This is an optimization exercise on Yosys and OpenROAD, whose aim is small area and a short achievable clock period, not a production implementation.
At most, simulation tests tie the RTL to the original design; equivalence was not proved.
Some runs may be left out. An edit can pass the tests and still lose a function that they never use.
For runs 2 to 7, 9 and 10, only the layout was checked, not whether the RTL still works.

==> design.v <==
module adder(
    input  [15:0] A,
    input  [15:0] B,
    output [31:0] Result
);
    assign Result = A + B;
endmodule
module subtractor(
    input  [15:0] A,
    input  [15:0] B,
    output [31:0] Result
);
    assign Result = A - B;
endmodule
module multiplier(
    input  [15:0] A,
    input  [15:0] B,
    output [31:0] Result
);
    assign Result = A * B;
endmodule
module dividor(
    input  [15:0] A,
    input  [15:0] B,
    output [31:0] Result
);
    assign Result = (B != 0) ? A / B : 32'b0;   
endmodule
module modolu(
    input  [15:0] A,
    input  [15:0] B,
    output [31:0] Result
);
    assign Result = (B != 0) ? A % B : 32'b0;   
endmodule
module andoperation(
    input  [15:0] A,
    input  [15:0] B,
    output [31:0] Result
);
    assign Result = A & B;
endmodule
module leftshift(
    input  [15:0] A,
    input  [15:0] B,
    output [31:0] Result
);
    assign Result = A << B;
endmodule
module rightshift(
    input  [15:0] A,
    input  [15:0] B,
    output [31:0] Result
);
    assign Result = A >> B;
endmodule
`timescale 1ns / 1ps
module Verticle_Partition_ALU(
input [15:0] A, B,
input [2:0] op, 
input clk, 
input reset, 
output reg [31:0] sol 
    );
    wire [31:0] add_result;
    wire [31:0] sub_result;
    wire [31:0] mul_result;
    wire [31:0] div_result;
    wire [31:0] mod_result;
    wire [31:0] and_result;
    wire [31:0] lshift_result;
    wire [31:0] rshift_result;
    adder       u_adder      (.A(A), .B(B), .Result(add_result));
    subtractor  u_subtractor (.A(A), .B(B), .Result(sub_result));
    multiplier  u_multiplier (.A(A), .B(B), .Result(mul_result));
    dividor     u_dividor    (.A(A), .B(B), .Result(div_result));
    modolu      u_modolu     (.A(A), .B(B), .Result(mod_result));
    andoperation u_and       (.A(A), .B(B), .Result(and_result));
    leftshift   u_leftshift  (.A(A), .B(B), .Result(lshift_result));
    rightshift  u_rightshift (.A(A), .B(B), .Result(rshift_result));
 reg [31:0] temp_sol; 
    always @(posedge clk)
    begin 
    if(reset) 
        begin 
        sol <= 32'b0;
        end 
     else begin 
     case(op)
        3'b000: sol <= add_result;
        3'b001: sol <= sub_result;
        3'b010: sol <= mul_result;
        3'b011: sol <= rshift_result;
        3'b100: sol <= lshift_result;
        3'b101: sol <= mod_result;
        3'b110: sol <= div_result;
        3'b111: sol <= and_result;
        default: sol <= 32'b0;
     endcase
     end 
     end 
endmodule
==> run.sh <==
#!/bin/bash
# synth_recipe.tcl (not shown) runs the flow's synth.tcl, then flattens the netlist and writes it again
# the make line also repeats each setting of config.mk as NAME=value (left out here)
make -C /OpenROAD-flow-scripts/flow DESIGN_CONFIG=/design/flow/config.mk WORK_HOME=/design/flow/orfs CLKGATE_MAP_FILE= SYNTH_SCRIPT=/design/flow/synth_recipe.tcl finish
==> config.mk <==
export PLATFORM = sky130hd
export DESIGN_NAME = Verticle_Partition_ALU
export DESIGN_NICKNAME = Verticle_Partition_ALU
export VERILOG_FILES = /design/flow/design.v
export SDC_FILE = /design/flow/constraint.sdc
export NUM_CORES = 4
export LEC_CHECK = 0
export CAP_MARGIN = 20
export CORE_MARGIN = 2
export CORE_UTILIZATION = 40
export SLEW_MARGIN = 20
==> constraint.sdc <==
create_clock -name core_clock -period 110.0 [get_ports {clk}]
set_input_delay 22.0000 -clock core_clock [delete_from_list [all_inputs] [get_ports {clk}]]
set_output_delay 22.0000 -clock core_clock [all_outputs]
set_load 0.01 [all_outputs]
### Supply network, run 1

Pins as bars on the die edge.
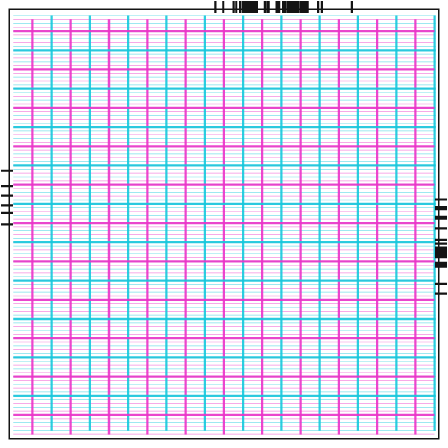
Magenta stands for VSS. Cyan stands for VDD.
110 met1 rails follow the rows. The core has 109 rows. 69 signal pins sit on the boundary.

### Cell classes on the final placement, run 1

The bar under the picture is 100 um long.
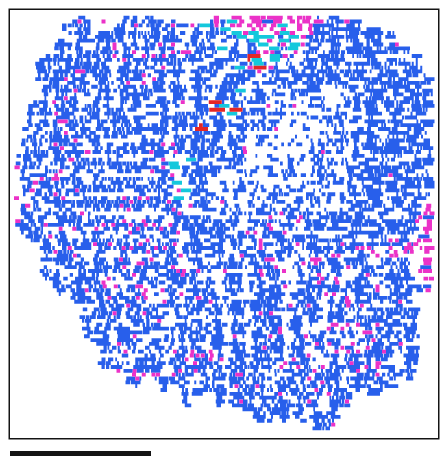
Magenta stands for other buffers and delay cells, cells 369, share of their area 7.6%. Red stands for clock drivers and dummy loads, cells 8, share of their area 0.42%. Blue stands for combinational and other logic, cells 4741, share of their area 90%. Cyan stands for flops, cells 32, share of their area 1.6%.

==> impl_metrics.env, run 1 <==
export IMPL_status="finished clean"
export IMPL_cts_setup_buffers=8
export IMPL_largest_reg_flops=32
export IMPL_utilization=0.462
export IMPL_whs_endpoint="sol[5]"
export IMPL_synth_mux_area_fraction=0.0439
export IMPL_avgSynthCellArea_um2=7.21
export IMPL_antenna_found_initial=2
export IMPL_min_path_cells=4
export IMPL_maxSlewHeadroom=0.254
export IMPL_setup_viol=0
export IMPL_area_growth_pct=14.2
export IMPL_cts_hold_buf=0
export IMPL_mostFrequentLayoutCells="nand2_1 (548), ha_1 (514), nor2_1 (426)"
export IMPL_max_stage_delay_ns=0.61
export IMPL_synth_commonest_cells="nand2_1 (558), ha_1 (530), nor2_1 (449)"
export IMPL_drc=0
export IMPL_drive_gt1_frac=0.137
export IMPL_crit_required_ns=110.21
export IMPL_max_flop_register="sol"
export IMPL_synth_compound_area_share=0.281
export IMPL_nFillCells=9119
export IMPL_grt_max_degree=54
export IMPL_taps=1165
export IMPL_clkTransAtPathRegs_ns=0.06
export IMPL_synth_edf_count=0
export IMPL_critPathKind="in2reg"
export IMPL_dpl_worst_slack_ns=-2.21
export IMPL_syn_inst=4966
export IMPL_ant_nets=0
export IMPL_wire_per_inst_um=22.0
export IMPL_first_pass_iters=6
export IMPL_yosys_most_used_dff="dfxtp_1"
export IMPL_startpoint_type="input pin"
export IMPL_slowest_stage="or4_4"
export IMPL_top_regs="sol x32"
export IMPL_synth_area_top_cells="ha_1 (19%), fa_1 (11%), nand2_1 (5.8%)"
export IMPL_cts_inserted_buffers=5
export IMPL_synth_top_area_cell="ha_1"
export IMPL_synth_xor_xnor_area_share=0.0625
export IMPL_num_vias=38714
### Routed clock nets over the placement, run 1

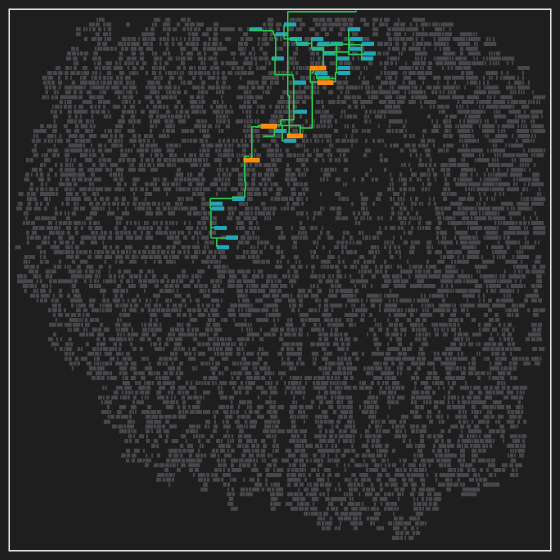
Orange stands for clock drivers, count 5. Cyan stands for flip-flops, count 32. Green stands for clock wires, length 598 um.
There are 6 routed clock nets.

==> inputs of run 2 (changes only) <==
==> design.v (replaced) <==
module adder(input [15:0] A, input [15:0] B, input sub, output [16:0] S);
    wire [16:0] c;
    assign c[0] = sub;
    genvar k;
    generate
        for (k = 0; k < 16; k = k + 1) begin : fa
            wire b = B[k] ^ sub;
            assign S[k]   = A[k] ^ b ^ c[k];
            assign c[k+1] = (A[k] & b) | (A[k] & c[k]) | (b & c[k]);
        end
    endgenerate
    assign S[16] = c[16];
endmodule
module multiplier(input [15:0] A, input [15:0] B, output [31:0] P);
    wire [31:0] S [0:15];
    wire [32:0] C [0:15];
    genvar i, j, k;
    generate
        for (k = 0; k < 32; k = k + 1) begin : r0
            if (k < 16) begin : in
                assign S[0][k] = A[k] & B[0];
            end else begin : out
                assign S[0][k] = 1'b0;
            end
        end
        assign C[0] = 33'd0;
        for (j = 1; j < 16; j = j + 1) begin : row
            for (k = 0; k < 33; k = k + 1) begin : col
                if (k < 32 && (k < j || k > j + 15)) begin : pass
                    assign S[j][k] = S[j-1][k];
                end
                if (k <= j || k > j + 16) begin : pc
                    assign C[j][k] = (k <= j) ? 1'b0 : C[j-1][k];
                end
                if (k >= j && k <= j + 15) begin : add
                    wire a = A[k-j] & B[j];
                    wire b = S[j-1][k];
                    wire c = C[j-1][k];
                    assign S[j][k]   = a ^ b ^ c;
                    assign C[j][k+1] = (a & b) | (a & c) | (b & c);
                end
            end
        end
        wire [16:0] rc;
        assign rc[0] = 1'b0;
        for (k = 0; k < 16; k = k + 1) begin : fin
            assign P[k] = S[15][k];
            wire a = S[15][k+16];
            wire b = C[15][k+16];
            assign P[k+16] = a ^ b ^ rc[k];
            assign rc[k+1] = (a & b) | (a & rc[k]) | (b & rc[k]);
        end
    endgenerate
endmodule
module dividor(
    input  [15:0] A,
    input  [15:0] B,
    output [15:0] Q,
    output [15:0] R
);
    wire [15:0] r [0:16];
    assign r[16] = A;
    genvar i, j;
    generate
        for (i = 15; i >= 0; i = i - 1) begin : row
            localparam W = 16 - i;
            wire [W-1:0] x = r[i+1][15:i];
            wire [W:0]   d = {1'b0, x} - {1'b0, B[W-1:0]};
            wire hz;
            if (i == 0) begin : g0
                assign hz = 1'b1;
            end else begin : gn
                assign hz = ~|B[15:W];
            end
            assign Q[i] = hz & ~d[W];
            for (j = 0; j < 16; j = j + 1) begin : col
                if (j < i) begin : lo
                    assign r[i][j] = r[i+1][j];
                end else begin : hi
                    assign r[i][j] = Q[i] ? d[j-i] : r[i+1][j];
                end
            end
        end
    endgenerate
    assign R = r[0];
endmodule
`timescale 1ns / 1ps
module Verticle_Partition_ALU(
input [15:0] A, B,
input [2:0] op,
input clk,
input reset,
output reg [31:0] sol
    );
    wire        sub = (op == 3'b001);
    wire [16:0] as; adder u_add(.A(A), .B(B), .sub(sub), .S(as));
    wire        shl = (op == 3'b100);
    wire        shr = (op == 3'b011);
    wire [3:0]  sa  = shr ? (4'd0 - B[3:0]) : B[3:0];
    wire [15:0] mb  = (shl | shr) ? (16'd1 << sa) : B;
    wire [31:0] p; multiplier u_mul(.A(A), .B(mb), .P(p));
    wire [31:0] shl_res = (|B[15:5]) ? 32'd0 : (B[4] ? {p[15:0], 16'd0} : p);
    wire [15:0] shr_res = (|B[15:4]) ? 16'd0 : ((B[3:0] == 4'd0) ? A : p[31:16]);
    wire [15:0] q, r;
    dividor u_div (.A(A), .B(B), .Q(q), .R(r));
    wire        nz = |B;
    always @(posedge clk) begin
        if (reset)
            sol <= 32'b0;
        else begin
            case (op)
                3'b000: sol <= {15'd0, as};
                3'b001: sol <= {{16{~as[16]}}, as[15:0]};
                3'b010: sol <= p;
                3'b011: sol <= {16'd0, shr_res};
                3'b100: sol <= shl_res;
                3'b101: sol <= {16'd0, nz ? r : 16'd0};
                3'b110: sol <= {16'd0, nz ? q : 16'd0};
                3'b111: sol <= {16'd0, A & B};
            endcase
        end
    end
endmodule
--- a/config.mk
+++ b/config.mk
@@ -7,5 +7,5 @@
 export LEC_CHECK = 0
-export CAP_MARGIN = 20
+export CAP_MARGIN = 80
 export CORE_MARGIN = 2
 export CORE_UTILIZATION = 40
-export SLEW_MARGIN = 20
+export SLEW_MARGIN = 80
### Supply network, run 2

Pins as bars on the die edge.
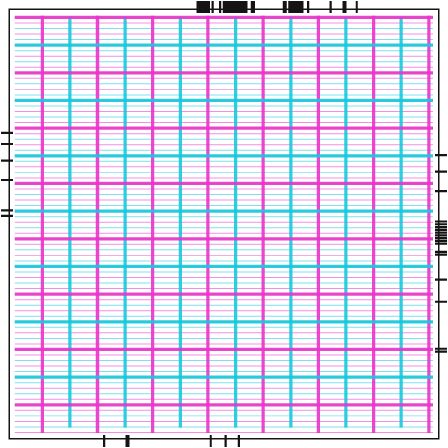
Cyan stands for VDD. Magenta stands for VSS.
15 straps on met5. 76 met1 rails follow the rows. The core has 75 rows.

### Routed metal, one colour a layer, run 2

The bar under the picture is 50 um long. Only two layers are drawn.
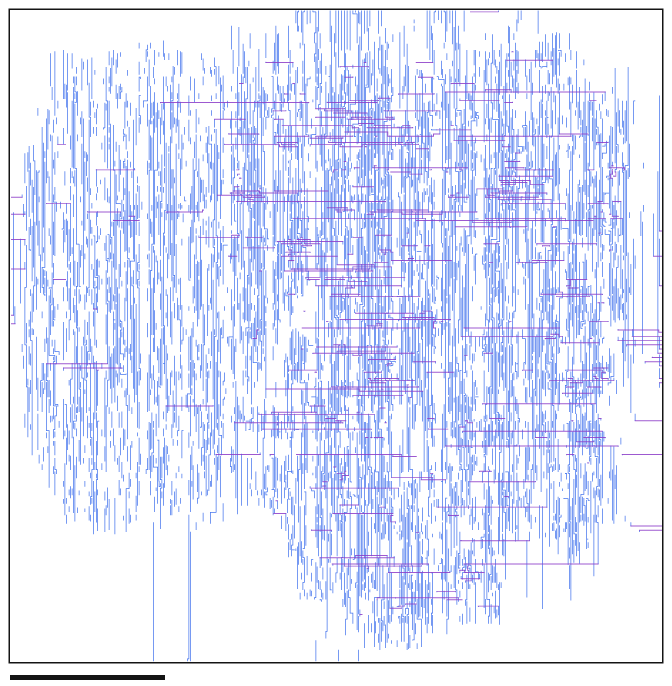
Blue stands for metal 2, wire length 30.0 mm. Purple stands for metal 3, wire length 3240 um.

### Routed clock nets over the placement, run 2

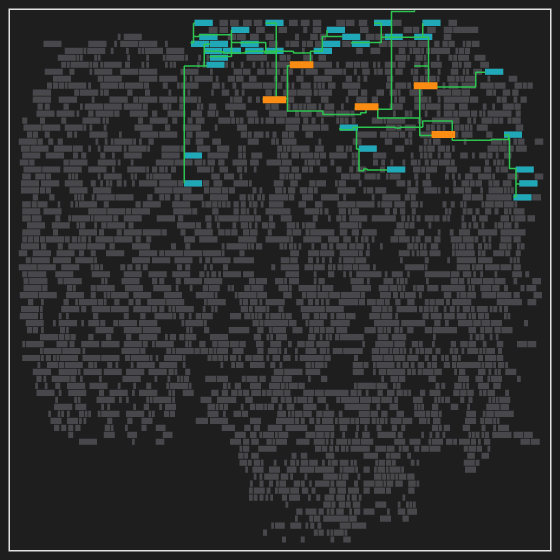
Green stands for clock wires, length 656 um. Cyan stands for flip-flops, count 32. Orange stands for clock drivers, count 5.
There are 6 routed clock nets.

==> run 2 against run 1 <==
  * Global-route usage shrank 0.66 points
  * Design area shrank 49%
  * Setup slack gained 52 ns
  * Count of clock-buffer cells in the layout is the same
  * Area after synthesis shrank 52%
  * Critical path depth shrank 280
  * Maximum frequency grew 96%
  * Hold slack lost 0.65 ns
  * Flip-flop and latch count is the same
  * Synthesized cell count shrank 57%
  * Critical path type unchanged
  * Highest routed layer unchanged
==> impl_metrics.env, run 2 <==
export IMPL_mostFrequentLayoutCells="fa_1 (250), inv_1 (198), nor2_1 (196)"
export IMPL_largest_reg_flops=32
export IMPL_min_path_cells=2
export IMPL_drive_gt1_frac=0.173
export IMPL_syn_inst=2112
export IMPL_postLayoutCellArea_mm2=0.0209
export IMPL_cts_inserted_buffers=5
export IMPL_max_flop_register="sol"
export IMPL_critPathKind="in2reg"
export IMPL_area_growth_pct=22.9
export IMPL_min_from="reset"
export IMPL_cts_setup_buffers=0
export IMPL_top_regs="sol x32"
export IMPL_routed_wl_um=62500
export IMPL_slowest_stage="clkdlybuf4s50_1"
export IMPL_dominant_cells="multi-input gates"
export IMPL_cts_hold_buf=0
export IMPL_synth_edf_count=0
export IMPL_n_all_buffers=204
export IMPL_synth_top_area_cell="fa_1"
export IMPL_synth_compound_area_share=0.193
export IMPL_startpoint_type="input pin"
export IMPL_utilization=0.499
export IMPL_synth_commonest_cells="fa_1 (254), nor2_1 (215), inv_1 (209)"
export IMPL_ant_nets=0
export IMPL_taps=539
export IMPL_layout_nets=2679
export IMPL_crit_required_ns=110.20
export IMPL_whs_endpoint="sol[12]"
export IMPL_synth_xor_xnor_area_share=0.0494
export IMPL_dpl_worst_slack_ns=55.52
export IMPL_met3_usage=0.0221
export IMPL_setup_viol=0
export IMPL_num_vias=16340
export IMPL_first_pass_iters=6
export IMPL_yosys_most_used_dff="dfxtp_1"
export IMPL_wirelength_met1_um=26000
export IMPL_clkTransAtPathRegs_ns=0.06
export IMPL_antenna_found_initial=2
export IMPL_status="finished clean"
export IMPL_avgSynthCellArea_um2=8.07
export IMPL_drc=0
export IMPL_max_stage_delay_ns=0.60
export IMPL_nFillCells=4049
export IMPL_synth_area_top_cells="fa_1 (30%), ha_1 (11%), and2_1 (6.6%)"
==> inputs of run 3 (changes only) <==
--- a/config.mk
+++ b/config.mk
@@ -7,3 +7,3 @@
 export LEC_CHECK = 0
-export CAP_MARGIN = 80
+export CAP_MARGIN = 20
 export CORE_MARGIN = 2
### Routed metal, one colour a layer, run 3

The bar under the picture is 50 um long. Only two layers are drawn.
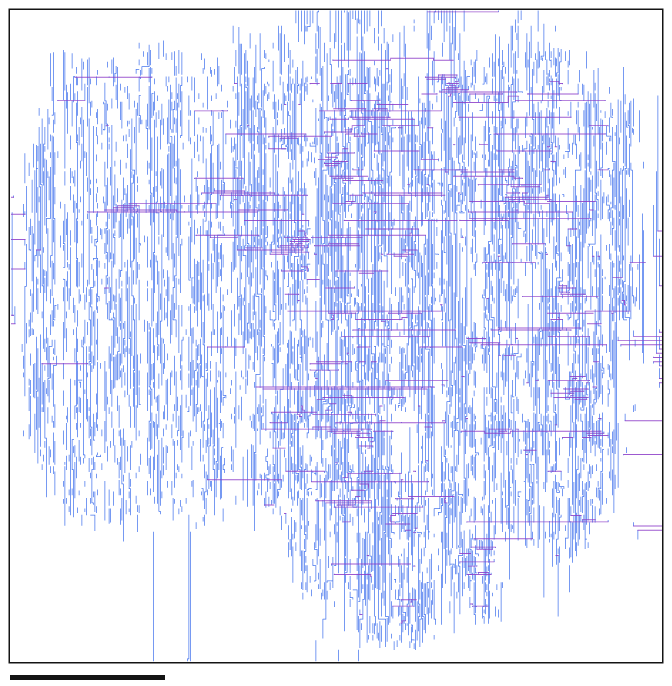
Blue stands for metal 2, wire length 30.0 mm. Purple stands for metal 3, wire length 3030 um.

### Cell classes on the final placement, run 3

The bar under the picture is 50 um long.
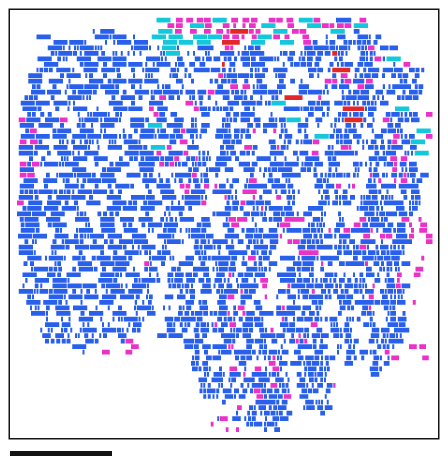
Cyan stands for flops, cells 32, share of their area 3.2%. Red stands for clock drivers and dummy loads, cells 8, share of their area 0.83%. Blue stands for combinational and other logic, cells 1990, share of their area 87%. Magenta stands for other buffers and delay cells, cells 207, share of their area 8.7%.

==> run 3 against run 2 <==
  * Still clean on timing, DRC and antenna
  * Count of clock-buffer cells in the layout did not move
  * Area after synthesis is the same
  * Cell count increased by 0.11%
  * Non-clock buffer count rose by 3
  * Hold slack better by 0.0043 ns
  * Die area unchanged
  * Routed wire length decreased by 0.64%
  * Global-route usage up 0.085 points
  * Sequential share of layout area is essentially flat
==> impl_metrics.env, run 3 <==
export IMPL_startpoint_type="input pin"
export IMPL_viasPerCell=5.87
export IMPL_cts_setup_buffers=0
export IMPL_drive_gt1_frac=0.170
export IMPL_hp_class="in2reg"
export IMPL_num_vias=16297
export IMPL_yosysWarningCount=3
export IMPL_dpl_worst_slack_ns=52.93
export IMPL_place_congestion=0.986
export IMPL_drc=0
export IMPL_synth_commonest_cells="fa_1 (254), nor2_1 (215), inv_1 (209)"
export IMPL_min_from="reset"
export IMPL_nFillCells=4016
export IMPL_largest_reg_flops=32
export IMPL_area_growth_pct=22.7
export IMPL_syn_inst=2112
export IMPL_mostFrequentLayoutCells="fa_1 (250), inv_1 (199), nor2_1 (194)"
export IMPL_worstSetupEndpointType="flop"
export IMPL_layout_nets=2682
export IMPL_crit_start="B[12]"
export IMPL_ant_nets=0
export IMPL_critPathKind="in2reg"
export IMPL_top_regs="sol x32"
export IMPL_first_pass_iters=6
export IMPL_crit_required_ns=110.18
export IMPL_setup_viol=0
export IMPL_yosysUniqueCellTypes=78
export IMPL_cts_inserted_buffers=5
export IMPL_synth_xor_xnor_area_share=0.0494
export IMPL_min_path_cells=2
export IMPL_max_flop_register="sol"
export IMPL_synth_edf_count=0
export IMPL_met3_usage=0.0223
export IMPL_status="finished clean"
export IMPL_tightest_slew_ns=0.333
export IMPL_clkTransAtPathRegs_ns=0.06
export IMPL_synth_mux_area_fraction=0.0300
export IMPL_synth_top_area_cell="fa_1"
export IMPL_cts_hold_buf=0
export IMPL_avgSynthCellArea_um2=8.07
export IMPL_io_pins=69
export IMPL_slowest_stage="clkdlybuf4s50_1"
export IMPL_max_stage_delay_ns=0.59
export IMPL_grt_max_degree=31
export IMPL_wire_per_inst_um=22.4
export IMPL_wirelength_met1_um=25900
export IMPL_n_all_buffers=207
export IMPL_routed_wl_um=62100
export IMPL_postLayoutCellArea_mm2=0.0209
export IMPL_maxSlewHeadroom=0.777
export IMPL_synth_compound_area_share=0.193
export IMPL_taps=539
export IMPL_antenna_found_initial=0
export IMPL_yosys_most_used_dff="dfxtp_1"
export IMPL_synth_area_top_cells="fa_1 (30%), ha_1 (11%), and2_1 (6.6%)"
### Final layout, run 3

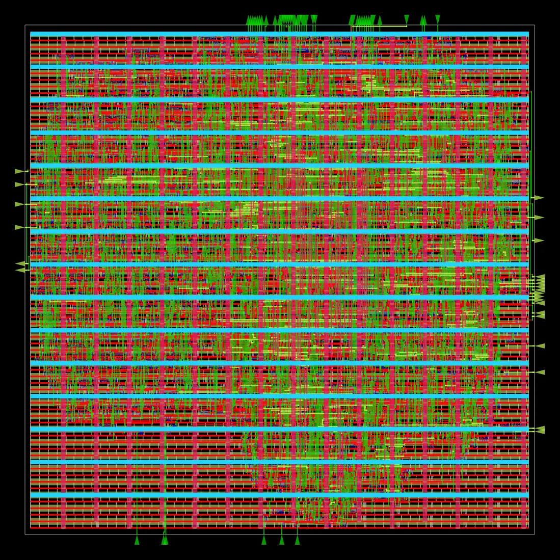
Die X: 210 um
final non-filler cell total: 2776
fin util: 0.498

### Routed clock nets over the placement, run 3

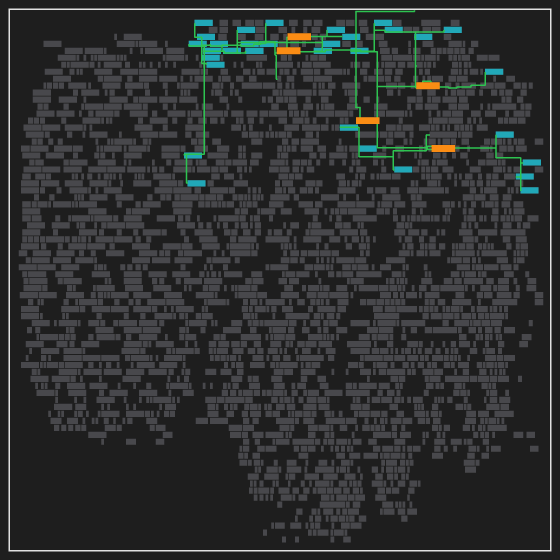

==> inputs of run 4 (changes only) <==
--- a/config.mk
+++ b/config.mk
@@ -10,2 +10,2 @@
 export CORE_UTILIZATION = 40
-export SLEW_MARGIN = 80
+export SLEW_MARGIN = 20
### Routed clock nets over the placement, run 4

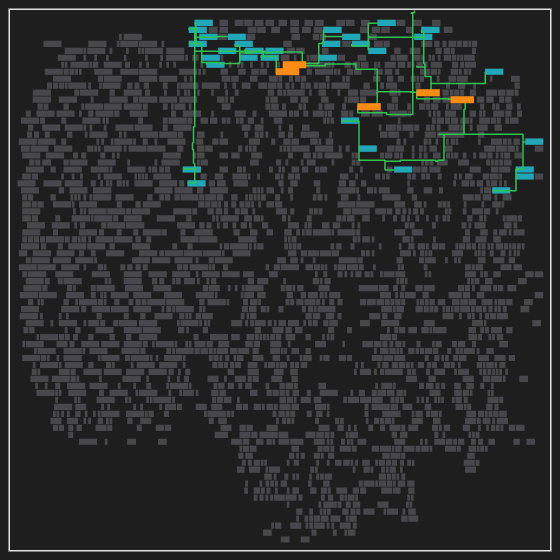
Orange stands for clock drivers, count 5. Green stands for clock wires, length 654 um. Cyan stands for flip-flops, count 32.
There are 6 routed clock nets.

### Cell classes on the final placement, run 4

The bar under the picture is 50 um long.
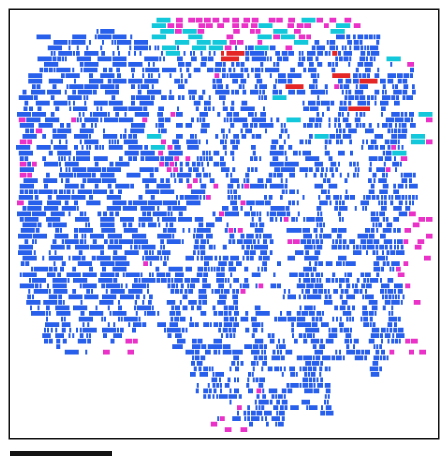
Red stands for clock drivers and dummy loads, cells 8, share of their area 0.93%. Blue stands for combinational and other logic, cells 1990, share of their area 90%. Magenta stands for other buffers and delay cells, cells 117, share of their area 5.8%. Cyan stands for flops, cells 32, share of their area 3.6%.

### Final layout, run 4

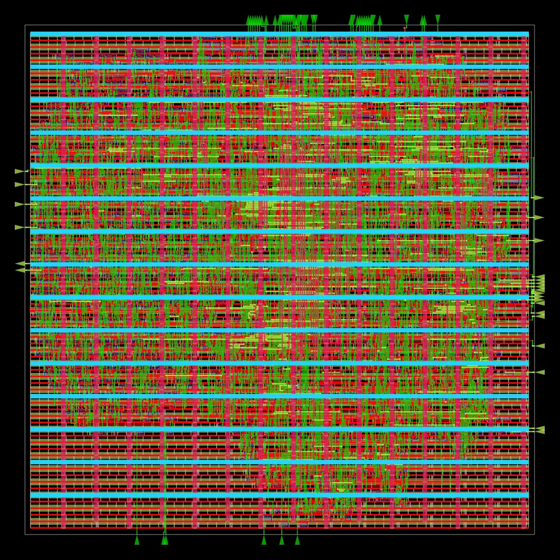
height of the die: 210 um
fin area: 0.0186 mm2
final non-filler cell total: 2686

==> run 4 against run 3 <==
  * Maximum frequency up 2.7%
  * Still clean
  * Global-route usage down 0.85 points
  * Routed wire length down 3.1%
  * Die area unchanged
  * Critical path depth down 32
  * Highest routed layer unchanged
==> impl_metrics.env, run 4 <==
export IMPL_routed_wl_um=60200
export IMPL_ant_nets=0
export IMPL_largest_reg_flops=32
export IMPL_utilization=0.444
export IMPL_synth_compound_area_share=0.193
export IMPL_synth_edf_count=0
export IMPL_clkTransAtPathRegs_ns=0.06
export IMPL_io_pins=69
export IMPL_startpoint_type="input pin"
export IMPL_whs_endpoint="sol[0]"
export IMPL_synth_area_top_cells="fa_1 (30%), ha_1 (11%), and2_1 (6.6%)"
export IMPL_slowest_stage="nor4b_1"
export IMPL_dpl_worst_slack_ns=54.90
export IMPL_cts_hold_buf=0
export IMPL_crit_required_ns=110.14
export IMPL_drive_gt1_frac=0.0494
export IMPL_hp_class="in2reg"
export IMPL_min_from="A[0]"
export IMPL_critPathKind="in2reg"
export IMPL_yosysWarningCount=3
export IMPL_met3_usage=0.0182
export IMPL_worstSetupEndpointType="flop"
export IMPL_dominant_cells="multi-input gates"
export IMPL_cts_setup_buffers=0
export IMPL_chipWidth_um=210
export IMPL_avgSynthCellArea_um2=8.07
export IMPL_crit_start="B[15]"
export IMPL_status="finished clean"
export IMPL_n_all_buffers=117
export IMPL_wirelength_met1_um=25200
export IMPL_maxSlewHeadroom=0.297
export IMPL_nFillCells=4212
export IMPL_place_congestion=0.986
export IMPL_viasPerCell=5.89
export IMPL_synth_top_area_cell="fa_1"
export IMPL_grt_max_degree=31
export IMPL_yosysUniqueCellTypes=78
export IMPL_synth_commonest_cells="fa_1 (254), nor2_1 (215), inv_1 (209)"
export IMPL_max_flop_register="sol"
export IMPL_min_path_cells=4
export IMPL_synth_xor_xnor_area_share=0.0494
export IMPL_cts_inserted_buffers=5
export IMPL_tightest_slew_ns=1.05
export IMPL_taps=539
export IMPL_first_pass_iters=5
export IMPL_max_stage_delay_ns=0.77
export IMPL_drc=0
==> inputs of run 5 (changes only) <==
==> flow/run.sh (new file) <==
#!/bin/bash
# Standard layout (standard.sh), with repair_timing aiming for
# 60 ns of setup slack instead of 0, so that it sizes the critical paths.
set -e
bash standard.sh SETUP_SLACK_MARGIN=60 finish > standard.log 2>&1
==> standard.sh (new file) <==
#!/bin/bash
# synth_recipe.tcl (not shown) runs the flow's synth.tcl, then flattens the netlist and writes it again
# the make line also repeats each setting of config.mk as NAME=value (left out here)
make -C /OpenROAD-flow-scripts/flow DESIGN_CONFIG=/design/flow/config.mk WORK_HOME=/design/flow/orfs CLKGATE_MAP_FILE= SYNTH_SCRIPT=/design/flow/synth_recipe.tcl "${@:-finish}"
removed: run.sh
==> run 5 against run 4 <==
  * Cell count is 2.4% higher
  * Critical endpoint is now sol[1]
  * Flip-flop and latch count stayed put
  * Die area stayed put
  * Synthesized cell count stayed put
==> impl_metrics.env, run 5 <==
export IMPL_critPathKind="in2reg"
export IMPL_avgSynthCellArea_um2=8.07
export IMPL_mostFrequentLayoutCells="fa_1 (251), inv_1 (209), nor2_1 (206)"
export IMPL_tightest_slew_ns=1.10
export IMPL_crit_required_ns=110.15
export IMPL_yosysUniqueCellTypes=78
export IMPL_maxSlewHeadroom=0.264
export IMPL_yosys_most_used_dff="dfxtp_1"
export IMPL_synth_area_top_cells="fa_1 (30%), ha_1 (11%), and2_1 (6.6%)"
export IMPL_largest_reg_flops=32
export IMPL_synth_edf_count=0
export IMPL_antenna_found_initial=0
export IMPL_max_flop_register="sol"
export IMPL_top_regs="sol x32"
export IMPL_cts_hold_buf=0
export IMPL_synth_top_area_cell="fa_1"
export IMPL_drive_gt1_frac=0.116
export IMPL_status="finished clean"
export IMPL_wire_per_inst_um=22.5
export IMPL_grt_max_degree=31
export IMPL_whs_endpoint="sol[0]"
export IMPL_nFillCells=4140
export IMPL_dpl_worst_slack_ns=54.90
export IMPL_n_all_buffers=179
export IMPL_crit_start="B[7]"
### Final layout, run 5

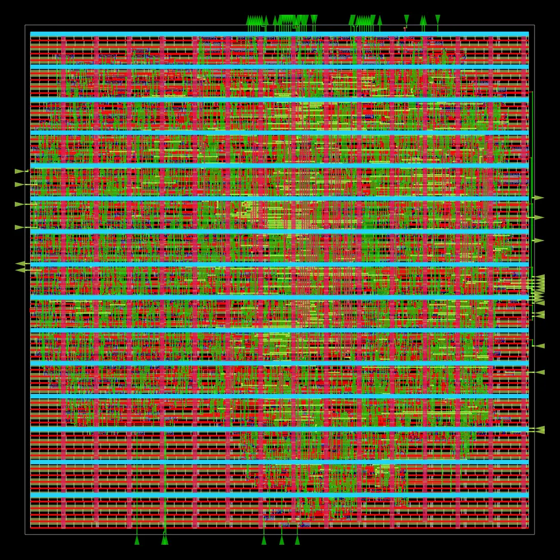
Die Area: 0.0443 mm2
drt total wl: 61800 um
fin area: 0.0197 mm2

### Routed metal, one colour a layer, run 5

The bar under the picture is 50 um long. Only two layers are drawn.
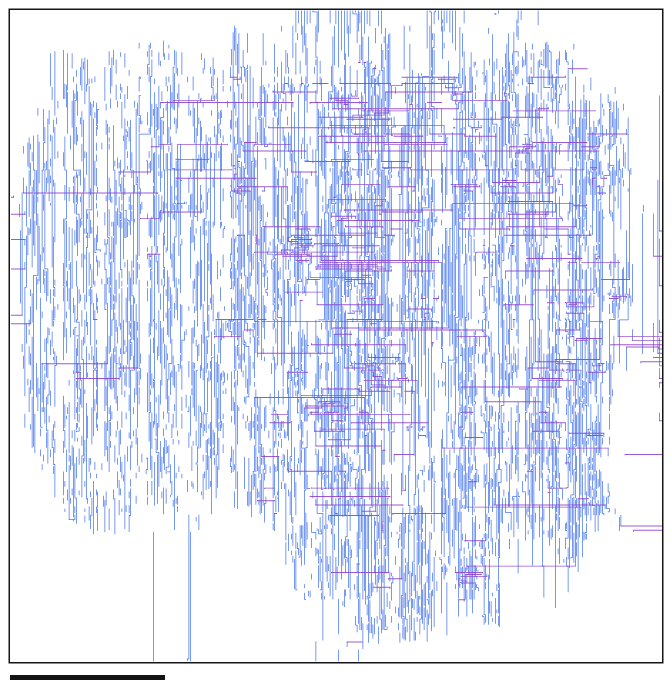
Blue stands for metal 2, wire length 29.5 mm. Purple stands for metal 3, wire length 3440 um.

### Routed clock nets over the placement, run 5

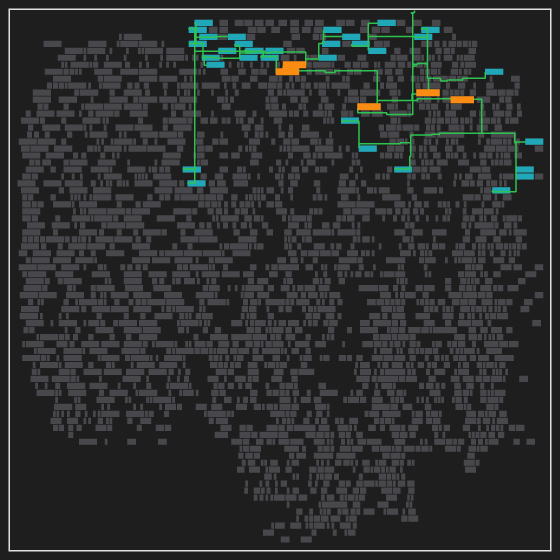
Cyan stands for flip-flops, count 32. Green stands for clock wires, length 655 um. Orange stands for clock drivers, count 5.
There are 6 routed clock nets.

### Cell classes on the final placement, run 5

The bar under the picture is 50 um long.
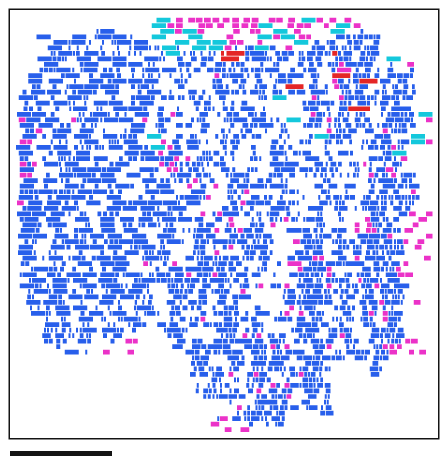

==> inputs of run 6 (changes only) <==
==> flow/run.sh (replaced) <==
#!/bin/bash
# Standard layout (standard.sh), with repair_timing aiming for
# 90 ns of setup slack instead of 0, so that it sizes the critical paths.
set -e
bash standard.sh SETUP_SLACK_MARGIN=90 finish > standard.log 2>&1
### Cell classes on the final placement, run 6

The bar under the picture is 50 um long.
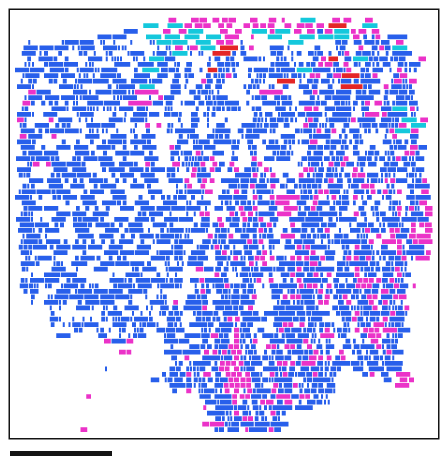
Blue stands for combinational and other logic, cells 1997, share of their area 81%. Red stands for clock drivers and dummy loads, cells 8, share of their area 0.79%. Cyan stands for flops, cells 32, share of their area 3.0%. Magenta stands for other buffers and delay cells, cells 398, share of their area 16%.

### Final layout, run 6

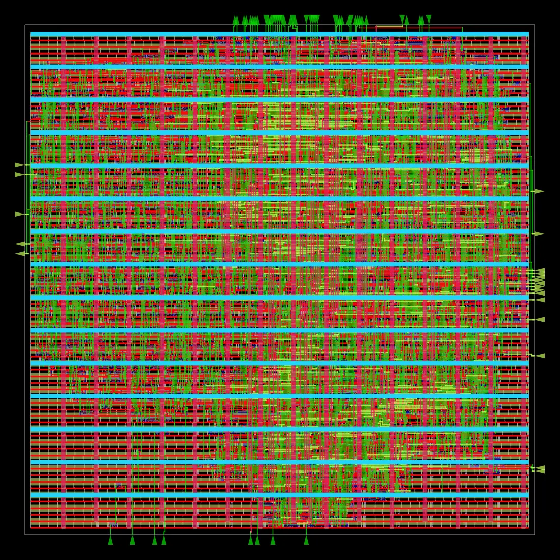
fin area: 0.0237 mm2
fin util: 0.565
Rows: 75
final non-filler cell total: 2975

### Routed metal, one colour a layer, run 6

The bar under the picture is 50 um long. Only two layers are drawn.
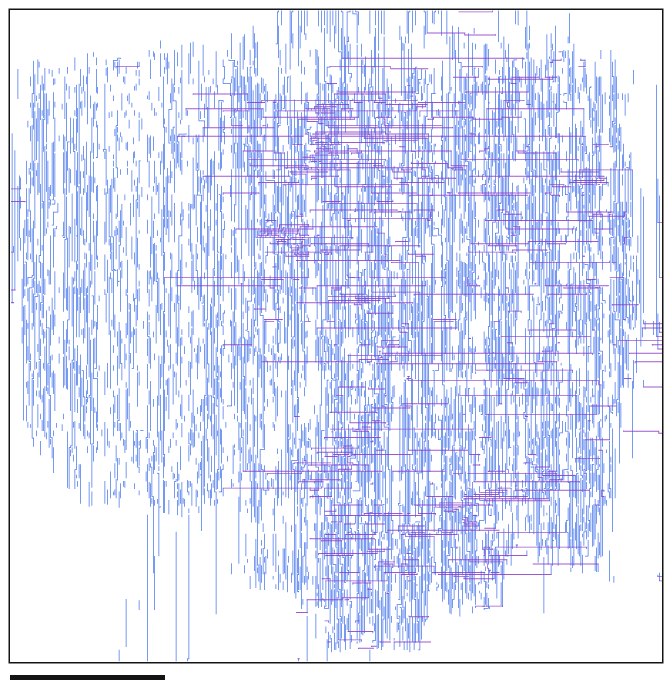
Purple stands for metal 3, wire length 4720 um. Blue stands for metal 2, wire length 32.7 mm.

==> run 6 against run 5 <==
  * Area after synthesis unchanged
  * Via count rose by 10%
  * Die area is the same
  * Utilization up 9.5 points
  * Flip-flop and latch count is the same
  * Maximum frequency up 5.0%
  * Sequential share of layout area down 0.37 points
  * Routed wire length rose by 11%
  * Critical path depth up 12
  * Critical path type unchanged
==> impl_metrics.env, run 6 <==
export IMPL_status="finished clean"
export IMPL_ant_nets=0
export IMPL_n_all_buffers=398
export IMPL_startpoint_type="input pin"
export IMPL_hp_class="in2reg"
export IMPL_yosys_most_used_dff="dfxtp_1"
export IMPL_area_growth_pct=39.2
export IMPL_drc=0
export IMPL_io_pins=69
export IMPL_mostFrequentLayoutCells="buf_4 (283), fa_1 (224), inv_1 (194)"
export IMPL_layout_nets=2880
export IMPL_maxSlewHeadroom=0.0872
export IMPL_chipWidth_um=210
export IMPL_whs_endpoint="sol[16]"
export IMPL_taps=539
export IMPL_max_stage_delay_ns=0.52
export IMPL_min_path_cells=3
export IMPL_top_regs="sol x32"
export IMPL_synth_compound_area_share=0.193
export IMPL_final_common_cell="buf_4"
export IMPL_setup_viol=0
export IMPL_die_y_um=210
export IMPL_wirelength_met1_um=26700
export IMPL_cts_setup_buffers=228
export IMPL_met3_usage=0.0311
export IMPL_nFillCells=3637
export IMPL_largest_reg_flops=32
export IMPL_synth_commonest_cells="fa_1 (254), nor2_1 (215), inv_1 (209)"
export IMPL_num_vias=17792
export IMPL_dpl_worst_slack_ns=56.74
export IMPL_yosysUniqueCellTypes=78
export IMPL_dominant_cells="multi-input gates"
export IMPL_place_congestion=1.00
export IMPL_syn_inst=2112
export IMPL_wire_per_inst_um=23.0
export IMPL_grt_pass1_vias=18340
export IMPL_top_layer_used="met4"
export IMPL_synth_top_area_cell="fa_1"
export IMPL_avgSynthCellArea_um2=8.07
export IMPL_tightest_slew_ns=1.36
export IMPL_crit_required_ns=110.13
export IMPL_first_pass_iters=6
export IMPL_cts_inserted_buffers=5
export IMPL_max_flop_register="sol"
export IMPL_drive_gt1_frac=0.330
export IMPL_crit_start="B[5]"
export IMPL_synth_mux_area_fraction=0.0300
export IMPL_slowest_stage="or4_4"
export IMPL_critPathKind="in2reg"
export IMPL_yosysWarningCount=3
==> inputs of run 7 (changes only) <==
==> flow/run.sh (replaced) <==
#!/bin/bash
# Standard layout (standard.sh), with repair_timing aiming for
# 75 ns of setup slack instead of 0, so that it sizes the critical paths.
set -e
bash standard.sh SETUP_SLACK_MARGIN=75 finish > standard.log 2>&1
### Routed clock nets over the placement, run 7

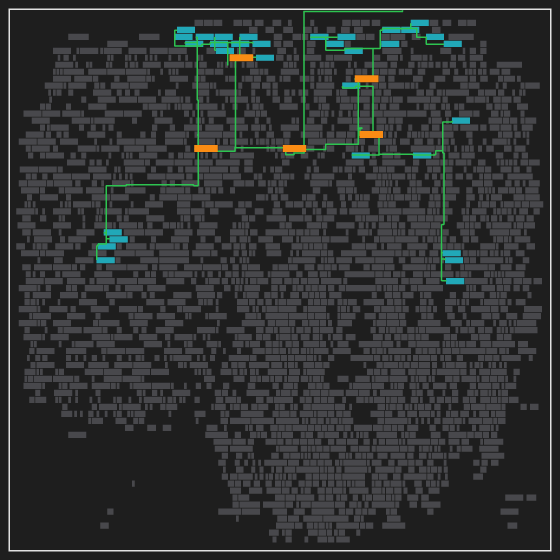
Green stands for clock wires, length 693 um. Cyan stands for flip-flops, count 32. Orange stands for clock drivers, count 5.
There are 6 routed clock nets.

### Final layout, run 7

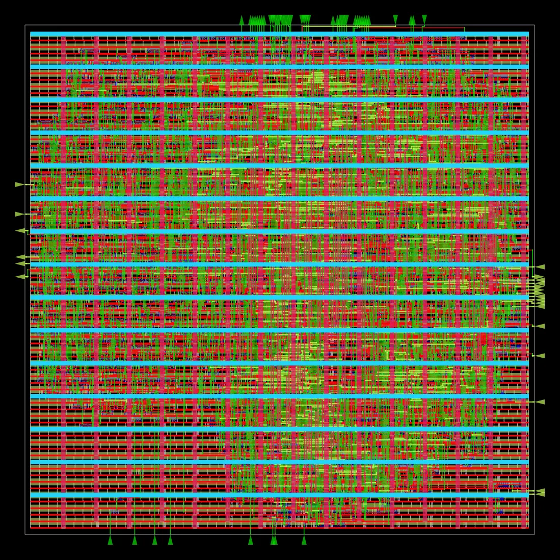
fin area: 0.0239 mm2
fin util: 0.569
I/O pins: 69

### Supply network, run 7

Pins as bars on the die edge.
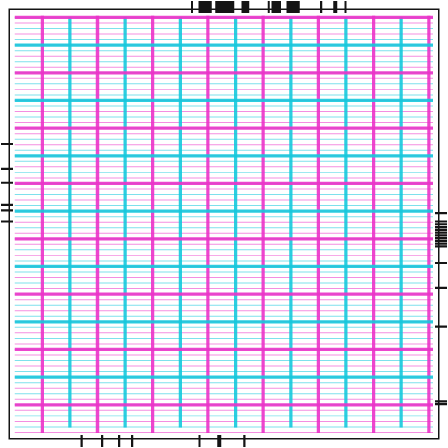
Cyan stands for VDD. Magenta stands for VSS.
15 straps on met5. The core has 75 rows. 15 straps on met4.

==> run 7 against run 6 <==
  * Setup slack improved by 0.23 ns
  * Cell count is essentially flat
  * Utilization increased by 0.35 points
  * First-iteration DRC count shrank 7.7%
  * Synthesized cell count unchanged
  * Critical path depth increased by 21
  * Critical path type unchanged
  * Still clean
  * Highest routed layer unchanged
==> impl_metrics.env, run 7 <==
export IMPL_status="finished clean"
export IMPL_synth_edf_count=0
export IMPL_chipWidth_um=210
export IMPL_dpl_worst_slack_ns=56.55
export IMPL_num_vias=17717
export IMPL_n_all_buffers=400
export IMPL_largest_reg_flops=32
export IMPL_setup_viol=0
export IMPL_area_growth_pct=40.1
export IMPL_mostFrequentLayoutCells="buf_4 (282), fa_1 (220), inv_1 (196)"
export IMPL_synth_compound_area_share=0.193
export IMPL_nFillCells=3683
export IMPL_grt_pass1_vias=18446
export IMPL_viasPerCell=5.95
export IMPL_cts_inserted_buffers=5
export IMPL_rows=75
export IMPL_synth_xor_xnor_area_share=0.0494
export IMPL_routed_wl_um=69200
export IMPL_top_layer_used="met4"
export IMPL_crit_start="B[5]"
export IMPL_avgSynthCellArea_um2=8.07
export IMPL_syn_inst=2112
export IMPL_grt_max_degree=29
export IMPL_min_from="B[4]"
export IMPL_met3_usage=0.0407
export IMPL_antenna_found_initial=1
export IMPL_max_stage_delay_ns=0.51
export IMPL_critPathKind="in2reg"
export IMPL_ant_nets=0
export IMPL_clkTransAtPathRegs_ns=0.06
export IMPL_synth_top_area_cell="fa_1"
export IMPL_worstSetupEndpointType="flop"
export IMPL_maxSlewHeadroom=0.236
export IMPL_first_pass_iters=5
### Routed metal, one colour a layer, run 7

The bar under the picture is 50 um long. Only two layers are drawn.
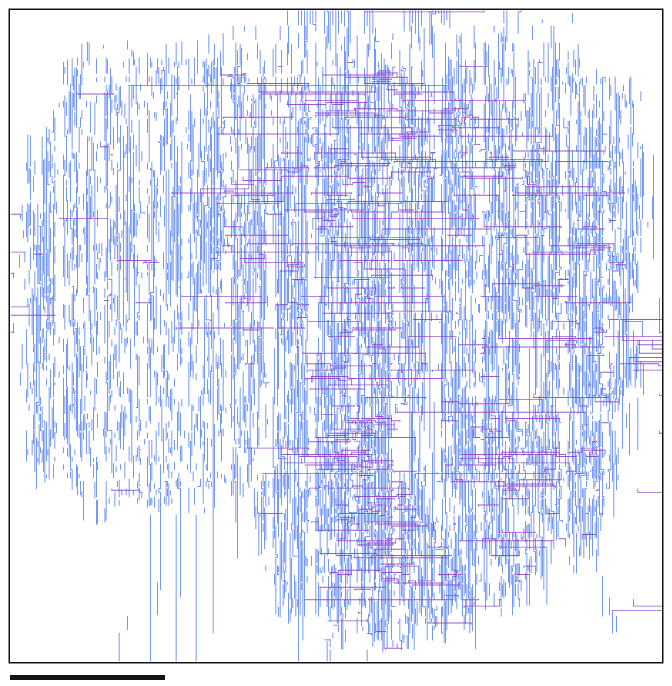

==> inputs of run 8 (changes only) <==
==> design.v (replaced) <==
module dividor(
    input  [15:0] A,
    input  [15:0] B,
    output [15:0] Q,
    output [15:0] R
);
    wire [15:0] r [0:16];
    assign r[16] = A;
    genvar i, j;
    generate
        for (i = 15; i >= 0; i = i - 1) begin : row
            localparam W = 16 - i;
            wire [W-1:0] x = r[i+1][15:i];
            wire [W:0]   d = {1'b0, x} - {1'b0, B[W-1:0]};
            wire hz;
            if (i == 0) begin : g0
                assign hz = 1'b1;
            end else begin : gn
                assign hz = ~|B[15:W];
            end
            assign Q[i] = hz & ~d[W];
            for (j = 0; j < 16; j = j + 1) begin : col
                if (j < i) begin : lo
                    assign r[i][j] = r[i+1][j];
                end else begin : hi
                    assign r[i][j] = Q[i] ? d[j-i] : r[i+1][j];
                end
            end
        end
    endgenerate
    assign R = r[0];
endmodule
`timescale 1ns / 1ps
module Verticle_Partition_ALU(
input [15:0] A, B,
input [2:0] op,
input clk,
input reset,
output reg [31:0] sol
    );
    wire        sub = (op == 3'b001);
    wire [16:0] as  = {1'b0, A} + {1'b0, B ^ {16{sub}}} + {16'd0, sub};
    wire        shl = (op == 3'b100);
    wire        shr = (op == 3'b011);
    wire [3:0]  sa  = shr ? (4'd0 - B[3:0]) : B[3:0];
    wire [15:0] mb  = (shl | shr) ? (16'd1 << sa) : B;
    wire [31:0] p   = A * mb;
    wire [31:0] shl_res = (|B[15:5]) ? 32'd0 : (B[4] ? {p[15:0], 16'd0} : p);
    wire [15:0] shr_res = (|B[15:4]) ? 16'd0 : ((B[3:0] == 4'd0) ? A : p[31:16]);
    wire [15:0] q, r;
    dividor u_div (.A(A), .B(B), .Q(q), .R(r));
    wire        nz = |B;
    always @(posedge clk) begin
        if (reset)
            sol <= 32'b0;
        else begin
            case (op)
                3'b000: sol <= {15'd0, as};
                3'b001: sol <= {{16{~as[16]}}, as[15:0]};
                3'b010: sol <= p;
                3'b011: sol <= {16'd0, shr_res};
                3'b100: sol <= shl_res;
                3'b101: sol <= {16'd0, nz ? r : 16'd0};
                3'b110: sol <= {16'd0, nz ? q : 16'd0};
                3'b111: sol <= {16'd0, A & B};
            endcase
        end
    end
endmodule
==> run.sh (new file) <==
#!/bin/bash
# synth_recipe.tcl (not shown) runs the flow's synth.tcl, then flattens the netlist and writes it again
# the make line also repeats each setting of config.mk as NAME=value (left out here)
make -C /OpenROAD-flow-scripts/flow DESIGN_CONFIG=/design/flow/config.mk WORK_HOME=/design/flow/orfs CLKGATE_MAP_FILE= SYNTH_SCRIPT=/design/flow/synth_recipe.tcl finish
removed: flow/run.sh
removed: standard.sh
### Routed metal, one colour a layer, run 8

The bar under the picture is 50 um long. Only two layers are drawn.
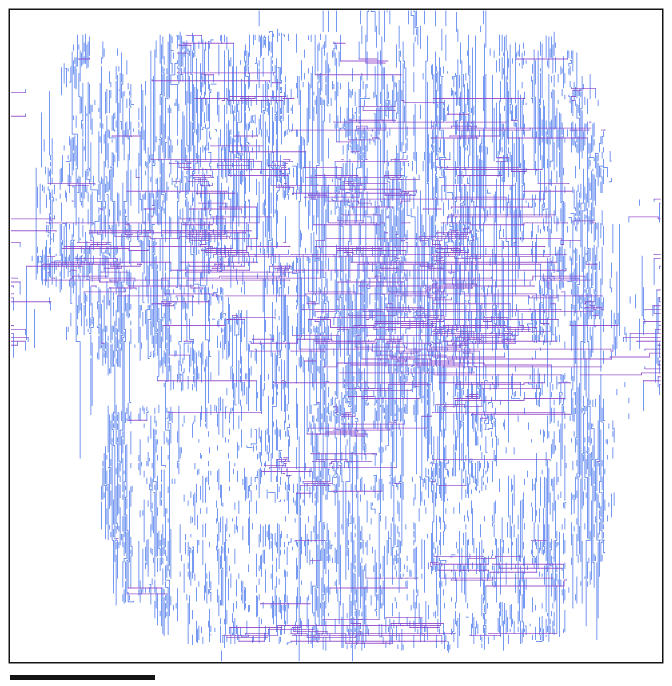
Blue stands for metal 2, wire length 31.1 mm. Purple stands for metal 3, wire length 7380 um.

### Final layout, run 8

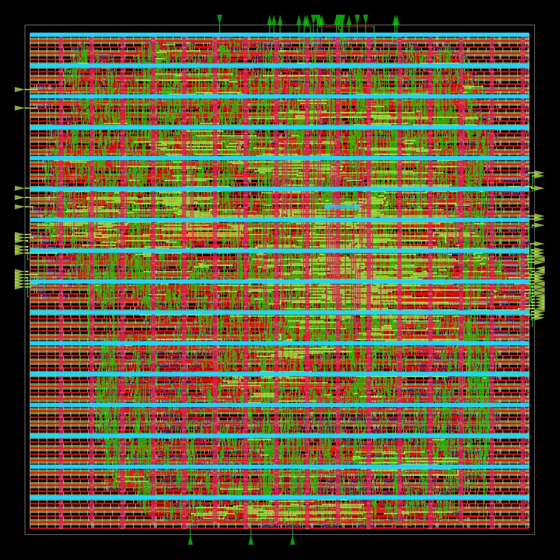
height of the die: 225 um
final non-filler cell total: 3212
Die Area: 0.0505 mm2

### Cell classes on the final placement, run 8

The bar under the picture is 50 um long.
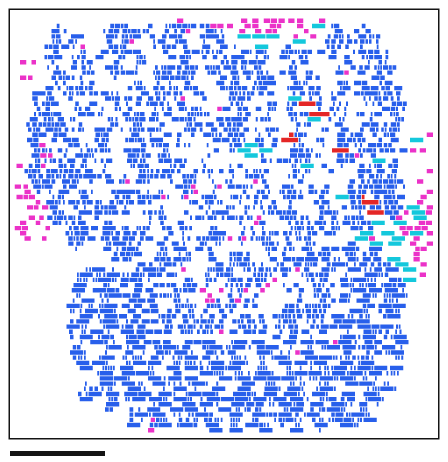
Blue stands for combinational and other logic, cells 2439, share of their area 91%. Magenta stands for other buffers and delay cells, cells 118, share of their area 5.2%. Red stands for clock drivers and dummy loads, cells 8, share of their area 0.82%. Cyan stands for flops, cells 32, share of their area 3.1%.

==> run 8 against run 7 <==
  * Setup slack got worse by 9.0 ns
  * Count of clock-buffer cells in the layout fell by 1
  * Via count rose by 10%
  * Largest cell class unchanged
  * Highest routed layer is now met5
==> impl_metrics.env, run 8 <==
export IMPL_syn_inst=2571
export IMPL_tightest_slew_ns=1.05
export IMPL_largest_reg_flops=32
export IMPL_rows=80
export IMPL_num_vias=19541
export IMPL_slowest_stage="or4_1"
export IMPL_maxSlewHeadroom=0.302
export IMPL_chipWidth_um=225
export IMPL_postLayoutCellArea_mm2=0.0211
export IMPL_top_layer_used="met5"
export IMPL_wire_per_inst_um=23.1
export IMPL_dpl_worst_slack_ns=55.13
export IMPL_max_stage_delay_ns=0.84
export IMPL_n_all_buffers=118
export IMPL_grt_max_degree=29
export IMPL_crit_start="B[12]"
export IMPL_utilization=0.441
export IMPL_drc=0
export IMPL_worstSetupEndpointType="flop"
export IMPL_nFillCells=4917
export IMPL_synth_top_area_cell="fa_1"
export IMPL_status="finished clean"
export IMPL_min_path_cells=3
export IMPL_avgSynthCellArea_um2=7.57
export IMPL_top_regs="sol x32"
export IMPL_synth_xor_xnor_area_share=0.0553
export IMPL_ant_nets=0
export IMPL_yosysUniqueCellTypes=81
export IMPL_layout_nets=3101
export IMPL_mostFrequentLayoutCells="nand2_1 (323), inv_1 (305), ha_1 (258)"
export IMPL_wirelength_met1_um=33300
--- run 9 (changed files replaced; the others as in run 8) ---
removed: run.sh
==> design.v <==
module adder(input [15:0] A, input [15:0] B, input sub, output [16:0] S);
    wire [16:0] c;
    assign c[0] = sub;
    genvar k;
    generate
        for (k = 0; k < 16; k = k + 1) begin : fa
            wire b = B[k] ^ sub;
            assign S[k]   = A[k] ^ b ^ c[k];
            assign c[k+1] = (A[k] & b) | (A[k] & c[k]) | (b & c[k]);
        end
    endgenerate
    assign S[16] = c[16];
endmodule
module multiplier(input [15:0] A, input [15:0] B, output [31:0] P);
    wire [31:0] S [0:15];
    wire [32:0] C [0:15];
    genvar i, j, k;
    generate
        for (k = 0; k < 32; k = k + 1) begin : r0
            if (k < 16) begin : in
                assign S[0][k] = A[k] & B[0];
            end else begin : out
                assign S[0][k] = 1'b0;
            end
        end
        assign C[0] = 33'd0;
        for (j = 1; j < 16; j = j + 1) begin : row
            for (k = 0; k < 33; k = k + 1) begin : col
                if (k < 32 && (k < j || k > j + 15)) begin : pass
                    assign S[j][k] = S[j-1][k];
                end
                if (k <= j || k > j + 16) begin : pc
                    assign C[j][k] = (k <= j) ? 1'b0 : C[j-1][k];
                end
                if (k >= j && k <= j + 15) begin : add
                    wire a = A[k-j] & B[j];
                    wire b = S[j-1][k];
                    wire c = C[j-1][k];
                    assign S[j][k]   = a ^ b ^ c;
                    assign C[j][k+1] = (a & b) | (a & c) | (b & c);
                end
            end
        end
        wire [16:0] rc;
        assign rc[0] = 1'b0;
        for (k = 0; k < 16; k = k + 1) begin : fin
            assign P[k] = S[15][k];
            wire a = S[15][k+16];
            wire b = C[15][k+16];
            assign P[k+16] = a ^ b ^ rc[k];
            assign rc[k+1] = (a & b) | (a & rc[k]) | (b & rc[k]);
        end
    endgenerate
endmodule
module dividor(
    input  [15:0] A,
    input  [15:0] B,
    output [15:0] Q,
    output [15:0] R
);
    wire [15:0] nb = ~B;
    wire [15:0] r16 = A;
    wire [0:0] x15 = r16[15:15];
    wire [0:0] p15 = x15 ^ nb[0:0];
    wire [0:0] g15_0;
    assign g15_0[0] = x15[0] | nb[0];
    wire [0:0] d15;
    assign d15[0] = ~p15[0];
    assign Q[15] = ~|B[15:1] & g15_0[0];
    wire [15:0] r15 = {Q[15] ? d15 : x15, r16[14:0]};
    wire [1:0] x14 = r15[15:14];
    wire [1:0] p14 = x14 ^ nb[1:0];
    wire [1:0] g14_0;
    assign g14_0[0] = x14[0] | nb[0];
    assign g14_0[1:1] = x14[1:1] & nb[1:1];
    wire G14_0 = g14_0[1] | (p14[1] & g14_0[0]);
    wire [1:0] d14;
    assign d14[0] = ~p14[0];
    assign d14[1] = p14[1] ^ g14_0[0];
    assign Q[14] = ~|B[15:2] & G14_0;
    wire [15:0] r14 = {Q[14] ? d14 : x14, r15[13:0]};
    wire [2:0] x13 = r14[15:13];
    wire [2:0] p13 = x13 ^ nb[2:0];
    wire [2:0] g13_0;
    assign g13_0[0] = x13[0] | nb[0];
    assign g13_0[2:1] = x13[2:1] & nb[2:1];
    wire G13_0 = g13_0[1] | (p13[1] & g13_0[0]);
    wire G13_1 = g13_0[2] | (p13[2] & G13_0);
    wire [2:0] d13;
    assign d13[0] = ~p13[0];
    assign d13[1] = p13[1] ^ g13_0[0];
    assign d13[2] = p13[2] ^ G13_0;
    assign Q[13] = ~|B[15:3] & G13_1;
    wire [15:0] r13 = {Q[13] ? d13 : x13, r14[12:0]};
    wire [3:0] x12 = r13[15:12];
    wire [3:0] p12 = x12 ^ nb[3:0];
    wire [3:0] g12_0;
    assign g12_0[0] = x12[0] | nb[0];
    assign g12_0[3:1] = x12[3:1] & nb[3:1];
    wire G12_0 = g12_0[1] | (p12[1] & g12_0[0]);
    wire G12_1 = g12_0[3] | (p12[3] & g12_0[2]);
    wire P12_1 = p12[3] & p12[2];
    wire G12_2 = g12_0[2] | (p12[2] & G12_0);
    wire G12_3 = G12_1 | (P12_1 & G12_0);
    wire [3:0] d12;
    assign d12[0] = ~p12[0];
    assign d12[1] = p12[1] ^ g12_0[0];
    assign d12[2] = p12[2] ^ G12_0;
    assign d12[3] = p12[3] ^ G12_2;
    assign Q[12] = ~|B[15:4] & G12_3;
    wire [15:0] r12 = {Q[12] ? d12 : x12, r13[11:0]};
    wire [4:0] x11 = r12[15:11];
    wire [4:0] p11 = x11 ^ nb[4:0];
    wire [4:0] g11_0;
    assign g11_0[0] = x11[0] | nb[0];
    assign g11_0[4:1] = x11[4:1] & nb[4:1];
    wire G11_0 = g11_0[1] | (p11[1] & g11_0[0]);
    wire G11_1 = g11_0[3] | (p11[3] & g11_0[2]);
    wire P11_1 = p11[3] & p11[2];
    wire G11_2 = g11_0[2] | (p11[2] & G11_0);
    wire G11_3 = G11_1 | (P11_1 & G11_0);
    wire G11_4 = g11_0[4] | (p11[4] & G11_3);
    wire [4:0] d11;
    assign d11[0] = ~p11[0];
    assign d11[1] = p11[1] ^ g11_0[0];
    assign d11[2] = p11[2] ^ G11_0;
    assign d11[3] = p11[3] ^ G11_2;
    assign d11[4] = p11[4] ^ G11_3;
    assign Q[11] = ~|B[15:5] & G11_4;
    wire [15:0] r11 = {Q[11] ? d11 : x11, r12[10:0]};
    wire [5:0] x10 = r11[15:10];
    wire [5:0] p10 = x10 ^ nb[5:0];
    wire [5:0] g10_0;
    assign g10_0[0] = x10[0] | nb[0];
    assign g10_0[5:1] = x10[5:1] & nb[5:1];
    wire G10_0 = g10_0[1] | (p10[1] & g10_0[0]);
    wire G10_1 = g10_0[3] | (p10[3] & g10_0[2]);
    wire P10_1 = p10[3] & p10[2];
    wire G10_2 = g10_0[5] | (p10[5] & g10_0[4]);
    wire P10_2 = p10[5] & p10[4];
    wire G10_3 = g10_0[2] | (p10[2] & G10_0);
    wire G10_4 = G10_1 | (P10_1 & G10_0);
    wire G10_5 = g10_0[4] | (p10[4] & G10_4);
    wire G10_6 = G10_2 | (P10_2 & G10_4);
    wire [5:0] d10;
    assign d10[0] = ~p10[0];
    assign d10[1] = p10[1] ^ g10_0[0];
    assign d10[2] = p10[2] ^ G10_0;
    assign d10[3] = p10[3] ^ G10_3;
    assign d10[4] = p10[4] ^ G10_4;
    assign d10[5] = p10[5] ^ G10_5;
    assign Q[10] = ~|B[15:6] & G10_6;
    wire [15:0] r10 = {Q[10] ? d10 : x10, r11[9:0]};
    wire [6:0] x9 = r10[15:9];
    wire [6:0] p9 = x9 ^ nb[6:0];
    wire [6:0] g9_0;
    assign g9_0[0] = x9[0] | nb[0];
    assign g9_0[6:1] = x9[6:1] & nb[6:1];
    wire G9_0 = g9_0[1] | (p9[1] & g9_0[0]);
    wire G9_1 = g9_0[3] | (p9[3] & g9_0[2]);
    wire P9_1 = p9[3] & p9[2];
    wire G9_2 = g9_0[5] | (p9[5] & g9_0[4]);
    wire P9_2 = p9[5] & p9[4];
    wire G9_3 = g9_0[2] | (p9[2] & G9_0);
    wire G9_4 = G9_1 | (P9_1 & G9_0);
    wire G9_5 = g9_0[6] | (p9[6] & G9_2);
    wire P9_5 = p9[6] & P9_2;
    wire G9_6 = g9_0[4] | (p9[4] & G9_4);
    wire G9_7 = G9_2 | (P9_2 & G9_4);
    wire G9_8 = G9_5 | (P9_5 & G9_4);
    wire [6:0] d9;
    assign d9[0] = ~p9[0];
    assign d9[1] = p9[1] ^ g9_0[0];
    assign d9[2] = p9[2] ^ G9_0;
    assign d9[3] = p9[3] ^ G9_3;
    assign d9[4] = p9[4] ^ G9_4;
    assign d9[5] = p9[5] ^ G9_6;
    assign d9[6] = p9[6] ^ G9_7;
    assign Q[9] = ~|B[15:7] & G9_8;
    wire [15:0] r9 = {Q[9] ? d9 : x9, r10[8:0]};
    wire [7:0] x8 = r9[15:8];
    wire [7:0] p8 = x8 ^ nb[7:0];
    wire [7:0] g8_0;
    assign g8_0[0] = x8[0] | nb[0];
    assign g8_0[7:1] = x8[7:1] & nb[7:1];
    wire G8_0 = g8_0[1] | (p8[1] & g8_0[0]);
    wire G8_1 = g8_0[3] | (p8[3] & g8_0[2]);
    wire P8_1 = p8[3] & p8[2];
    wire G8_2 = g8_0[5] | (p8[5] & g8_0[4]);
    wire P8_2 = p8[5] & p8[4];
    wire G8_3 = g8_0[7] | (p8[7] & g8_0[6]);
    wire P8_3 = p8[7] & p8[6];
    wire G8_4 = g8_0[2] | (p8[2] & G8_0);
    wire G8_5 = G8_1 | (P8_1 & G8_0);
    wire G8_6 = g8_0[6] | (p8[6] & G8_2);
    wire P8_6 = p8[6] & P8_2;
    wire G8_7 = G8_3 | (P8_3 & G8_2);
    wire P8_7 = P8_3 & P8_2;
    wire G8_8 = g8_0[4] | (p8[4] & G8_5);
    wire G8_9 = G8_2 | (P8_2 & G8_5);
    wire G8_10 = G8_6 | (P8_6 & G8_5);
    wire G8_11 = G8_7 | (P8_7 & G8_5);
    wire [7:0] d8;
    assign d8[0] = ~p8[0];
    assign d8[1] = p8[1] ^ g8_0[0];
    assign d8[2] = p8[2] ^ G8_0;
    assign d8[3] = p8[3] ^ G8_4;
    assign d8[4] = p8[4] ^ G8_5;
    assign d8[5] = p8[5] ^ G8_8;
    assign d8[6] = p8[6] ^ G8_9;
    assign d8[7] = p8[7] ^ G8_10;
    assign Q[8] = ~|B[15:8] & G8_11;
    wire [15:0] r8 = {Q[8] ? d8 : x8, r9[7:0]};
    wire [8:0] x7 = r8[15:7];
    wire [8:0] p7 = x7 ^ nb[8:0];
    wire [8:0] g7_0;
    assign g7_0[0] = x7[0] | nb[0];
    assign g7_0[8:1] = x7[8:1] & nb[8:1];
    wire G7_0 = g7_0[1] | (p7[1] & g7_0[0]);
    wire G7_1 = g7_0[3] | (p7[3] & g7_0[2]);
    wire P7_1 = p7[3] & p7[2];
    wire G7_2 = g7_0[5] | (p7[5] & g7_0[4]);
    wire P7_2 = p7[5] & p7[4];
    wire G7_3 = g7_0[7] | (p7[7] & g7_0[6]);
    wire P7_3 = p7[7] & p7[6];
    wire G7_4 = g7_0[2] | (p7[2] & G7_0);
    wire G7_5 = G7_1 | (P7_1 & G7_0);
    wire G7_6 = g7_0[6] | (p7[6] & G7_2);
    wire P7_6 = p7[6] & P7_2;
    wire G7_7 = G7_3 | (P7_3 & G7_2);
    wire P7_7 = P7_3 & P7_2;
    wire G7_8 = g7_0[4] | (p7[4] & G7_5);
    wire G7_9 = G7_2 | (P7_2 & G7_5);
    wire G7_10 = G7_6 | (P7_6 & G7_5);
    wire G7_11 = G7_7 | (P7_7 & G7_5);
    wire G7_12 = g7_0[8] | (p7[8] & G7_11);
    wire [8:0] d7;
    assign d7[0] = ~p7[0];
    assign d7[1] = p7[1] ^ g7_0[0];
    assign d7[2] = p7[2] ^ G7_0;
    assign d7[3] = p7[3] ^ G7_4;
    assign d7[4] = p7[4] ^ G7_5;
    assign d7[5] = p7[5] ^ G7_8;
    assign d7[6] = p7[6] ^ G7_9;
    assign d7[7] = p7[7] ^ G7_10;
    assign d7[8] = p7[8] ^ G7_11;
    assign Q[7] = ~|B[15:9] & G7_12;
    wire [15:0] r7 = {Q[7] ? d7 : x7, r8[6:0]};
    wire [9:0] x6 = r7[15:6];
    wire [9:0] p6 = x6 ^ nb[9:0];
    wire [9:0] g6_0;
    assign g6_0[0] = x6[0] | nb[0];
    assign g6_0[9:1] = x6[9:1] & nb[9:1];
    wire G6_0 = g6_0[1] | (p6[1] & g6_0[0]);
    wire G6_1 = g6_0[3] | (p6[3] & g6_0[2]);
    wire P6_1 = p6[3] & p6[2];
    wire G6_2 = g6_0[5] | (p6[5] & g6_0[4]);
    wire P6_2 = p6[5] & p6[4];
    wire G6_3 = g6_0[7] | (p6[7] & g6_0[6]);
    wire P6_3 = p6[7] & p6[6];
    wire G6_4 = g6_0[9] | (p6[9] & g6_0[8]);
    wire P6_4 = p6[9] & p6[8];
    wire G6_5 = g6_0[2] | (p6[2] & G6_0);
    wire G6_6 = G6_1 | (P6_1 & G6_0);
    wire G6_7 = g6_0[6] | (p6[6] & G6_2);
    wire P6_7 = p6[6] & P6_2;
    wire G6_8 = G6_3 | (P6_3 & G6_2);
    wire P6_8 = P6_3 & P6_2;
    wire G6_9 = g6_0[4] | (p6[4] & G6_6);
    wire G6_10 = G6_2 | (P6_2 & G6_6);
    wire G6_11 = G6_7 | (P6_7 & G6_6);
    wire G6_12 = G6_8 | (P6_8 & G6_6);
    wire G6_13 = g6_0[8] | (p6[8] & G6_12);
    wire G6_14 = G6_4 | (P6_4 & G6_12);
    wire [9:0] d6;
    assign d6[0] = ~p6[0];
    assign d6[1] = p6[1] ^ g6_0[0];
    assign d6[2] = p6[2] ^ G6_0;
    assign d6[3] = p6[3] ^ G6_5;
    assign d6[4] = p6[4] ^ G6_6;
    assign d6[5] = p6[5] ^ G6_9;
    assign d6[6] = p6[6] ^ G6_10;
    assign d6[7] = p6[7] ^ G6_11;
    assign d6[8] = p6[8] ^ G6_12;
    assign d6[9] = p6[9] ^ G6_13;
    assign Q[6] = ~|B[15:10] & G6_14;
    wire [15:0] r6 = {Q[6] ? d6 : x6, r7[5:0]};
    wire [10:0] x5 = r6[15:5];
    wire [10:0] p5 = x5 ^ nb[10:0];
    wire [10:0] g5_0;
    assign g5_0[0] = x5[0] | nb[0];
    assign g5_0[10:1] = x5[10:1] & nb[10:1];
    wire G5_0 = g5_0[1] | (p5[1] & g5_0[0]);
    wire G5_1 = g5_0[3] | (p5[3] & g5_0[2]);
    wire P5_1 = p5[3] & p5[2];
    wire G5_2 = g5_0[5] | (p5[5] & g5_0[4]);
    wire P5_2 = p5[5] & p5[4];
    wire G5_3 = g5_0[7] | (p5[7] & g5_0[6]);
    wire P5_3 = p5[7] & p5[6];
    wire G5_4 = g5_0[9] | (p5[9] & g5_0[8]);
    wire P5_4 = p5[9] & p5[8];
    wire G5_5 = g5_0[2] | (p5[2] & G5_0);
    wire G5_6 = G5_1 | (P5_1 & G5_0);
    wire G5_7 = g5_0[6] | (p5[6] & G5_2);
    wire P5_7 = p5[6] & P5_2;
    wire G5_8 = G5_3 | (P5_3 & G5_2);
    wire P5_8 = P5_3 & P5_2;
    wire G5_9 = g5_0[10] | (p5[10] & G5_4);
    wire P5_9 = p5[10] & P5_4;
    wire G5_10 = g5_0[4] | (p5[4] & G5_6);
    wire G5_11 = G5_2 | (P5_2 & G5_6);
    wire G5_12 = G5_7 | (P5_7 & G5_6);
    wire G5_13 = G5_8 | (P5_8 & G5_6);
    wire G5_14 = g5_0[8] | (p5[8] & G5_13);
    wire G5_15 = G5_4 | (P5_4 & G5_13);
    wire G5_16 = G5_9 | (P5_9 & G5_13);
    wire [10:0] d5;
    assign d5[0] = ~p5[0];
    assign d5[1] = p5[1] ^ g5_0[0];
    assign d5[2] = p5[2] ^ G5_0;
    assign d5[3] = p5[3] ^ G5_5;
    assign d5[4] = p5[4] ^ G5_6;
    assign d5[5] = p5[5] ^ G5_10;
    assign d5[6] = p5[6] ^ G5_11;
    assign d5[7] = p5[7] ^ G5_12;
    assign d5[8] = p5[8] ^ G5_13;
    assign d5[9] = p5[9] ^ G5_14;
    assign d5[10] = p5[10] ^ G5_15;
    assign Q[5] = ~|B[15:11] & G5_16;
    wire [15:0] r5 = {Q[5] ? d5 : x5, r6[4:0]};
    wire [11:0] x4 = r5[15:4];
    wire [11:0] p4 = x4 ^ nb[11:0];
    wire [11:0] g4_0;
    assign g4_0[0] = x4[0] | nb[0];
    assign g4_0[11:1] = x4[11:1] & nb[11:1];
    wire G4_0 = g4_0[1] | (p4[1] & g4_0[0]);
    wire G4_1 = g4_0[3] | (p4[3] & g4_0[2]);
    wire P4_1 = p4[3] & p4[2];
    wire G4_2 = g4_0[5] | (p4[5] & g4_0[4]);
    wire P4_2 = p4[5] & p4[4];
    wire G4_3 = g4_0[7] | (p4[7] & g4_0[6]);
    wire P4_3 = p4[7] & p4[6];
    wire G4_4 = g4_0[9] | (p4[9] & g4_0[8]);
    wire P4_4 = p4[9] & p4[8];
    wire G4_5 = g4_0[11] | (p4[11] & g4_0[10]);
    wire P4_5 = p4[11] & p4[10];
    wire G4_6 = g4_0[2] | (p4[2] & G4_0);
    wire G4_7 = G4_1 | (P4_1 & G4_0);
    wire G4_8 = g4_0[6] | (p4[6] & G4_2);
    wire P4_8 = p4[6] & P4_2;
    wire G4_9 = G4_3 | (P4_3 & G4_2);
    wire P4_9 = P4_3 & P4_2;
    wire G4_10 = g4_0[10] | (p4[10] & G4_4);
    wire P4_10 = p4[10] & P4_4;
    wire G4_11 = G4_5 | (P4_5 & G4_4);
    wire P4_11 = P4_5 & P4_4;
    wire G4_12 = g4_0[4] | (p4[4] & G4_7);
    wire G4_13 = G4_2 | (P4_2 & G4_7);
    wire G4_14 = G4_8 | (P4_8 & G4_7);
    wire G4_15 = G4_9 | (P4_9 & G4_7);
    wire G4_16 = g4_0[8] | (p4[8] & G4_15);
    wire G4_17 = G4_4 | (P4_4 & G4_15);
    wire G4_18 = G4_10 | (P4_10 & G4_15);
    wire G4_19 = G4_11 | (P4_11 & G4_15);
    wire [11:0] d4;
    assign d4[0] = ~p4[0];
    assign d4[1] = p4[1] ^ g4_0[0];
    assign d4[2] = p4[2] ^ G4_0;
    assign d4[3] = p4[3] ^ G4_6;
    assign d4[4] = p4[4] ^ G4_7;
    assign d4[5] = p4[5] ^ G4_12;
    assign d4[6] = p4[6] ^ G4_13;
    assign d4[7] = p4[7] ^ G4_14;
    assign d4[8] = p4[8] ^ G4_15;
    assign d4[9] = p4[9] ^ G4_16;
    assign d4[10] = p4[10] ^ G4_17;
    assign d4[11] = p4[11] ^ G4_18;
    assign Q[4] = ~|B[15:12] & G4_19;
    wire [15:0] r4 = {Q[4] ? d4 : x4, r5[3:0]};
    wire [12:0] x3 = r4[15:3];
    wire [12:0] p3 = x3 ^ nb[12:0];
    wire [12:0] g3_0;
    assign g3_0[0] = x3[0] | nb[0];
    assign g3_0[12:1] = x3[12:1] & nb[12:1];
    wire G3_0 = g3_0[1] | (p3[1] & g3_0[0]);
    wire G3_1 = g3_0[3] | (p3[3] & g3_0[2]);
    wire P3_1 = p3[3] & p3[2];
    wire G3_2 = g3_0[5] | (p3[5] & g3_0[4]);
    wire P3_2 = p3[5] & p3[4];
    wire G3_3 = g3_0[7] | (p3[7] & g3_0[6]);
    wire P3_3 = p3[7] & p3[6];
    wire G3_4 = g3_0[9] | (p3[9] & g3_0[8]);
    wire P3_4 = p3[9] & p3[8];
    wire G3_5 = g3_0[11] | (p3[11] & g3_0[10]);
    wire P3_5 = p3[11] & p3[10];
    wire G3_6 = g3_0[2] | (p3[2] & G3_0);
    wire G3_7 = G3_1 | (P3_1 & G3_0);
    wire G3_8 = g3_0[6] | (p3[6] & G3_2);
    wire P3_8 = p3[6] & P3_2;
    wire G3_9 = G3_3 | (P3_3 & G3_2);
    wire P3_9 = P3_3 & P3_2;
    wire G3_10 = g3_0[10] | (p3[10] & G3_4);
    wire P3_10 = p3[10] & P3_4;
    wire G3_11 = G3_5 | (P3_5 & G3_4);
    wire P3_11 = P3_5 & P3_4;
    wire G3_12 = g3_0[4] | (p3[4] & G3_7);
    wire G3_13 = G3_2 | (P3_2 & G3_7);
    wire G3_14 = G3_8 | (P3_8 & G3_7);
    wire G3_15 = G3_9 | (P3_9 & G3_7);
    wire G3_16 = g3_0[12] | (p3[12] & G3_11);
    wire P3_16 = p3[12] & P3_11;
    wire G3_17 = g3_0[8] | (p3[8] & G3_15);
    wire G3_18 = G3_4 | (P3_4 & G3_15);
    wire G3_19 = G3_10 | (P3_10 & G3_15);
    wire G3_20 = G3_11 | (P3_11 & G3_15);
    wire G3_21 = G3_16 | (P3_16 & G3_15);
    wire [12:0] d3;
    assign d3[0] = ~p3[0];
    assign d3[1] = p3[1] ^ g3_0[0];
    assign d3[2] = p3[2] ^ G3_0;
    assign d3[3] = p3[3] ^ G3_6;
    assign d3[4] = p3[4] ^ G3_7;
    assign d3[5] = p3[5] ^ G3_12;
    assign d3[6] = p3[6] ^ G3_13;
    assign d3[7] = p3[7] ^ G3_14;
    assign d3[8] = p3[8] ^ G3_15;
    assign d3[9] = p3[9] ^ G3_17;
    assign d3[10] = p3[10] ^ G3_18;
    assign d3[11] = p3[11] ^ G3_19;
    assign d3[12] = p3[12] ^ G3_20;
    assign Q[3] = ~|B[15:13] & G3_21;
    wire [15:0] r3 = {Q[3] ? d3 : x3, r4[2:0]};
    wire [13:0] x2 = r3[15:2];
    wire [13:0] p2 = x2 ^ nb[13:0];
    wire [13:0] g2_0;
    assign g2_0[0] = x2[0] | nb[0];
    assign g2_0[13:1] = x2[13:1] & nb[13:1];
    wire G2_0 = g2_0[1] | (p2[1] & g2_0[0]);
    wire G2_1 = g2_0[3] | (p2[3] & g2_0[2]);
    wire P2_1 = p2[3] & p2[2];
    wire G2_2 = g2_0[5] | (p2[5] & g2_0[4]);
    wire P2_2 = p2[5] & p2[4];
    wire G2_3 = g2_0[7] | (p2[7] & g2_0[6]);
    wire P2_3 = p2[7] & p2[6];
    wire G2_4 = g2_0[9] | (p2[9] & g2_0[8]);
    wire P2_4 = p2[9] & p2[8];
    wire G2_5 = g2_0[11] | (p2[11] & g2_0[10]);
    wire P2_5 = p2[11] & p2[10];
    wire G2_6 = g2_0[13] | (p2[13] & g2_0[12]);
    wire P2_6 = p2[13] & p2[12];
    wire G2_7 = g2_0[2] | (p2[2] & G2_0);
    wire G2_8 = G2_1 | (P2_1 & G2_0);
    wire G2_9 = g2_0[6] | (p2[6] & G2_2);
    wire P2_9 = p2[6] & P2_2;
    wire G2_10 = G2_3 | (P2_3 & G2_2);
    wire P2_10 = P2_3 & P2_2;
    wire G2_11 = g2_0[10] | (p2[10] & G2_4);
    wire P2_11 = p2[10] & P2_4;
    wire G2_12 = G2_5 | (P2_5 & G2_4);
    wire P2_12 = P2_5 & P2_4;
    wire G2_13 = g2_0[4] | (p2[4] & G2_8);
    wire G2_14 = G2_2 | (P2_2 & G2_8);
    wire G2_15 = G2_9 | (P2_9 & G2_8);
    wire G2_16 = G2_10 | (P2_10 & G2_8);
    wire G2_17 = g2_0[12] | (p2[12] & G2_12);
    wire P2_17 = p2[12] & P2_12;
    wire G2_18 = G2_6 | (P2_6 & G2_12);
    wire P2_18 = P2_6 & P2_12;
    wire G2_19 = g2_0[8] | (p2[8] & G2_16);
    wire G2_20 = G2_4 | (P2_4 & G2_16);
    wire G2_21 = G2_11 | (P2_11 & G2_16);
    wire G2_22 = G2_12 | (P2_12 & G2_16);
    wire G2_23 = G2_17 | (P2_17 & G2_16);
    wire G2_24 = G2_18 | (P2_18 & G2_16);
    wire [13:0] d2;
    assign d2[0] = ~p2[0];
    assign d2[1] = p2[1] ^ g2_0[0];
    assign d2[2] = p2[2] ^ G2_0;
    assign d2[3] = p2[3] ^ G2_7;
    assign d2[4] = p2[4] ^ G2_8;
    assign d2[5] = p2[5] ^ G2_13;
    assign d2[6] = p2[6] ^ G2_14;
    assign d2[7] = p2[7] ^ G2_15;
    assign d2[8] = p2[8] ^ G2_16;
    assign d2[9] = p2[9] ^ G2_19;
    assign d2[10] = p2[10] ^ G2_20;
    assign d2[11] = p2[11] ^ G2_21;
    assign d2[12] = p2[12] ^ G2_22;
    assign d2[13] = p2[13] ^ G2_23;
    assign Q[2] = ~|B[15:14] & G2_24;
    wire [15:0] r2 = {Q[2] ? d2 : x2, r3[1:0]};
    wire [14:0] x1 = r2[15:1];
    wire [14:0] p1 = x1 ^ nb[14:0];
    wire [14:0] g1_0;
    assign g1_0[0] = x1[0] | nb[0];
    assign g1_0[14:1] = x1[14:1] & nb[14:1];
    wire G1_0 = g1_0[1] | (p1[1] & g1_0[0]);
    wire G1_1 = g1_0[3] | (p1[3] & g1_0[2]);
    wire P1_1 = p1[3] & p1[2];
    wire G1_2 = g1_0[5] | (p1[5] & g1_0[4]);
    wire P1_2 = p1[5] & p1[4];
    wire G1_3 = g1_0[7] | (p1[7] & g1_0[6]);
    wire P1_3 = p1[7] & p1[6];
    wire G1_4 = g1_0[9] | (p1[9] & g1_0[8]);
    wire P1_4 = p1[9] & p1[8];
    wire G1_5 = g1_0[11] | (p1[11] & g1_0[10]);
    wire P1_5 = p1[11] & p1[10];
    wire G1_6 = g1_0[13] | (p1[13] & g1_0[12]);
    wire P1_6 = p1[13] & p1[12];
    wire G1_7 = g1_0[2] | (p1[2] & G1_0);
    wire G1_8 = G1_1 | (P1_1 & G1_0);
    wire G1_9 = g1_0[6] | (p1[6] & G1_2);
    wire P1_9 = p1[6] & P1_2;
    wire G1_10 = G1_3 | (P1_3 & G1_2);
    wire P1_10 = P1_3 & P1_2;
    wire G1_11 = g1_0[10] | (p1[10] & G1_4);
    wire P1_11 = p1[10] & P1_4;
    wire G1_12 = G1_5 | (P1_5 & G1_4);
    wire P1_12 = P1_5 & P1_4;
    wire G1_13 = g1_0[14] | (p1[14] & G1_6);
    wire P1_13 = p1[14] & P1_6;
    wire G1_14 = g1_0[4] | (p1[4] & G1_8);
    wire G1_15 = G1_2 | (P1_2 & G1_8);
    wire G1_16 = G1_9 | (P1_9 & G1_8);
    wire G1_17 = G1_10 | (P1_10 & G1_8);
    wire G1_18 = g1_0[12] | (p1[12] & G1_12);
    wire P1_18 = p1[12] & P1_12;
    wire G1_19 = G1_6 | (P1_6 & G1_12);
    wire P1_19 = P1_6 & P1_12;
    wire G1_20 = G1_13 | (P1_13 & G1_12);
    wire P1_20 = P1_13 & P1_12;
    wire G1_21 = g1_0[8] | (p1[8] & G1_17);
    wire G1_22 = G1_4 | (P1_4 & G1_17);
    wire G1_23 = G1_11 | (P1_11 & G1_17);
    wire G1_24 = G1_12 | (P1_12 & G1_17);
    wire G1_25 = G1_18 | (P1_18 & G1_17);
    wire G1_26 = G1_19 | (P1_19 & G1_17);
    wire G1_27 = G1_20 | (P1_20 & G1_17);
    wire [14:0] d1;
    assign d1[0] = ~p1[0];
    assign d1[1] = p1[1] ^ g1_0[0];
    assign d1[2] = p1[2] ^ G1_0;
    assign d1[3] = p1[3] ^ G1_7;
    assign d1[4] = p1[4] ^ G1_8;
    assign d1[5] = p1[5] ^ G1_14;
    assign d1[6] = p1[6] ^ G1_15;
    assign d1[7] = p1[7] ^ G1_16;
    assign d1[8] = p1[8] ^ G1_17;
    assign d1[9] = p1[9] ^ G1_21;
    assign d1[10] = p1[10] ^ G1_22;
    assign d1[11] = p1[11] ^ G1_23;
    assign d1[12] = p1[12] ^ G1_24;
    assign d1[13] = p1[13] ^ G1_25;
    assign d1[14] = p1[14] ^ G1_26;
    assign Q[1] = ~|B[15:15] & G1_27;
    wire [15:0] r1 = {Q[1] ? d1 : x1, r2[0:0]};
    wire [15:0] x0 = r1[15:0];
    wire [15:0] p0 = x0 ^ nb[15:0];
    wire [15:0] g0_0;
    assign g0_0[0] = x0[0] | nb[0];
    assign g0_0[15:1] = x0[15:1] & nb[15:1];
    wire G0_0 = g0_0[1] | (p0[1] & g0_0[0]);
    wire G0_1 = g0_0[3] | (p0[3] & g0_0[2]);
    wire P0_1 = p0[3] & p0[2];
    wire G0_2 = g0_0[5] | (p0[5] & g0_0[4]);
    wire P0_2 = p0[5] & p0[4];
    wire G0_3 = g0_0[7] | (p0[7] & g0_0[6]);
    wire P0_3 = p0[7] & p0[6];
    wire G0_4 = g0_0[9] | (p0[9] & g0_0[8]);
    wire P0_4 = p0[9] & p0[8];
    wire G0_5 = g0_0[11] | (p0[11] & g0_0[10]);
    wire P0_5 = p0[11] & p0[10];
    wire G0_6 = g0_0[13] | (p0[13] & g0_0[12]);
    wire P0_6 = p0[13] & p0[12];
    wire G0_7 = g0_0[15] | (p0[15] & g0_0[14]);
    wire P0_7 = p0[15] & p0[14];
    wire G0_8 = g0_0[2] | (p0[2] & G0_0);
    wire G0_9 = G0_1 | (P0_1 & G0_0);
    wire G0_10 = g0_0[6] | (p0[6] & G0_2);
    wire P0_10 = p0[6] & P0_2;
    wire G0_11 = G0_3 | (P0_3 & G0_2);
    wire P0_11 = P0_3 & P0_2;
    wire G0_12 = g0_0[10] | (p0[10] & G0_4);
    wire P0_12 = p0[10] & P0_4;
    wire G0_13 = G0_5 | (P0_5 & G0_4);
    wire P0_13 = P0_5 & P0_4;
    wire G0_14 = g0_0[14] | (p0[14] & G0_6);
    wire P0_14 = p0[14] & P0_6;
    wire G0_15 = G0_7 | (P0_7 & G0_6);
    wire P0_15 = P0_7 & P0_6;
    wire G0_16 = g0_0[4] | (p0[4] & G0_9);
    wire G0_17 = G0_2 | (P0_2 & G0_9);
    wire G0_18 = G0_10 | (P0_10 & G0_9);
    wire G0_19 = G0_11 | (P0_11 & G0_9);
    wire G0_20 = g0_0[12] | (p0[12] & G0_13);
    wire P0_20 = p0[12] & P0_13;
    wire G0_21 = G0_6 | (P0_6 & G0_13);
    wire P0_21 = P0_6 & P0_13;
    wire G0_22 = G0_14 | (P0_14 & G0_13);
    wire P0_22 = P0_14 & P0_13;
    wire G0_23 = G0_15 | (P0_15 & G0_13);
    wire P0_23 = P0_15 & P0_13;
    wire G0_24 = g0_0[8] | (p0[8] & G0_19);
    wire G0_25 = G0_4 | (P0_4 & G0_19);
    wire G0_26 = G0_12 | (P0_12 & G0_19);
    wire G0_27 = G0_13 | (P0_13 & G0_19);
    wire G0_28 = G0_20 | (P0_20 & G0_19);
    wire G0_29 = G0_21 | (P0_21 & G0_19);
    wire G0_30 = G0_22 | (P0_22 & G0_19);
    wire G0_31 = G0_23 | (P0_23 & G0_19);
    wire [15:0] d0;
    assign d0[0] = ~p0[0];
    assign d0[1] = p0[1] ^ g0_0[0];
    assign d0[2] = p0[2] ^ G0_0;
    assign d0[3] = p0[3] ^ G0_8;
    assign d0[4] = p0[4] ^ G0_9;
    assign d0[5] = p0[5] ^ G0_16;
    assign d0[6] = p0[6] ^ G0_17;
    assign d0[7] = p0[7] ^ G0_18;
    assign d0[8] = p0[8] ^ G0_19;
    assign d0[9] = p0[9] ^ G0_24;
    assign d0[10] = p0[10] ^ G0_25;
    assign d0[11] = p0[11] ^ G0_26;
    assign d0[12] = p0[12] ^ G0_27;
    assign d0[13] = p0[13] ^ G0_28;
    assign d0[14] = p0[14] ^ G0_29;
    assign d0[15] = p0[15] ^ G0_30;
    assign Q[0] = 1'b1 & G0_31;
    wire [15:0] r0 = Q[0] ? d0 : x0;
    assign R = r0;
endmodule
`timescale 1ns / 1ps
module Verticle_Partition_ALU(
input [15:0] A, B,
input [2:0] op,
input clk,
input reset,
output reg [31:0] sol
    );
    wire op_add = (op == 3'b000);
    wire op_sub = (op == 3'b001);
    wire op_mul = (op == 3'b010);
    wire op_shr = (op == 3'b011);
    wire op_shl = (op == 3'b100);
    wire op_mod = (op == 3'b101);
    wire op_div = (op == 3'b110);
    wire op_and = (op == 3'b111);
    wire [16:0] as;
    adder u_add (.A(A), .B(B), .sub(op_sub), .S(as));
    wire        sh   = op_shl | op_shr;
    wire [3:0]  sa   = op_shr ? (4'd0 - B[3:0]) : B[3:0];
    wire [15:0] mb   = sh ? (16'd1 << sa) : B;
    wire [31:0] p;
    multiplier u_mul (.A(A), .B(mb), .P(p));
    wire [15:0] q, r;
    dividor u_div (.A(A), .B(B), .Q(q), .R(r));
    wire b_lt16 = ~|B[15:4];
    wire b_lt32 = ~|B[15:5];
    wire s_zero = ~|B[3:0];
    wire b_nz   = ~(b_lt16 & s_zero);
    wire run    = ~reset;
    wire lo_as  = run & (op_add | op_sub);
    wire lo_plo = run & (op_mul | (op_shl & b_lt32 & ~B[4]) | (op_shr & b_lt16 & s_zero));
    wire lo_phi = run & op_shr & b_lt16 & ~s_zero;
    wire lo_r   = run & op_mod & b_nz;
    wire lo_q   = run & op_div & b_nz;
    wire lo_and = run & op_and;
    wire hi_add = run & op_add;
    wire hi_sub = run & op_sub & ~as[16];
    wire hi_phi = run & (op_mul | (op_shl & b_lt32 & ~B[4]));
    wire hi_plo = run & op_shl & b_lt32 & B[4];
    wire [31:0] d;
    assign d[15:0]  = ({16{lo_as}}  & as[15:0])
                    | ({16{lo_plo}} & p[15:0])
                    | ({16{lo_phi}} & p[31:16])
                    | ({16{lo_r}}   & r)
                    | ({16{lo_q}}   & q)
                    | ({16{lo_and}} & (A & B));
    assign d[16]    = (hi_add & as[16]) | hi_sub | (hi_phi & p[16]) | (hi_plo & p[0]);
    assign d[31:17] = {15{hi_sub}} | ({15{hi_phi}} & p[31:17]) | ({15{hi_plo}} & p[15:1]);
    always @(posedge clk)
        sol <= d;
endmodule
==> flow/run.sh <==
#!/bin/bash
# Standard layout (standard.sh), with repair_timing aiming for
# 60 ns of setup slack instead of 0, so that it sizes the critical paths.
set -e
bash standard.sh SETUP_SLACK_MARGIN=60 finish > standard.log 2>&1
==> standard.sh <==
#!/bin/bash
# synth_recipe.tcl (not shown) runs the flow's synth.tcl, then flattens the netlist and writes it again
# the make line also repeats each setting of config.mk as NAME=value (left out here)
make -C /OpenROAD-flow-scripts/flow DESIGN_CONFIG=/design/flow/config.mk WORK_HOME=/design/flow/orfs CLKGATE_MAP_FILE= SYNTH_SCRIPT=/design/flow/synth_recipe.tcl "${@:-finish}"
### Final layout, run 9

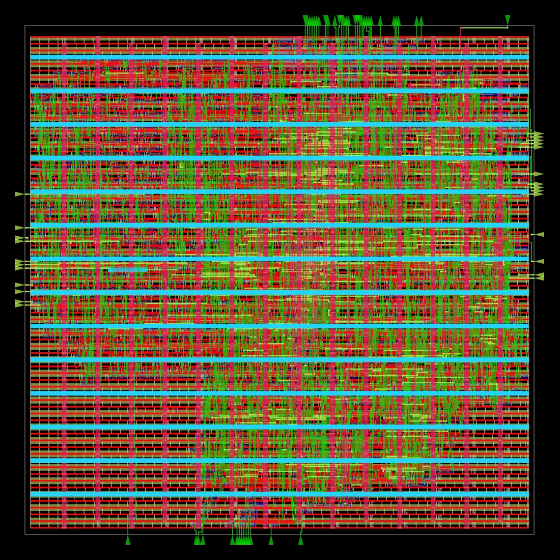
fin util: 0.479
fin area: 0.0192 mm2
Rows: 73
Die X: 206 um

### Routed metal, one colour a layer, run 9

The bar under the picture is 50 um long. Only two layers are drawn.
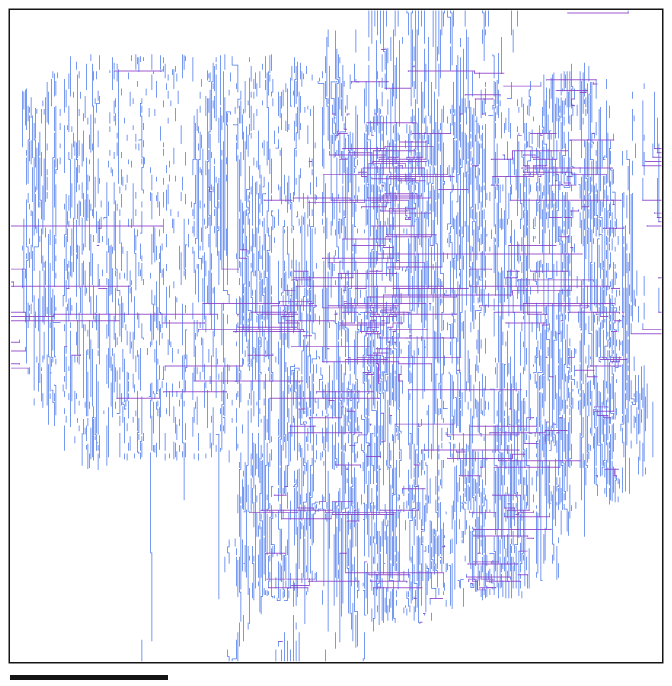
Blue stands for metal 2, wire length 27.2 mm. Purple stands for metal 3, wire length 3240 um.

### Supply network, run 9

Pins as bars on the die edge.
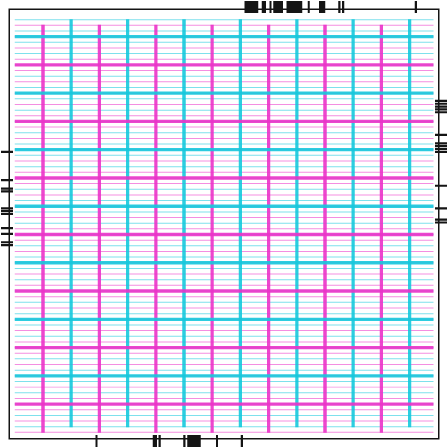
Magenta stands for VSS. Cyan stands for VDD.
69 signal pins sit on the boundary. 14 straps on met4.

==> run 9 against run 8 <==
  * Cell count decreased by 23%
  * Global-route usage shrank 2.7 points
  * First-iteration DRC count down 52%
  * Maximum frequency up 13%
  * Synthesized cell count decreased by 29%
  * Non-clock buffer count rose by 71
  * Routed wire length is 25% lower
  * Sequential share of layout area increased by 0.31 points
  * Area after synthesis is 16% lower
  * Critical path type unchanged
  * Highest routed layer unchanged
==> impl_metrics.env, run 9 <==
export IMPL_status="finished clean"
export IMPL_crit_start="B[6]"
export IMPL_synth_area_top_cells="fa_1 (35%), ha_1 (11%), and2_1 (6.7%)"
export IMPL_layout_nets=2411
export IMPL_largest_reg_flops=32
export IMPL_maxSlewHeadroom=0.310
export IMPL_critPathKind="in2reg"
export IMPL_drive_gt1_frac=0.166
export IMPL_synth_edf_count=0
export IMPL_max_flop_register="sol"
export IMPL_drc=0
export IMPL_startpoint_type="input pin"
export IMPL_setup_viol=0
export IMPL_num_vias=14779
export IMPL_nFillCells=3885
export IMPL_synth_mux_area_fraction=0.0226
export IMPL_wirelength_met1_um=22500
export IMPL_cts_hold_buf=0
export IMPL_antenna_found_initial=2
export IMPL_syn_inst=1827
export IMPL_yosysUniqueCellTypes=89
export IMPL_min_from="B[15]"
export IMPL_wire_per_inst_um=22.6
export IMPL_place_congestion=0.959
export IMPL_slowest_stage="o211ai_1"
export IMPL_top_layer_used="met5"
export IMPL_grt_pass1_vias=15157
export IMPL_synth_compound_area_share=0.191
export IMPL_crit_required_ns=110.21
export IMPL_n_all_buffers=189
export IMPL_cts_inserted_buffers=5
export IMPL_yosysWarningCount=2
export IMPL_tightest_slew_ns=1.03
==> run 10: too many edits to list; what changed since run 9 <==
design.v: 683 -> 937 lines; modules unchanged: 3
  dividor: edited, 577 -> 831 lines
==> run 10 against run 9 <==
  * Still clean on timing, DRC and antenna
  * Count of clock-buffer cells in the layout is the same
  * Non-clock buffer count down 55
  * Area after synthesis rose by 1.3%
  * Global-route usage is 1.4 points lower
  * Setup slack better by 0.54 ns
  * Flip-flop and latch count is the same
  * Synthesized cell count up 5.9%
  * Cell count up 2.5%
  * Die area up 1.3%
  * Critical path type unchanged
  * Critical endpoint is now sol[8]
==> impl_metrics.env, run 10 <==
export IMPL_syn_inst=1935
export IMPL_final_common_cell="fa_1"
export IMPL_chipWidth_um=207
export IMPL_synth_compound_area_share=0.192
export IMPL_grt_max_degree=31
export IMPL_synth_xor_xnor_area_share=0.0525
export IMPL_min_from="op[0]"
export IMPL_layout_cells_non_filler=2539
export IMPL_cts_inserted_buffers=5
export IMPL_slowest_stage="clkdlybuf4s50_1"
export IMPL_nFillCells=4019
export IMPL_cts_hold_buf=0
export IMPL_routed_wl_um=54800
export IMPL_place_congestion=0.964
export IMPL_yosys_most_used_dff="dfxtp_1"
export IMPL_antenna_found_initial=1
export IMPL_whs_endpoint="sol[16]"
export IMPL_wire_per_inst_um=21.6
export IMPL_first_pass_iters=5
export IMPL_rows=74
export IMPL_maxSlewHeadroom=0.351
export IMPL_die_area_mm2=0.0430
export IMPL_drc=0
export IMPL_status="finished clean"
export IMPL_die_y_um=207
export IMPL_tightest_slew_ns=0.973
export IMPL_viasPerCell=5.82
export IMPL_top_layer_used="met4"
export IMPL_largest_reg_flops=32
### Supply network, run 10

Pins as bars on the die edge.
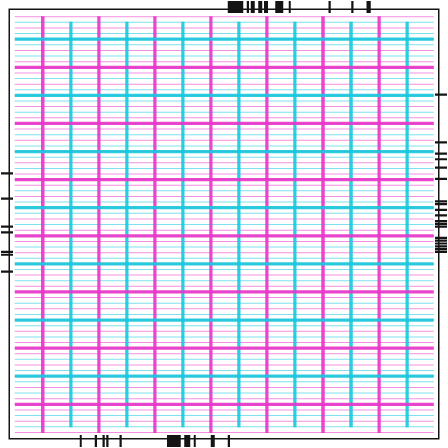
Magenta stands for VSS. Cyan stands for VDD.
14 straps on met4. 14 straps on met5. 75 met1 rails follow the rows.

### Cell classes on the final placement, run 10

The bar under the picture is 50 um long.
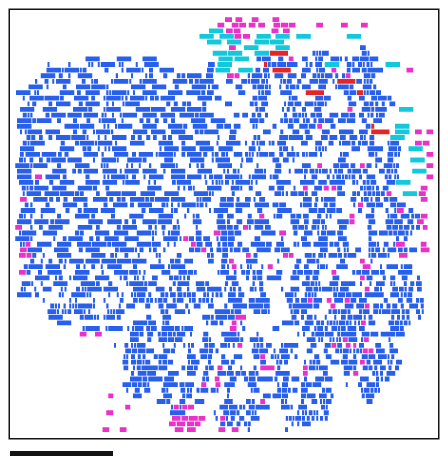
Magenta stands for other buffers and delay cells, cells 134, share of their area 6.7%. Red stands for clock drivers and dummy loads, cells 8, share of their area 0.80%. Blue stands for combinational and other logic, cells 1831, share of their area 89%. Cyan stands for flops, cells 32, share of their area 3.5%.

### Routed clock nets over the placement, run 10

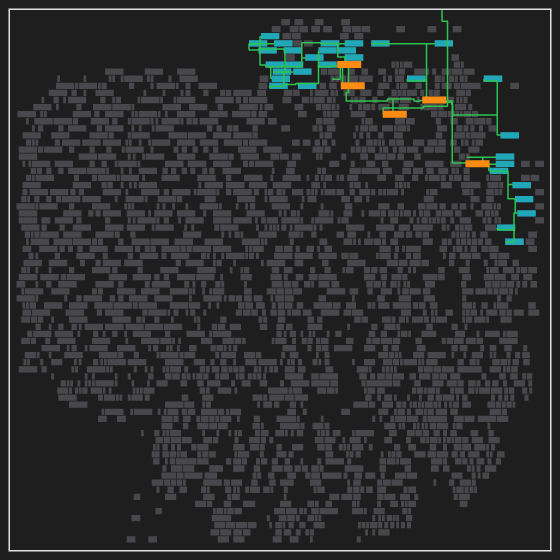
Cyan stands for flip-flops, count 32. Green stands for clock wires, length 547 um. Orange stands for clock drivers, count 5.
There are 6 routed clock nets.

### Final layout, run 10

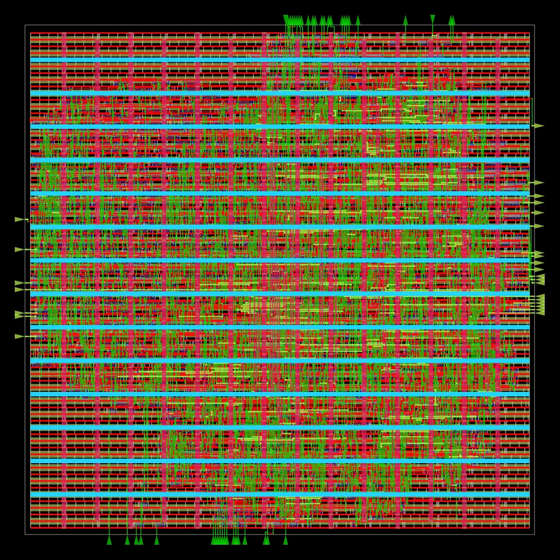

==> run 11: too many edits to list; what changed since run 10 <==
design.v: 937 -> 997 lines; modules unchanged: 3
  dividor: edited, 831 -> 891 lines
==> flow/run.sh (replaced) <==
#!/bin/bash
# Standard layout (standard.sh), with repair_timing aiming for
# 66 ns of setup slack instead of 0, so that it sizes the critical paths.
set -e
bash standard.sh SETUP_SLACK_MARGIN=66 finish > standard.log 2>&1
--- a/config.mk
+++ b/config.mk
@@ -8,4 +8,5 @@
 export CAP_MARGIN = 20
 export CORE_MARGIN = 2
-export CORE_UTILIZATION = 40
+export CORE_UTILIZATION = 65
+export PLACE_DENSITY = 0.75
 export SLEW_MARGIN = 20
### Final layout, run 11

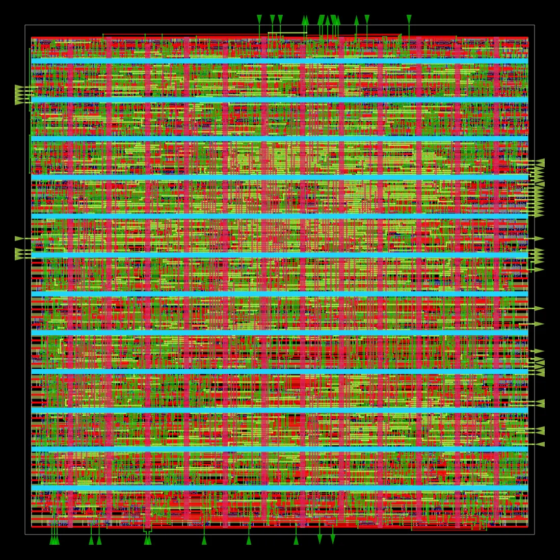
Die X: 179 um
Rows: 63
height of the die: 179 um

### Supply network, run 11

Pins as bars on the die edge.
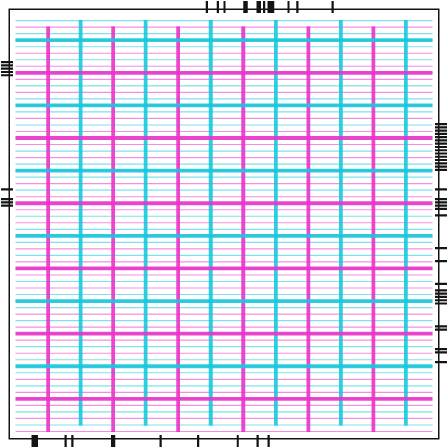
Cyan stands for VDD. Magenta stands for VSS.
12 straps on met4. 12 straps on met5. 64 met1 rails follow the rows. 69 signal pins sit on the boundary.

### Routed metal, one colour a layer, run 11

The bar under the picture is 50 um long. Only two layers are drawn.
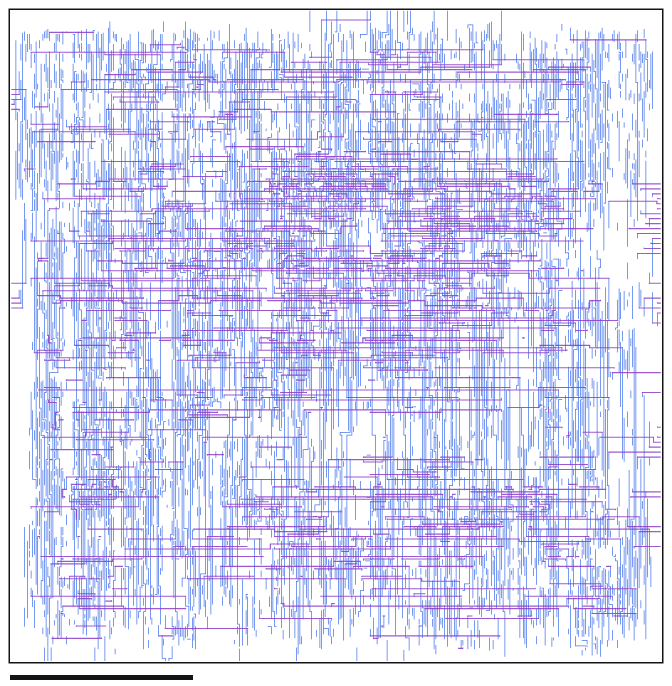
Purple stands for metal 3, wire length 10100 um. Blue stands for metal 2, wire length 29.7 mm.

==> run 11 against run 10 <==
  * Still clean
  * Area after synthesis rose by 20%
  * Cell count rose by 4.8%
  * Global-route usage increased by 21 points
  * Maximum frequency rose by 13%
  * Utilization increased by 26 points
  * Via count grew 26%
  * Non-clock buffer count decreased by 12
  * Hold slack got worse by 0.063 ns
  * Count of clock-buffer cells in the layout is the same
  * Largest cell class unchanged
==> impl_metrics.env, run 11 <==
export IMPL_status="finished clean"
export IMPL_yosysUniqueCellTypes=89
export IMPL_met3_usage=0.133
export IMPL_synth_edf_count=0
export IMPL_final_common_cell="fa_1"
export IMPL_postLayoutCellArea_mm2=0.0213
export IMPL_die_area_mm2=0.0319
export IMPL_slowest_stage="a221oi_1"
export IMPL_grt_max_degree=23
export IMPL_yosys_most_used_dff="dfxtp_1"
export IMPL_hp_class="in2reg"
export IMPL_worstSetupEndpointType="flop"
export IMPL_max_flop_register="sol"
export IMPL_dominant_cells="multi-input gates"
export IMPL_synth_xor_xnor_area_share=0.0509
export IMPL_synth_top_area_cell="fa_1"
export IMPL_clkTransAtPathRegs_ns=0.06
export IMPL_tightest_slew_ns=1.12
export IMPL_antenna_found_initial=0
export IMPL_dpl_worst_slack_ns=66.77
export IMPL_taps=390
export IMPL_startpoint_type="input pin"
export IMPL_avgSynthCellArea_um2=8.94
### Cell classes on the final placement, run 11

The bar under the picture is 50 um long.
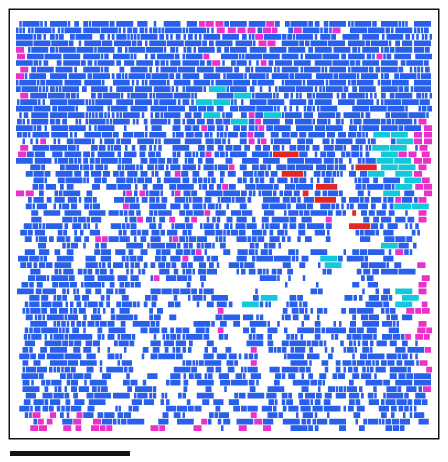

==> inputs of run 12 (changes only) <==
==> run.sh (new file) <==
#!/bin/bash
# synth_recipe.tcl (not shown) runs the flow's synth.tcl, then flattens the netlist and writes it again
# the make line also repeats each setting of config.mk as NAME=value (left out here)
make -C /OpenROAD-flow-scripts/flow DESIGN_CONFIG=/design/flow/config.mk WORK_HOME=/design/flow/orfs CLKGATE_MAP_FILE= SYNTH_SCRIPT=/design/flow/synth_recipe.tcl finish
removed: flow/run.sh
removed: standard.sh
### Cell classes on the final placement, run 12

The bar under the picture is 50 um long.
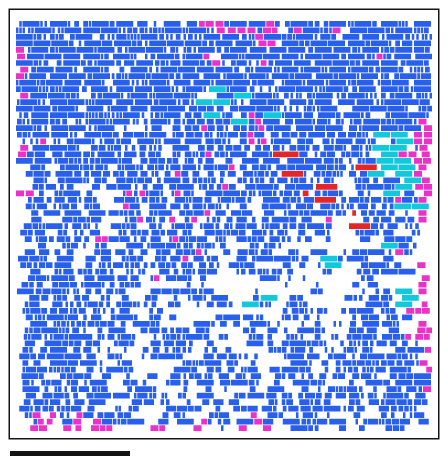
Blue stands for combinational and other logic, cells 2109, share of their area 91%. Magenta stands for other buffers and delay cells, cells 118, share of their area 5.1%. Cyan stands for flops, cells 32, share of their area 3.1%. Red stands for clock drivers and dummy loads, cells 8, share of their area 0.81%.

### Routed clock nets over the placement, run 12

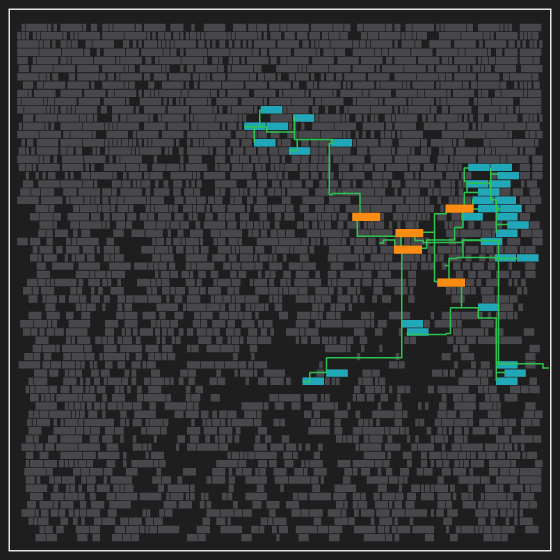
Green stands for clock wires, length 576 um. Orange stands for clock drivers, count 5. Cyan stands for flip-flops, count 32.
There are 6 routed clock nets.

==> run 12 against run 11 <==
  * Cell count shrank 0.15%
  * Sequential share of layout area is essentially flat
  * Global-route usage is the same
  * Maximum frequency shrank 1.7%
  * Non-clock buffer count shrank 4
  * Synthesized cell count is the same
  * Area after synthesis is the same
  * Flip-flop and latch count is the same
==> impl_metrics.env, run 12 <==
export IMPL_status="finished clean"
export IMPL_hp_class="in2reg"
export IMPL_yosys_most_used_dff="dfxtp_1"
export IMPL_min_from="A[0]"
export IMPL_cts_setup_buffers=0
export IMPL_wirelength_met1_um=27400
export IMPL_layout_nets=2885
export IMPL_num_vias=18602
export IMPL_clkTransAtPathRegs_ns=0.06
export IMPL_max_flop_register="sol"
export IMPL_antenna_found_initial=0
export IMPL_final_common_cell="fa_1"
export IMPL_cts_inserted_buffers=5
export IMPL_yosysWarningCount=2
export IMPL_slowest_stage="inv_1"
export IMPL_die_area_mm2=0.0319
export IMPL_synth_top_area_cell="fa_1"
export IMPL_worstSetupEndpointType="flop"
export IMPL_wire_per_inst_um=27.2
export IMPL_max_stage_delay_ns=0.84
export IMPL_crit_required_ns=110.17
export IMPL_ant_nets=0
export IMPL_die_y_um=179
export IMPL_synth_area_top_cells="fa_1 (34%), ha_1 (15%), and2_1 (4.7%)"
export IMPL_layout_cells_non_filler=2657
export IMPL_startpoint_type="input pin"
### Routed metal, one colour a layer, run 12

The bar under the picture is 50 um long. Only two layers are drawn.
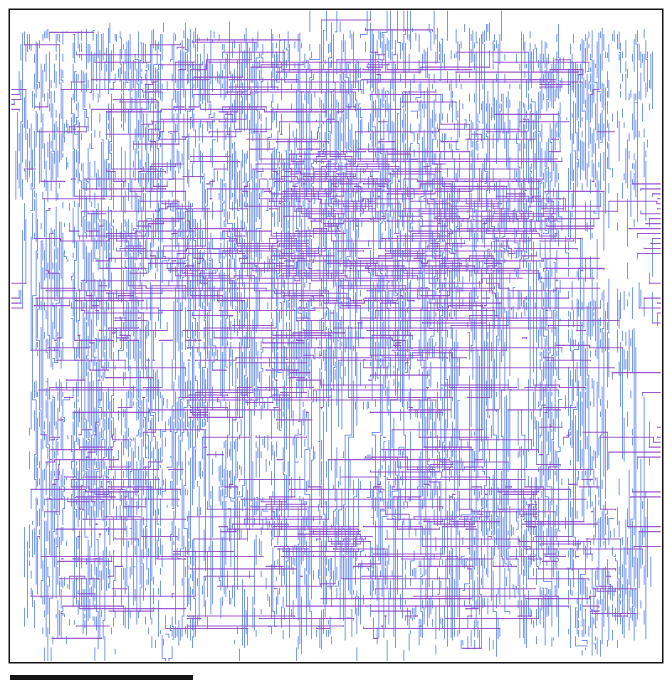
Purple stands for metal 3, wire length 10200 um. Blue stands for metal 2, wire length 29.8 mm.

==> inputs of run 13 (changes only) <==
==> flow/run.sh (new file) <==
#!/bin/bash
# Standard layout (standard.sh), with repair_timing aiming for
# 71 ns of setup slack instead of 0, so that it sizes the critical paths.
set -e
bash standard.sh SETUP_SLACK_MARGIN=71 finish > standard.log 2>&1
==> standard.sh (new file) <==
#!/bin/bash
# synth_recipe.tcl (not shown) runs the flow's synth.tcl, then flattens the netlist and writes it again
# the make line also repeats each setting of config.mk as NAME=value (left out here)
make -C /OpenROAD-flow-scripts/flow DESIGN_CONFIG=/design/flow/config.mk WORK_HOME=/design/flow/orfs CLKGATE_MAP_FILE= SYNTH_SCRIPT=/design/flow/synth_recipe.tcl "${@:-finish}"
--- a/config.mk
+++ b/config.mk
@@ -9,4 +9,3 @@
 export CORE_MARGIN = 2
-export CORE_UTILIZATION = 65
-export PLACE_DENSITY = 0.75
+export CORE_UTILIZATION = 40
 export SLEW_MARGIN = 20
removed: run.sh
### Routed clock nets over the placement, run 13

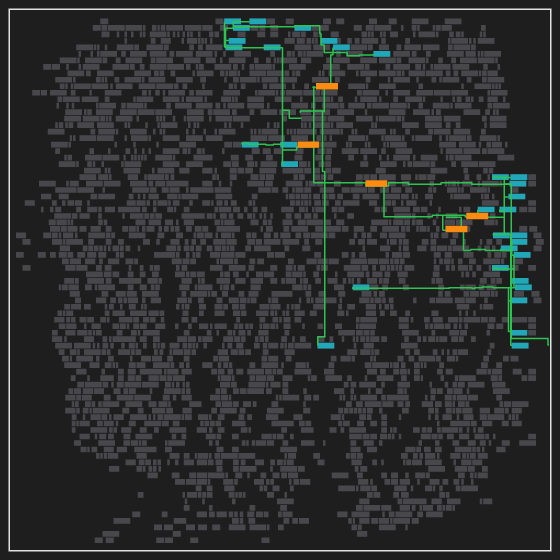
Cyan stands for flip-flops, count 32. Orange stands for clock drivers, count 5. Green stands for clock wires, length 920 um.
There are 6 routed clock nets.

### Cell classes on the final placement, run 13

The bar under the picture is 50 um long.
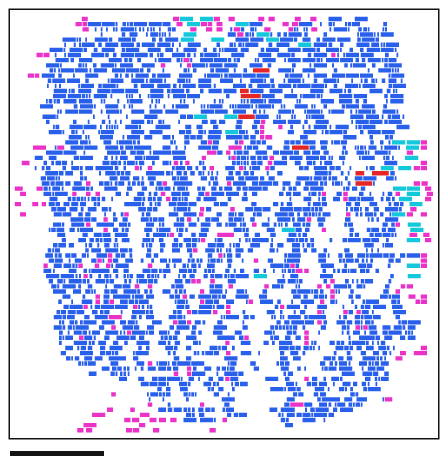
Red stands for clock drivers and dummy loads, cells 8, share of their area 0.81%. Cyan stands for flops, cells 32, share of their area 2.9%. Magenta stands for other buffers and delay cells, cells 214, share of their area 8.6%. Blue stands for combinational and other logic, cells 2111, share of their area 88%.

==> run 13 against run 12 <==
  * Still clean
  * Maximum frequency increased by 13%
  * Area after synthesis unchanged
  * Hold slack improved by 0.014 ns
  * Global-route usage decreased by 15 points
  * Flip-flop and latch count unchanged
  * Synthesized cell count unchanged
==> impl_metrics.env, run 13 <==
export IMPL_cts_setup_buffers=30
export IMPL_startpoint_type="input pin"
export IMPL_taps=664
export IMPL_crit_required_ns=110.18
export IMPL_maxSlewHeadroom=0.241
export IMPL_yosysUniqueCellTypes=89
export IMPL_drive_gt1_frac=0.139
export IMPL_top_layer_used="met5"
export IMPL_dominant_cells="multi-input gates"
export IMPL_grt_max_degree=23
export IMPL_crit_start="B[11]"
export IMPL_synth_area_top_cells="fa_1 (34%), ha_1 (15%), and2_1 (4.7%)"
export IMPL_yosys_most_used_dff="dfxtp_1"
export IMPL_min_from="B[0]"
export IMPL_drc=0
export IMPL_yosysWarningCount=2
export IMPL_mostFrequentLayoutCells="fa_1 (339), ha_1 (231), inv_1 (221)"
export IMPL_critPathKind="in2reg"
export IMPL_syn_inst=2215
export IMPL_layout_nets=2983
export IMPL_utilization=0.477
export IMPL_wire_per_inst_um=26.2
export IMPL_die_area_mm2=0.0513
export IMPL_whs_endpoint="sol[0]"
export IMPL_setup_viol=0
export IMPL_cts_inserted_buffers=5
export IMPL_clkTransAtPathRegs_ns=0.05
export IMPL_wirelength_met1_um=34000
export IMPL_top_regs="sol x32"
export IMPL_first_pass_iters=5
export IMPL_place_congestion=1.01
export IMPL_slowest_stage="or4_1"
export IMPL_synth_top_area_cell="fa_1"
export IMPL_cts_hold_buf=0
export IMPL_viasPerCell=6.12
export IMPL_hp_class="in2reg"
export IMPL_routed_wl_um=79500
export IMPL_rows=81
export IMPL_status="finished clean"
export IMPL_n_all_buffers=214
export IMPL_synth_commonest_cells="fa_1 (340), ha_1 (242), inv_1 (233)"
export IMPL_min_path_cells=5
export IMPL_io_pins=69
export IMPL_antenna_found_initial=2
export IMPL_largest_reg_flops=32
### Routed metal, one colour a layer, run 13

The bar under the picture is 50 um long. Only two layers are drawn.
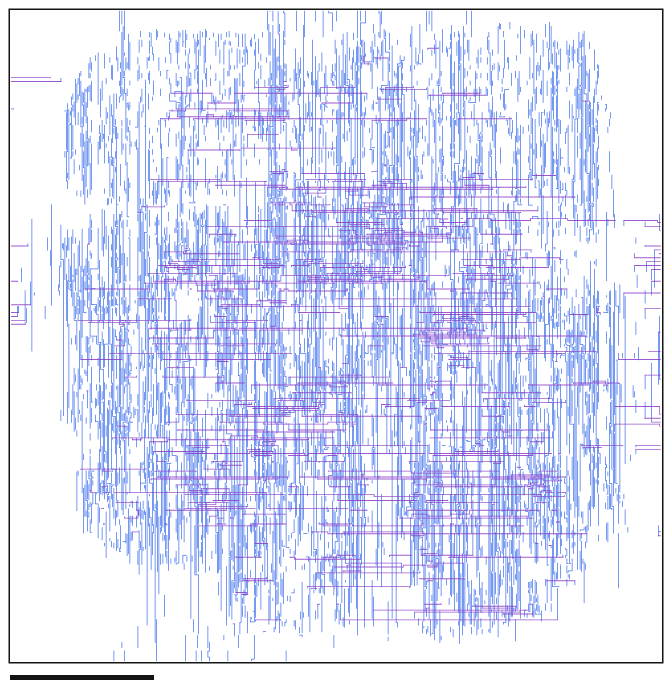
Purple stands for metal 3, wire length 7290 um. Blue stands for metal 2, wire length 34.3 mm.


==> layout pictures side by side <==
Final layout.
picture 1
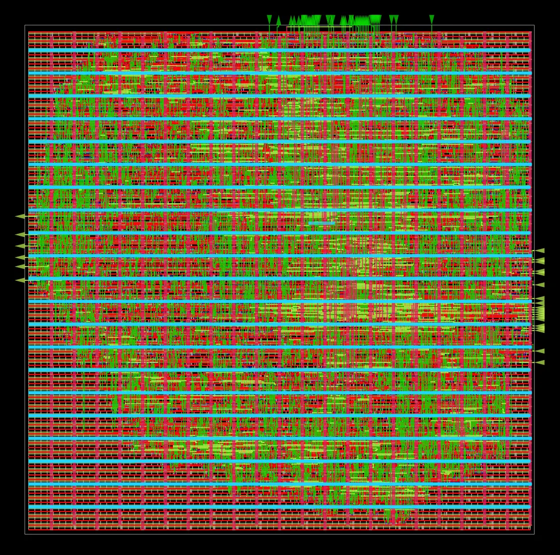
picture 2
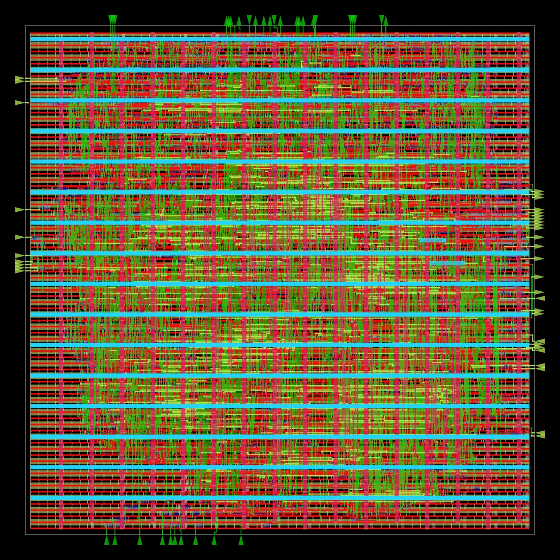
picture 3
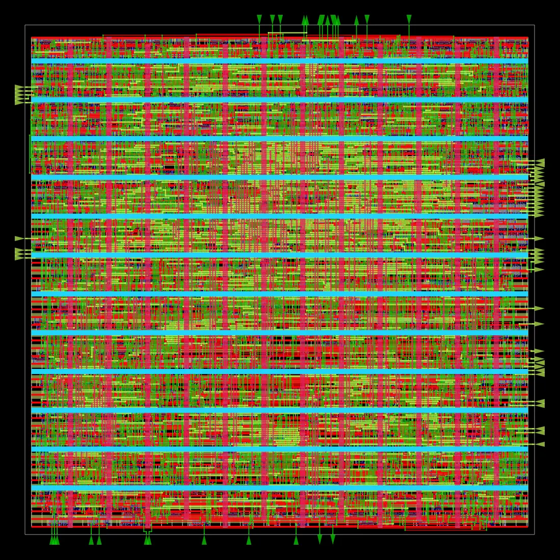
Of these, highest utilization: picture 3
Of these, smallest die: picture 3
picture 1: run 1
picture 3: run 12
picture 2: run 13


==> notes/layouts.md <==
Pictures saved along the way, in no particular order.

Supply network.
Pins as bars on the die edge.
panel A
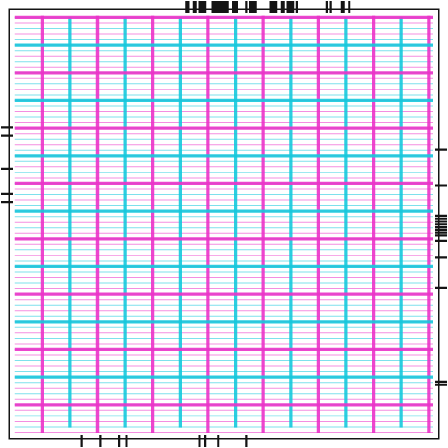
panel B
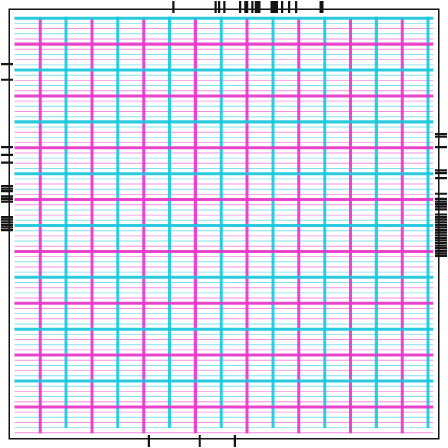
panel C
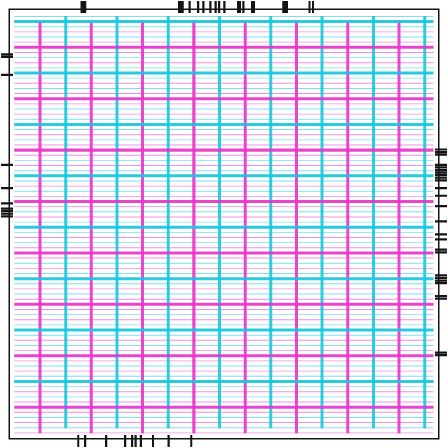
run 13: panel C
run 6: panel A
run 8: panel B

[what the ideal ports hide]
In the flow no input, the clock included, has a driving cell. The finished layouts below were timed again as built, in two steps. Step 1 sets driving cells, clkbuf_16 on the clock port and buf_2 on the other inputs (assumed; they add their load-dependent delay and slew). Step 2 adds t to the input delays and takes it off the output delays; t is the mean of the earliest and latest rising clock arrival at the registers after step 1. Input paths then give back, and output paths get back, about the clock's delay inside the block. Three values: no drivers, after step 1, after step 2; two values: the first two.
| run | t, ns | slack for setup (ns) | latest minus earliest clock arrival (ns) | worst slew at a driven data input, ns |
|---|---|---|---|---|
| run 1 | 0.326 | 4.083 / 4.102 / 3.776 | 0.006 / 0.006 | 0.06 |
| run 2 | 0.320 | 56.057 / 55.995 / 55.675 | 0.009 / 0.009 | 0.09 |
| run 3 | 0.323 | 53.412 / 53.418 / 53.095 | 0.009 / 0.008 | 0.09 |
| run 4 | 0.318 | 54.925 / 54.929 / 54.611 | 0.008 / 0.008 | 0.09 |
| run 5 | 0.317 | 60.980 / 60.936 / 60.619 | 0.007 / 0.006 | 0.09 |
| run 6 | 0.316 | 63.320 / 63.331 / 63.015 | 0.004 / 0.004 | 0.09 |
| run 7 | 0.331 | 63.546 / 63.485 / 63.155 | 0.015 / 0.015 | 0.12 |
| run 8 | 0.332 | 54.557 / 54.578 / 54.247 | 0.009 / 0.009 | 0.07 |
| run 9 | 0.317 | 60.823 / 60.844 / 60.527 | 0.006 / 0.005 | 0.07 |
| run 10 | 0.315 | 61.360 / 61.336 / 61.022 | 0.007 / 0.007 | 0.09 |
| run 11 | 0.321 | 67.130 / 67.137 / 66.816 | 0.013 / 0.012 | 0.04 |
| run 12 | 0.318 | 66.406 / 66.418 / 66.100 | 0.012 / 0.012 | 0.04 |
| run 13 | 0.348 | 71.409 / 71.434 / 71.086 | 0.022 / 0.022 | 0.04 |
After both steps setup and hold are still met in every run listed. The setup slack of run 7, which loses most, moves by -0.061 ns with the drivers and by -0.391 ns with both steps.
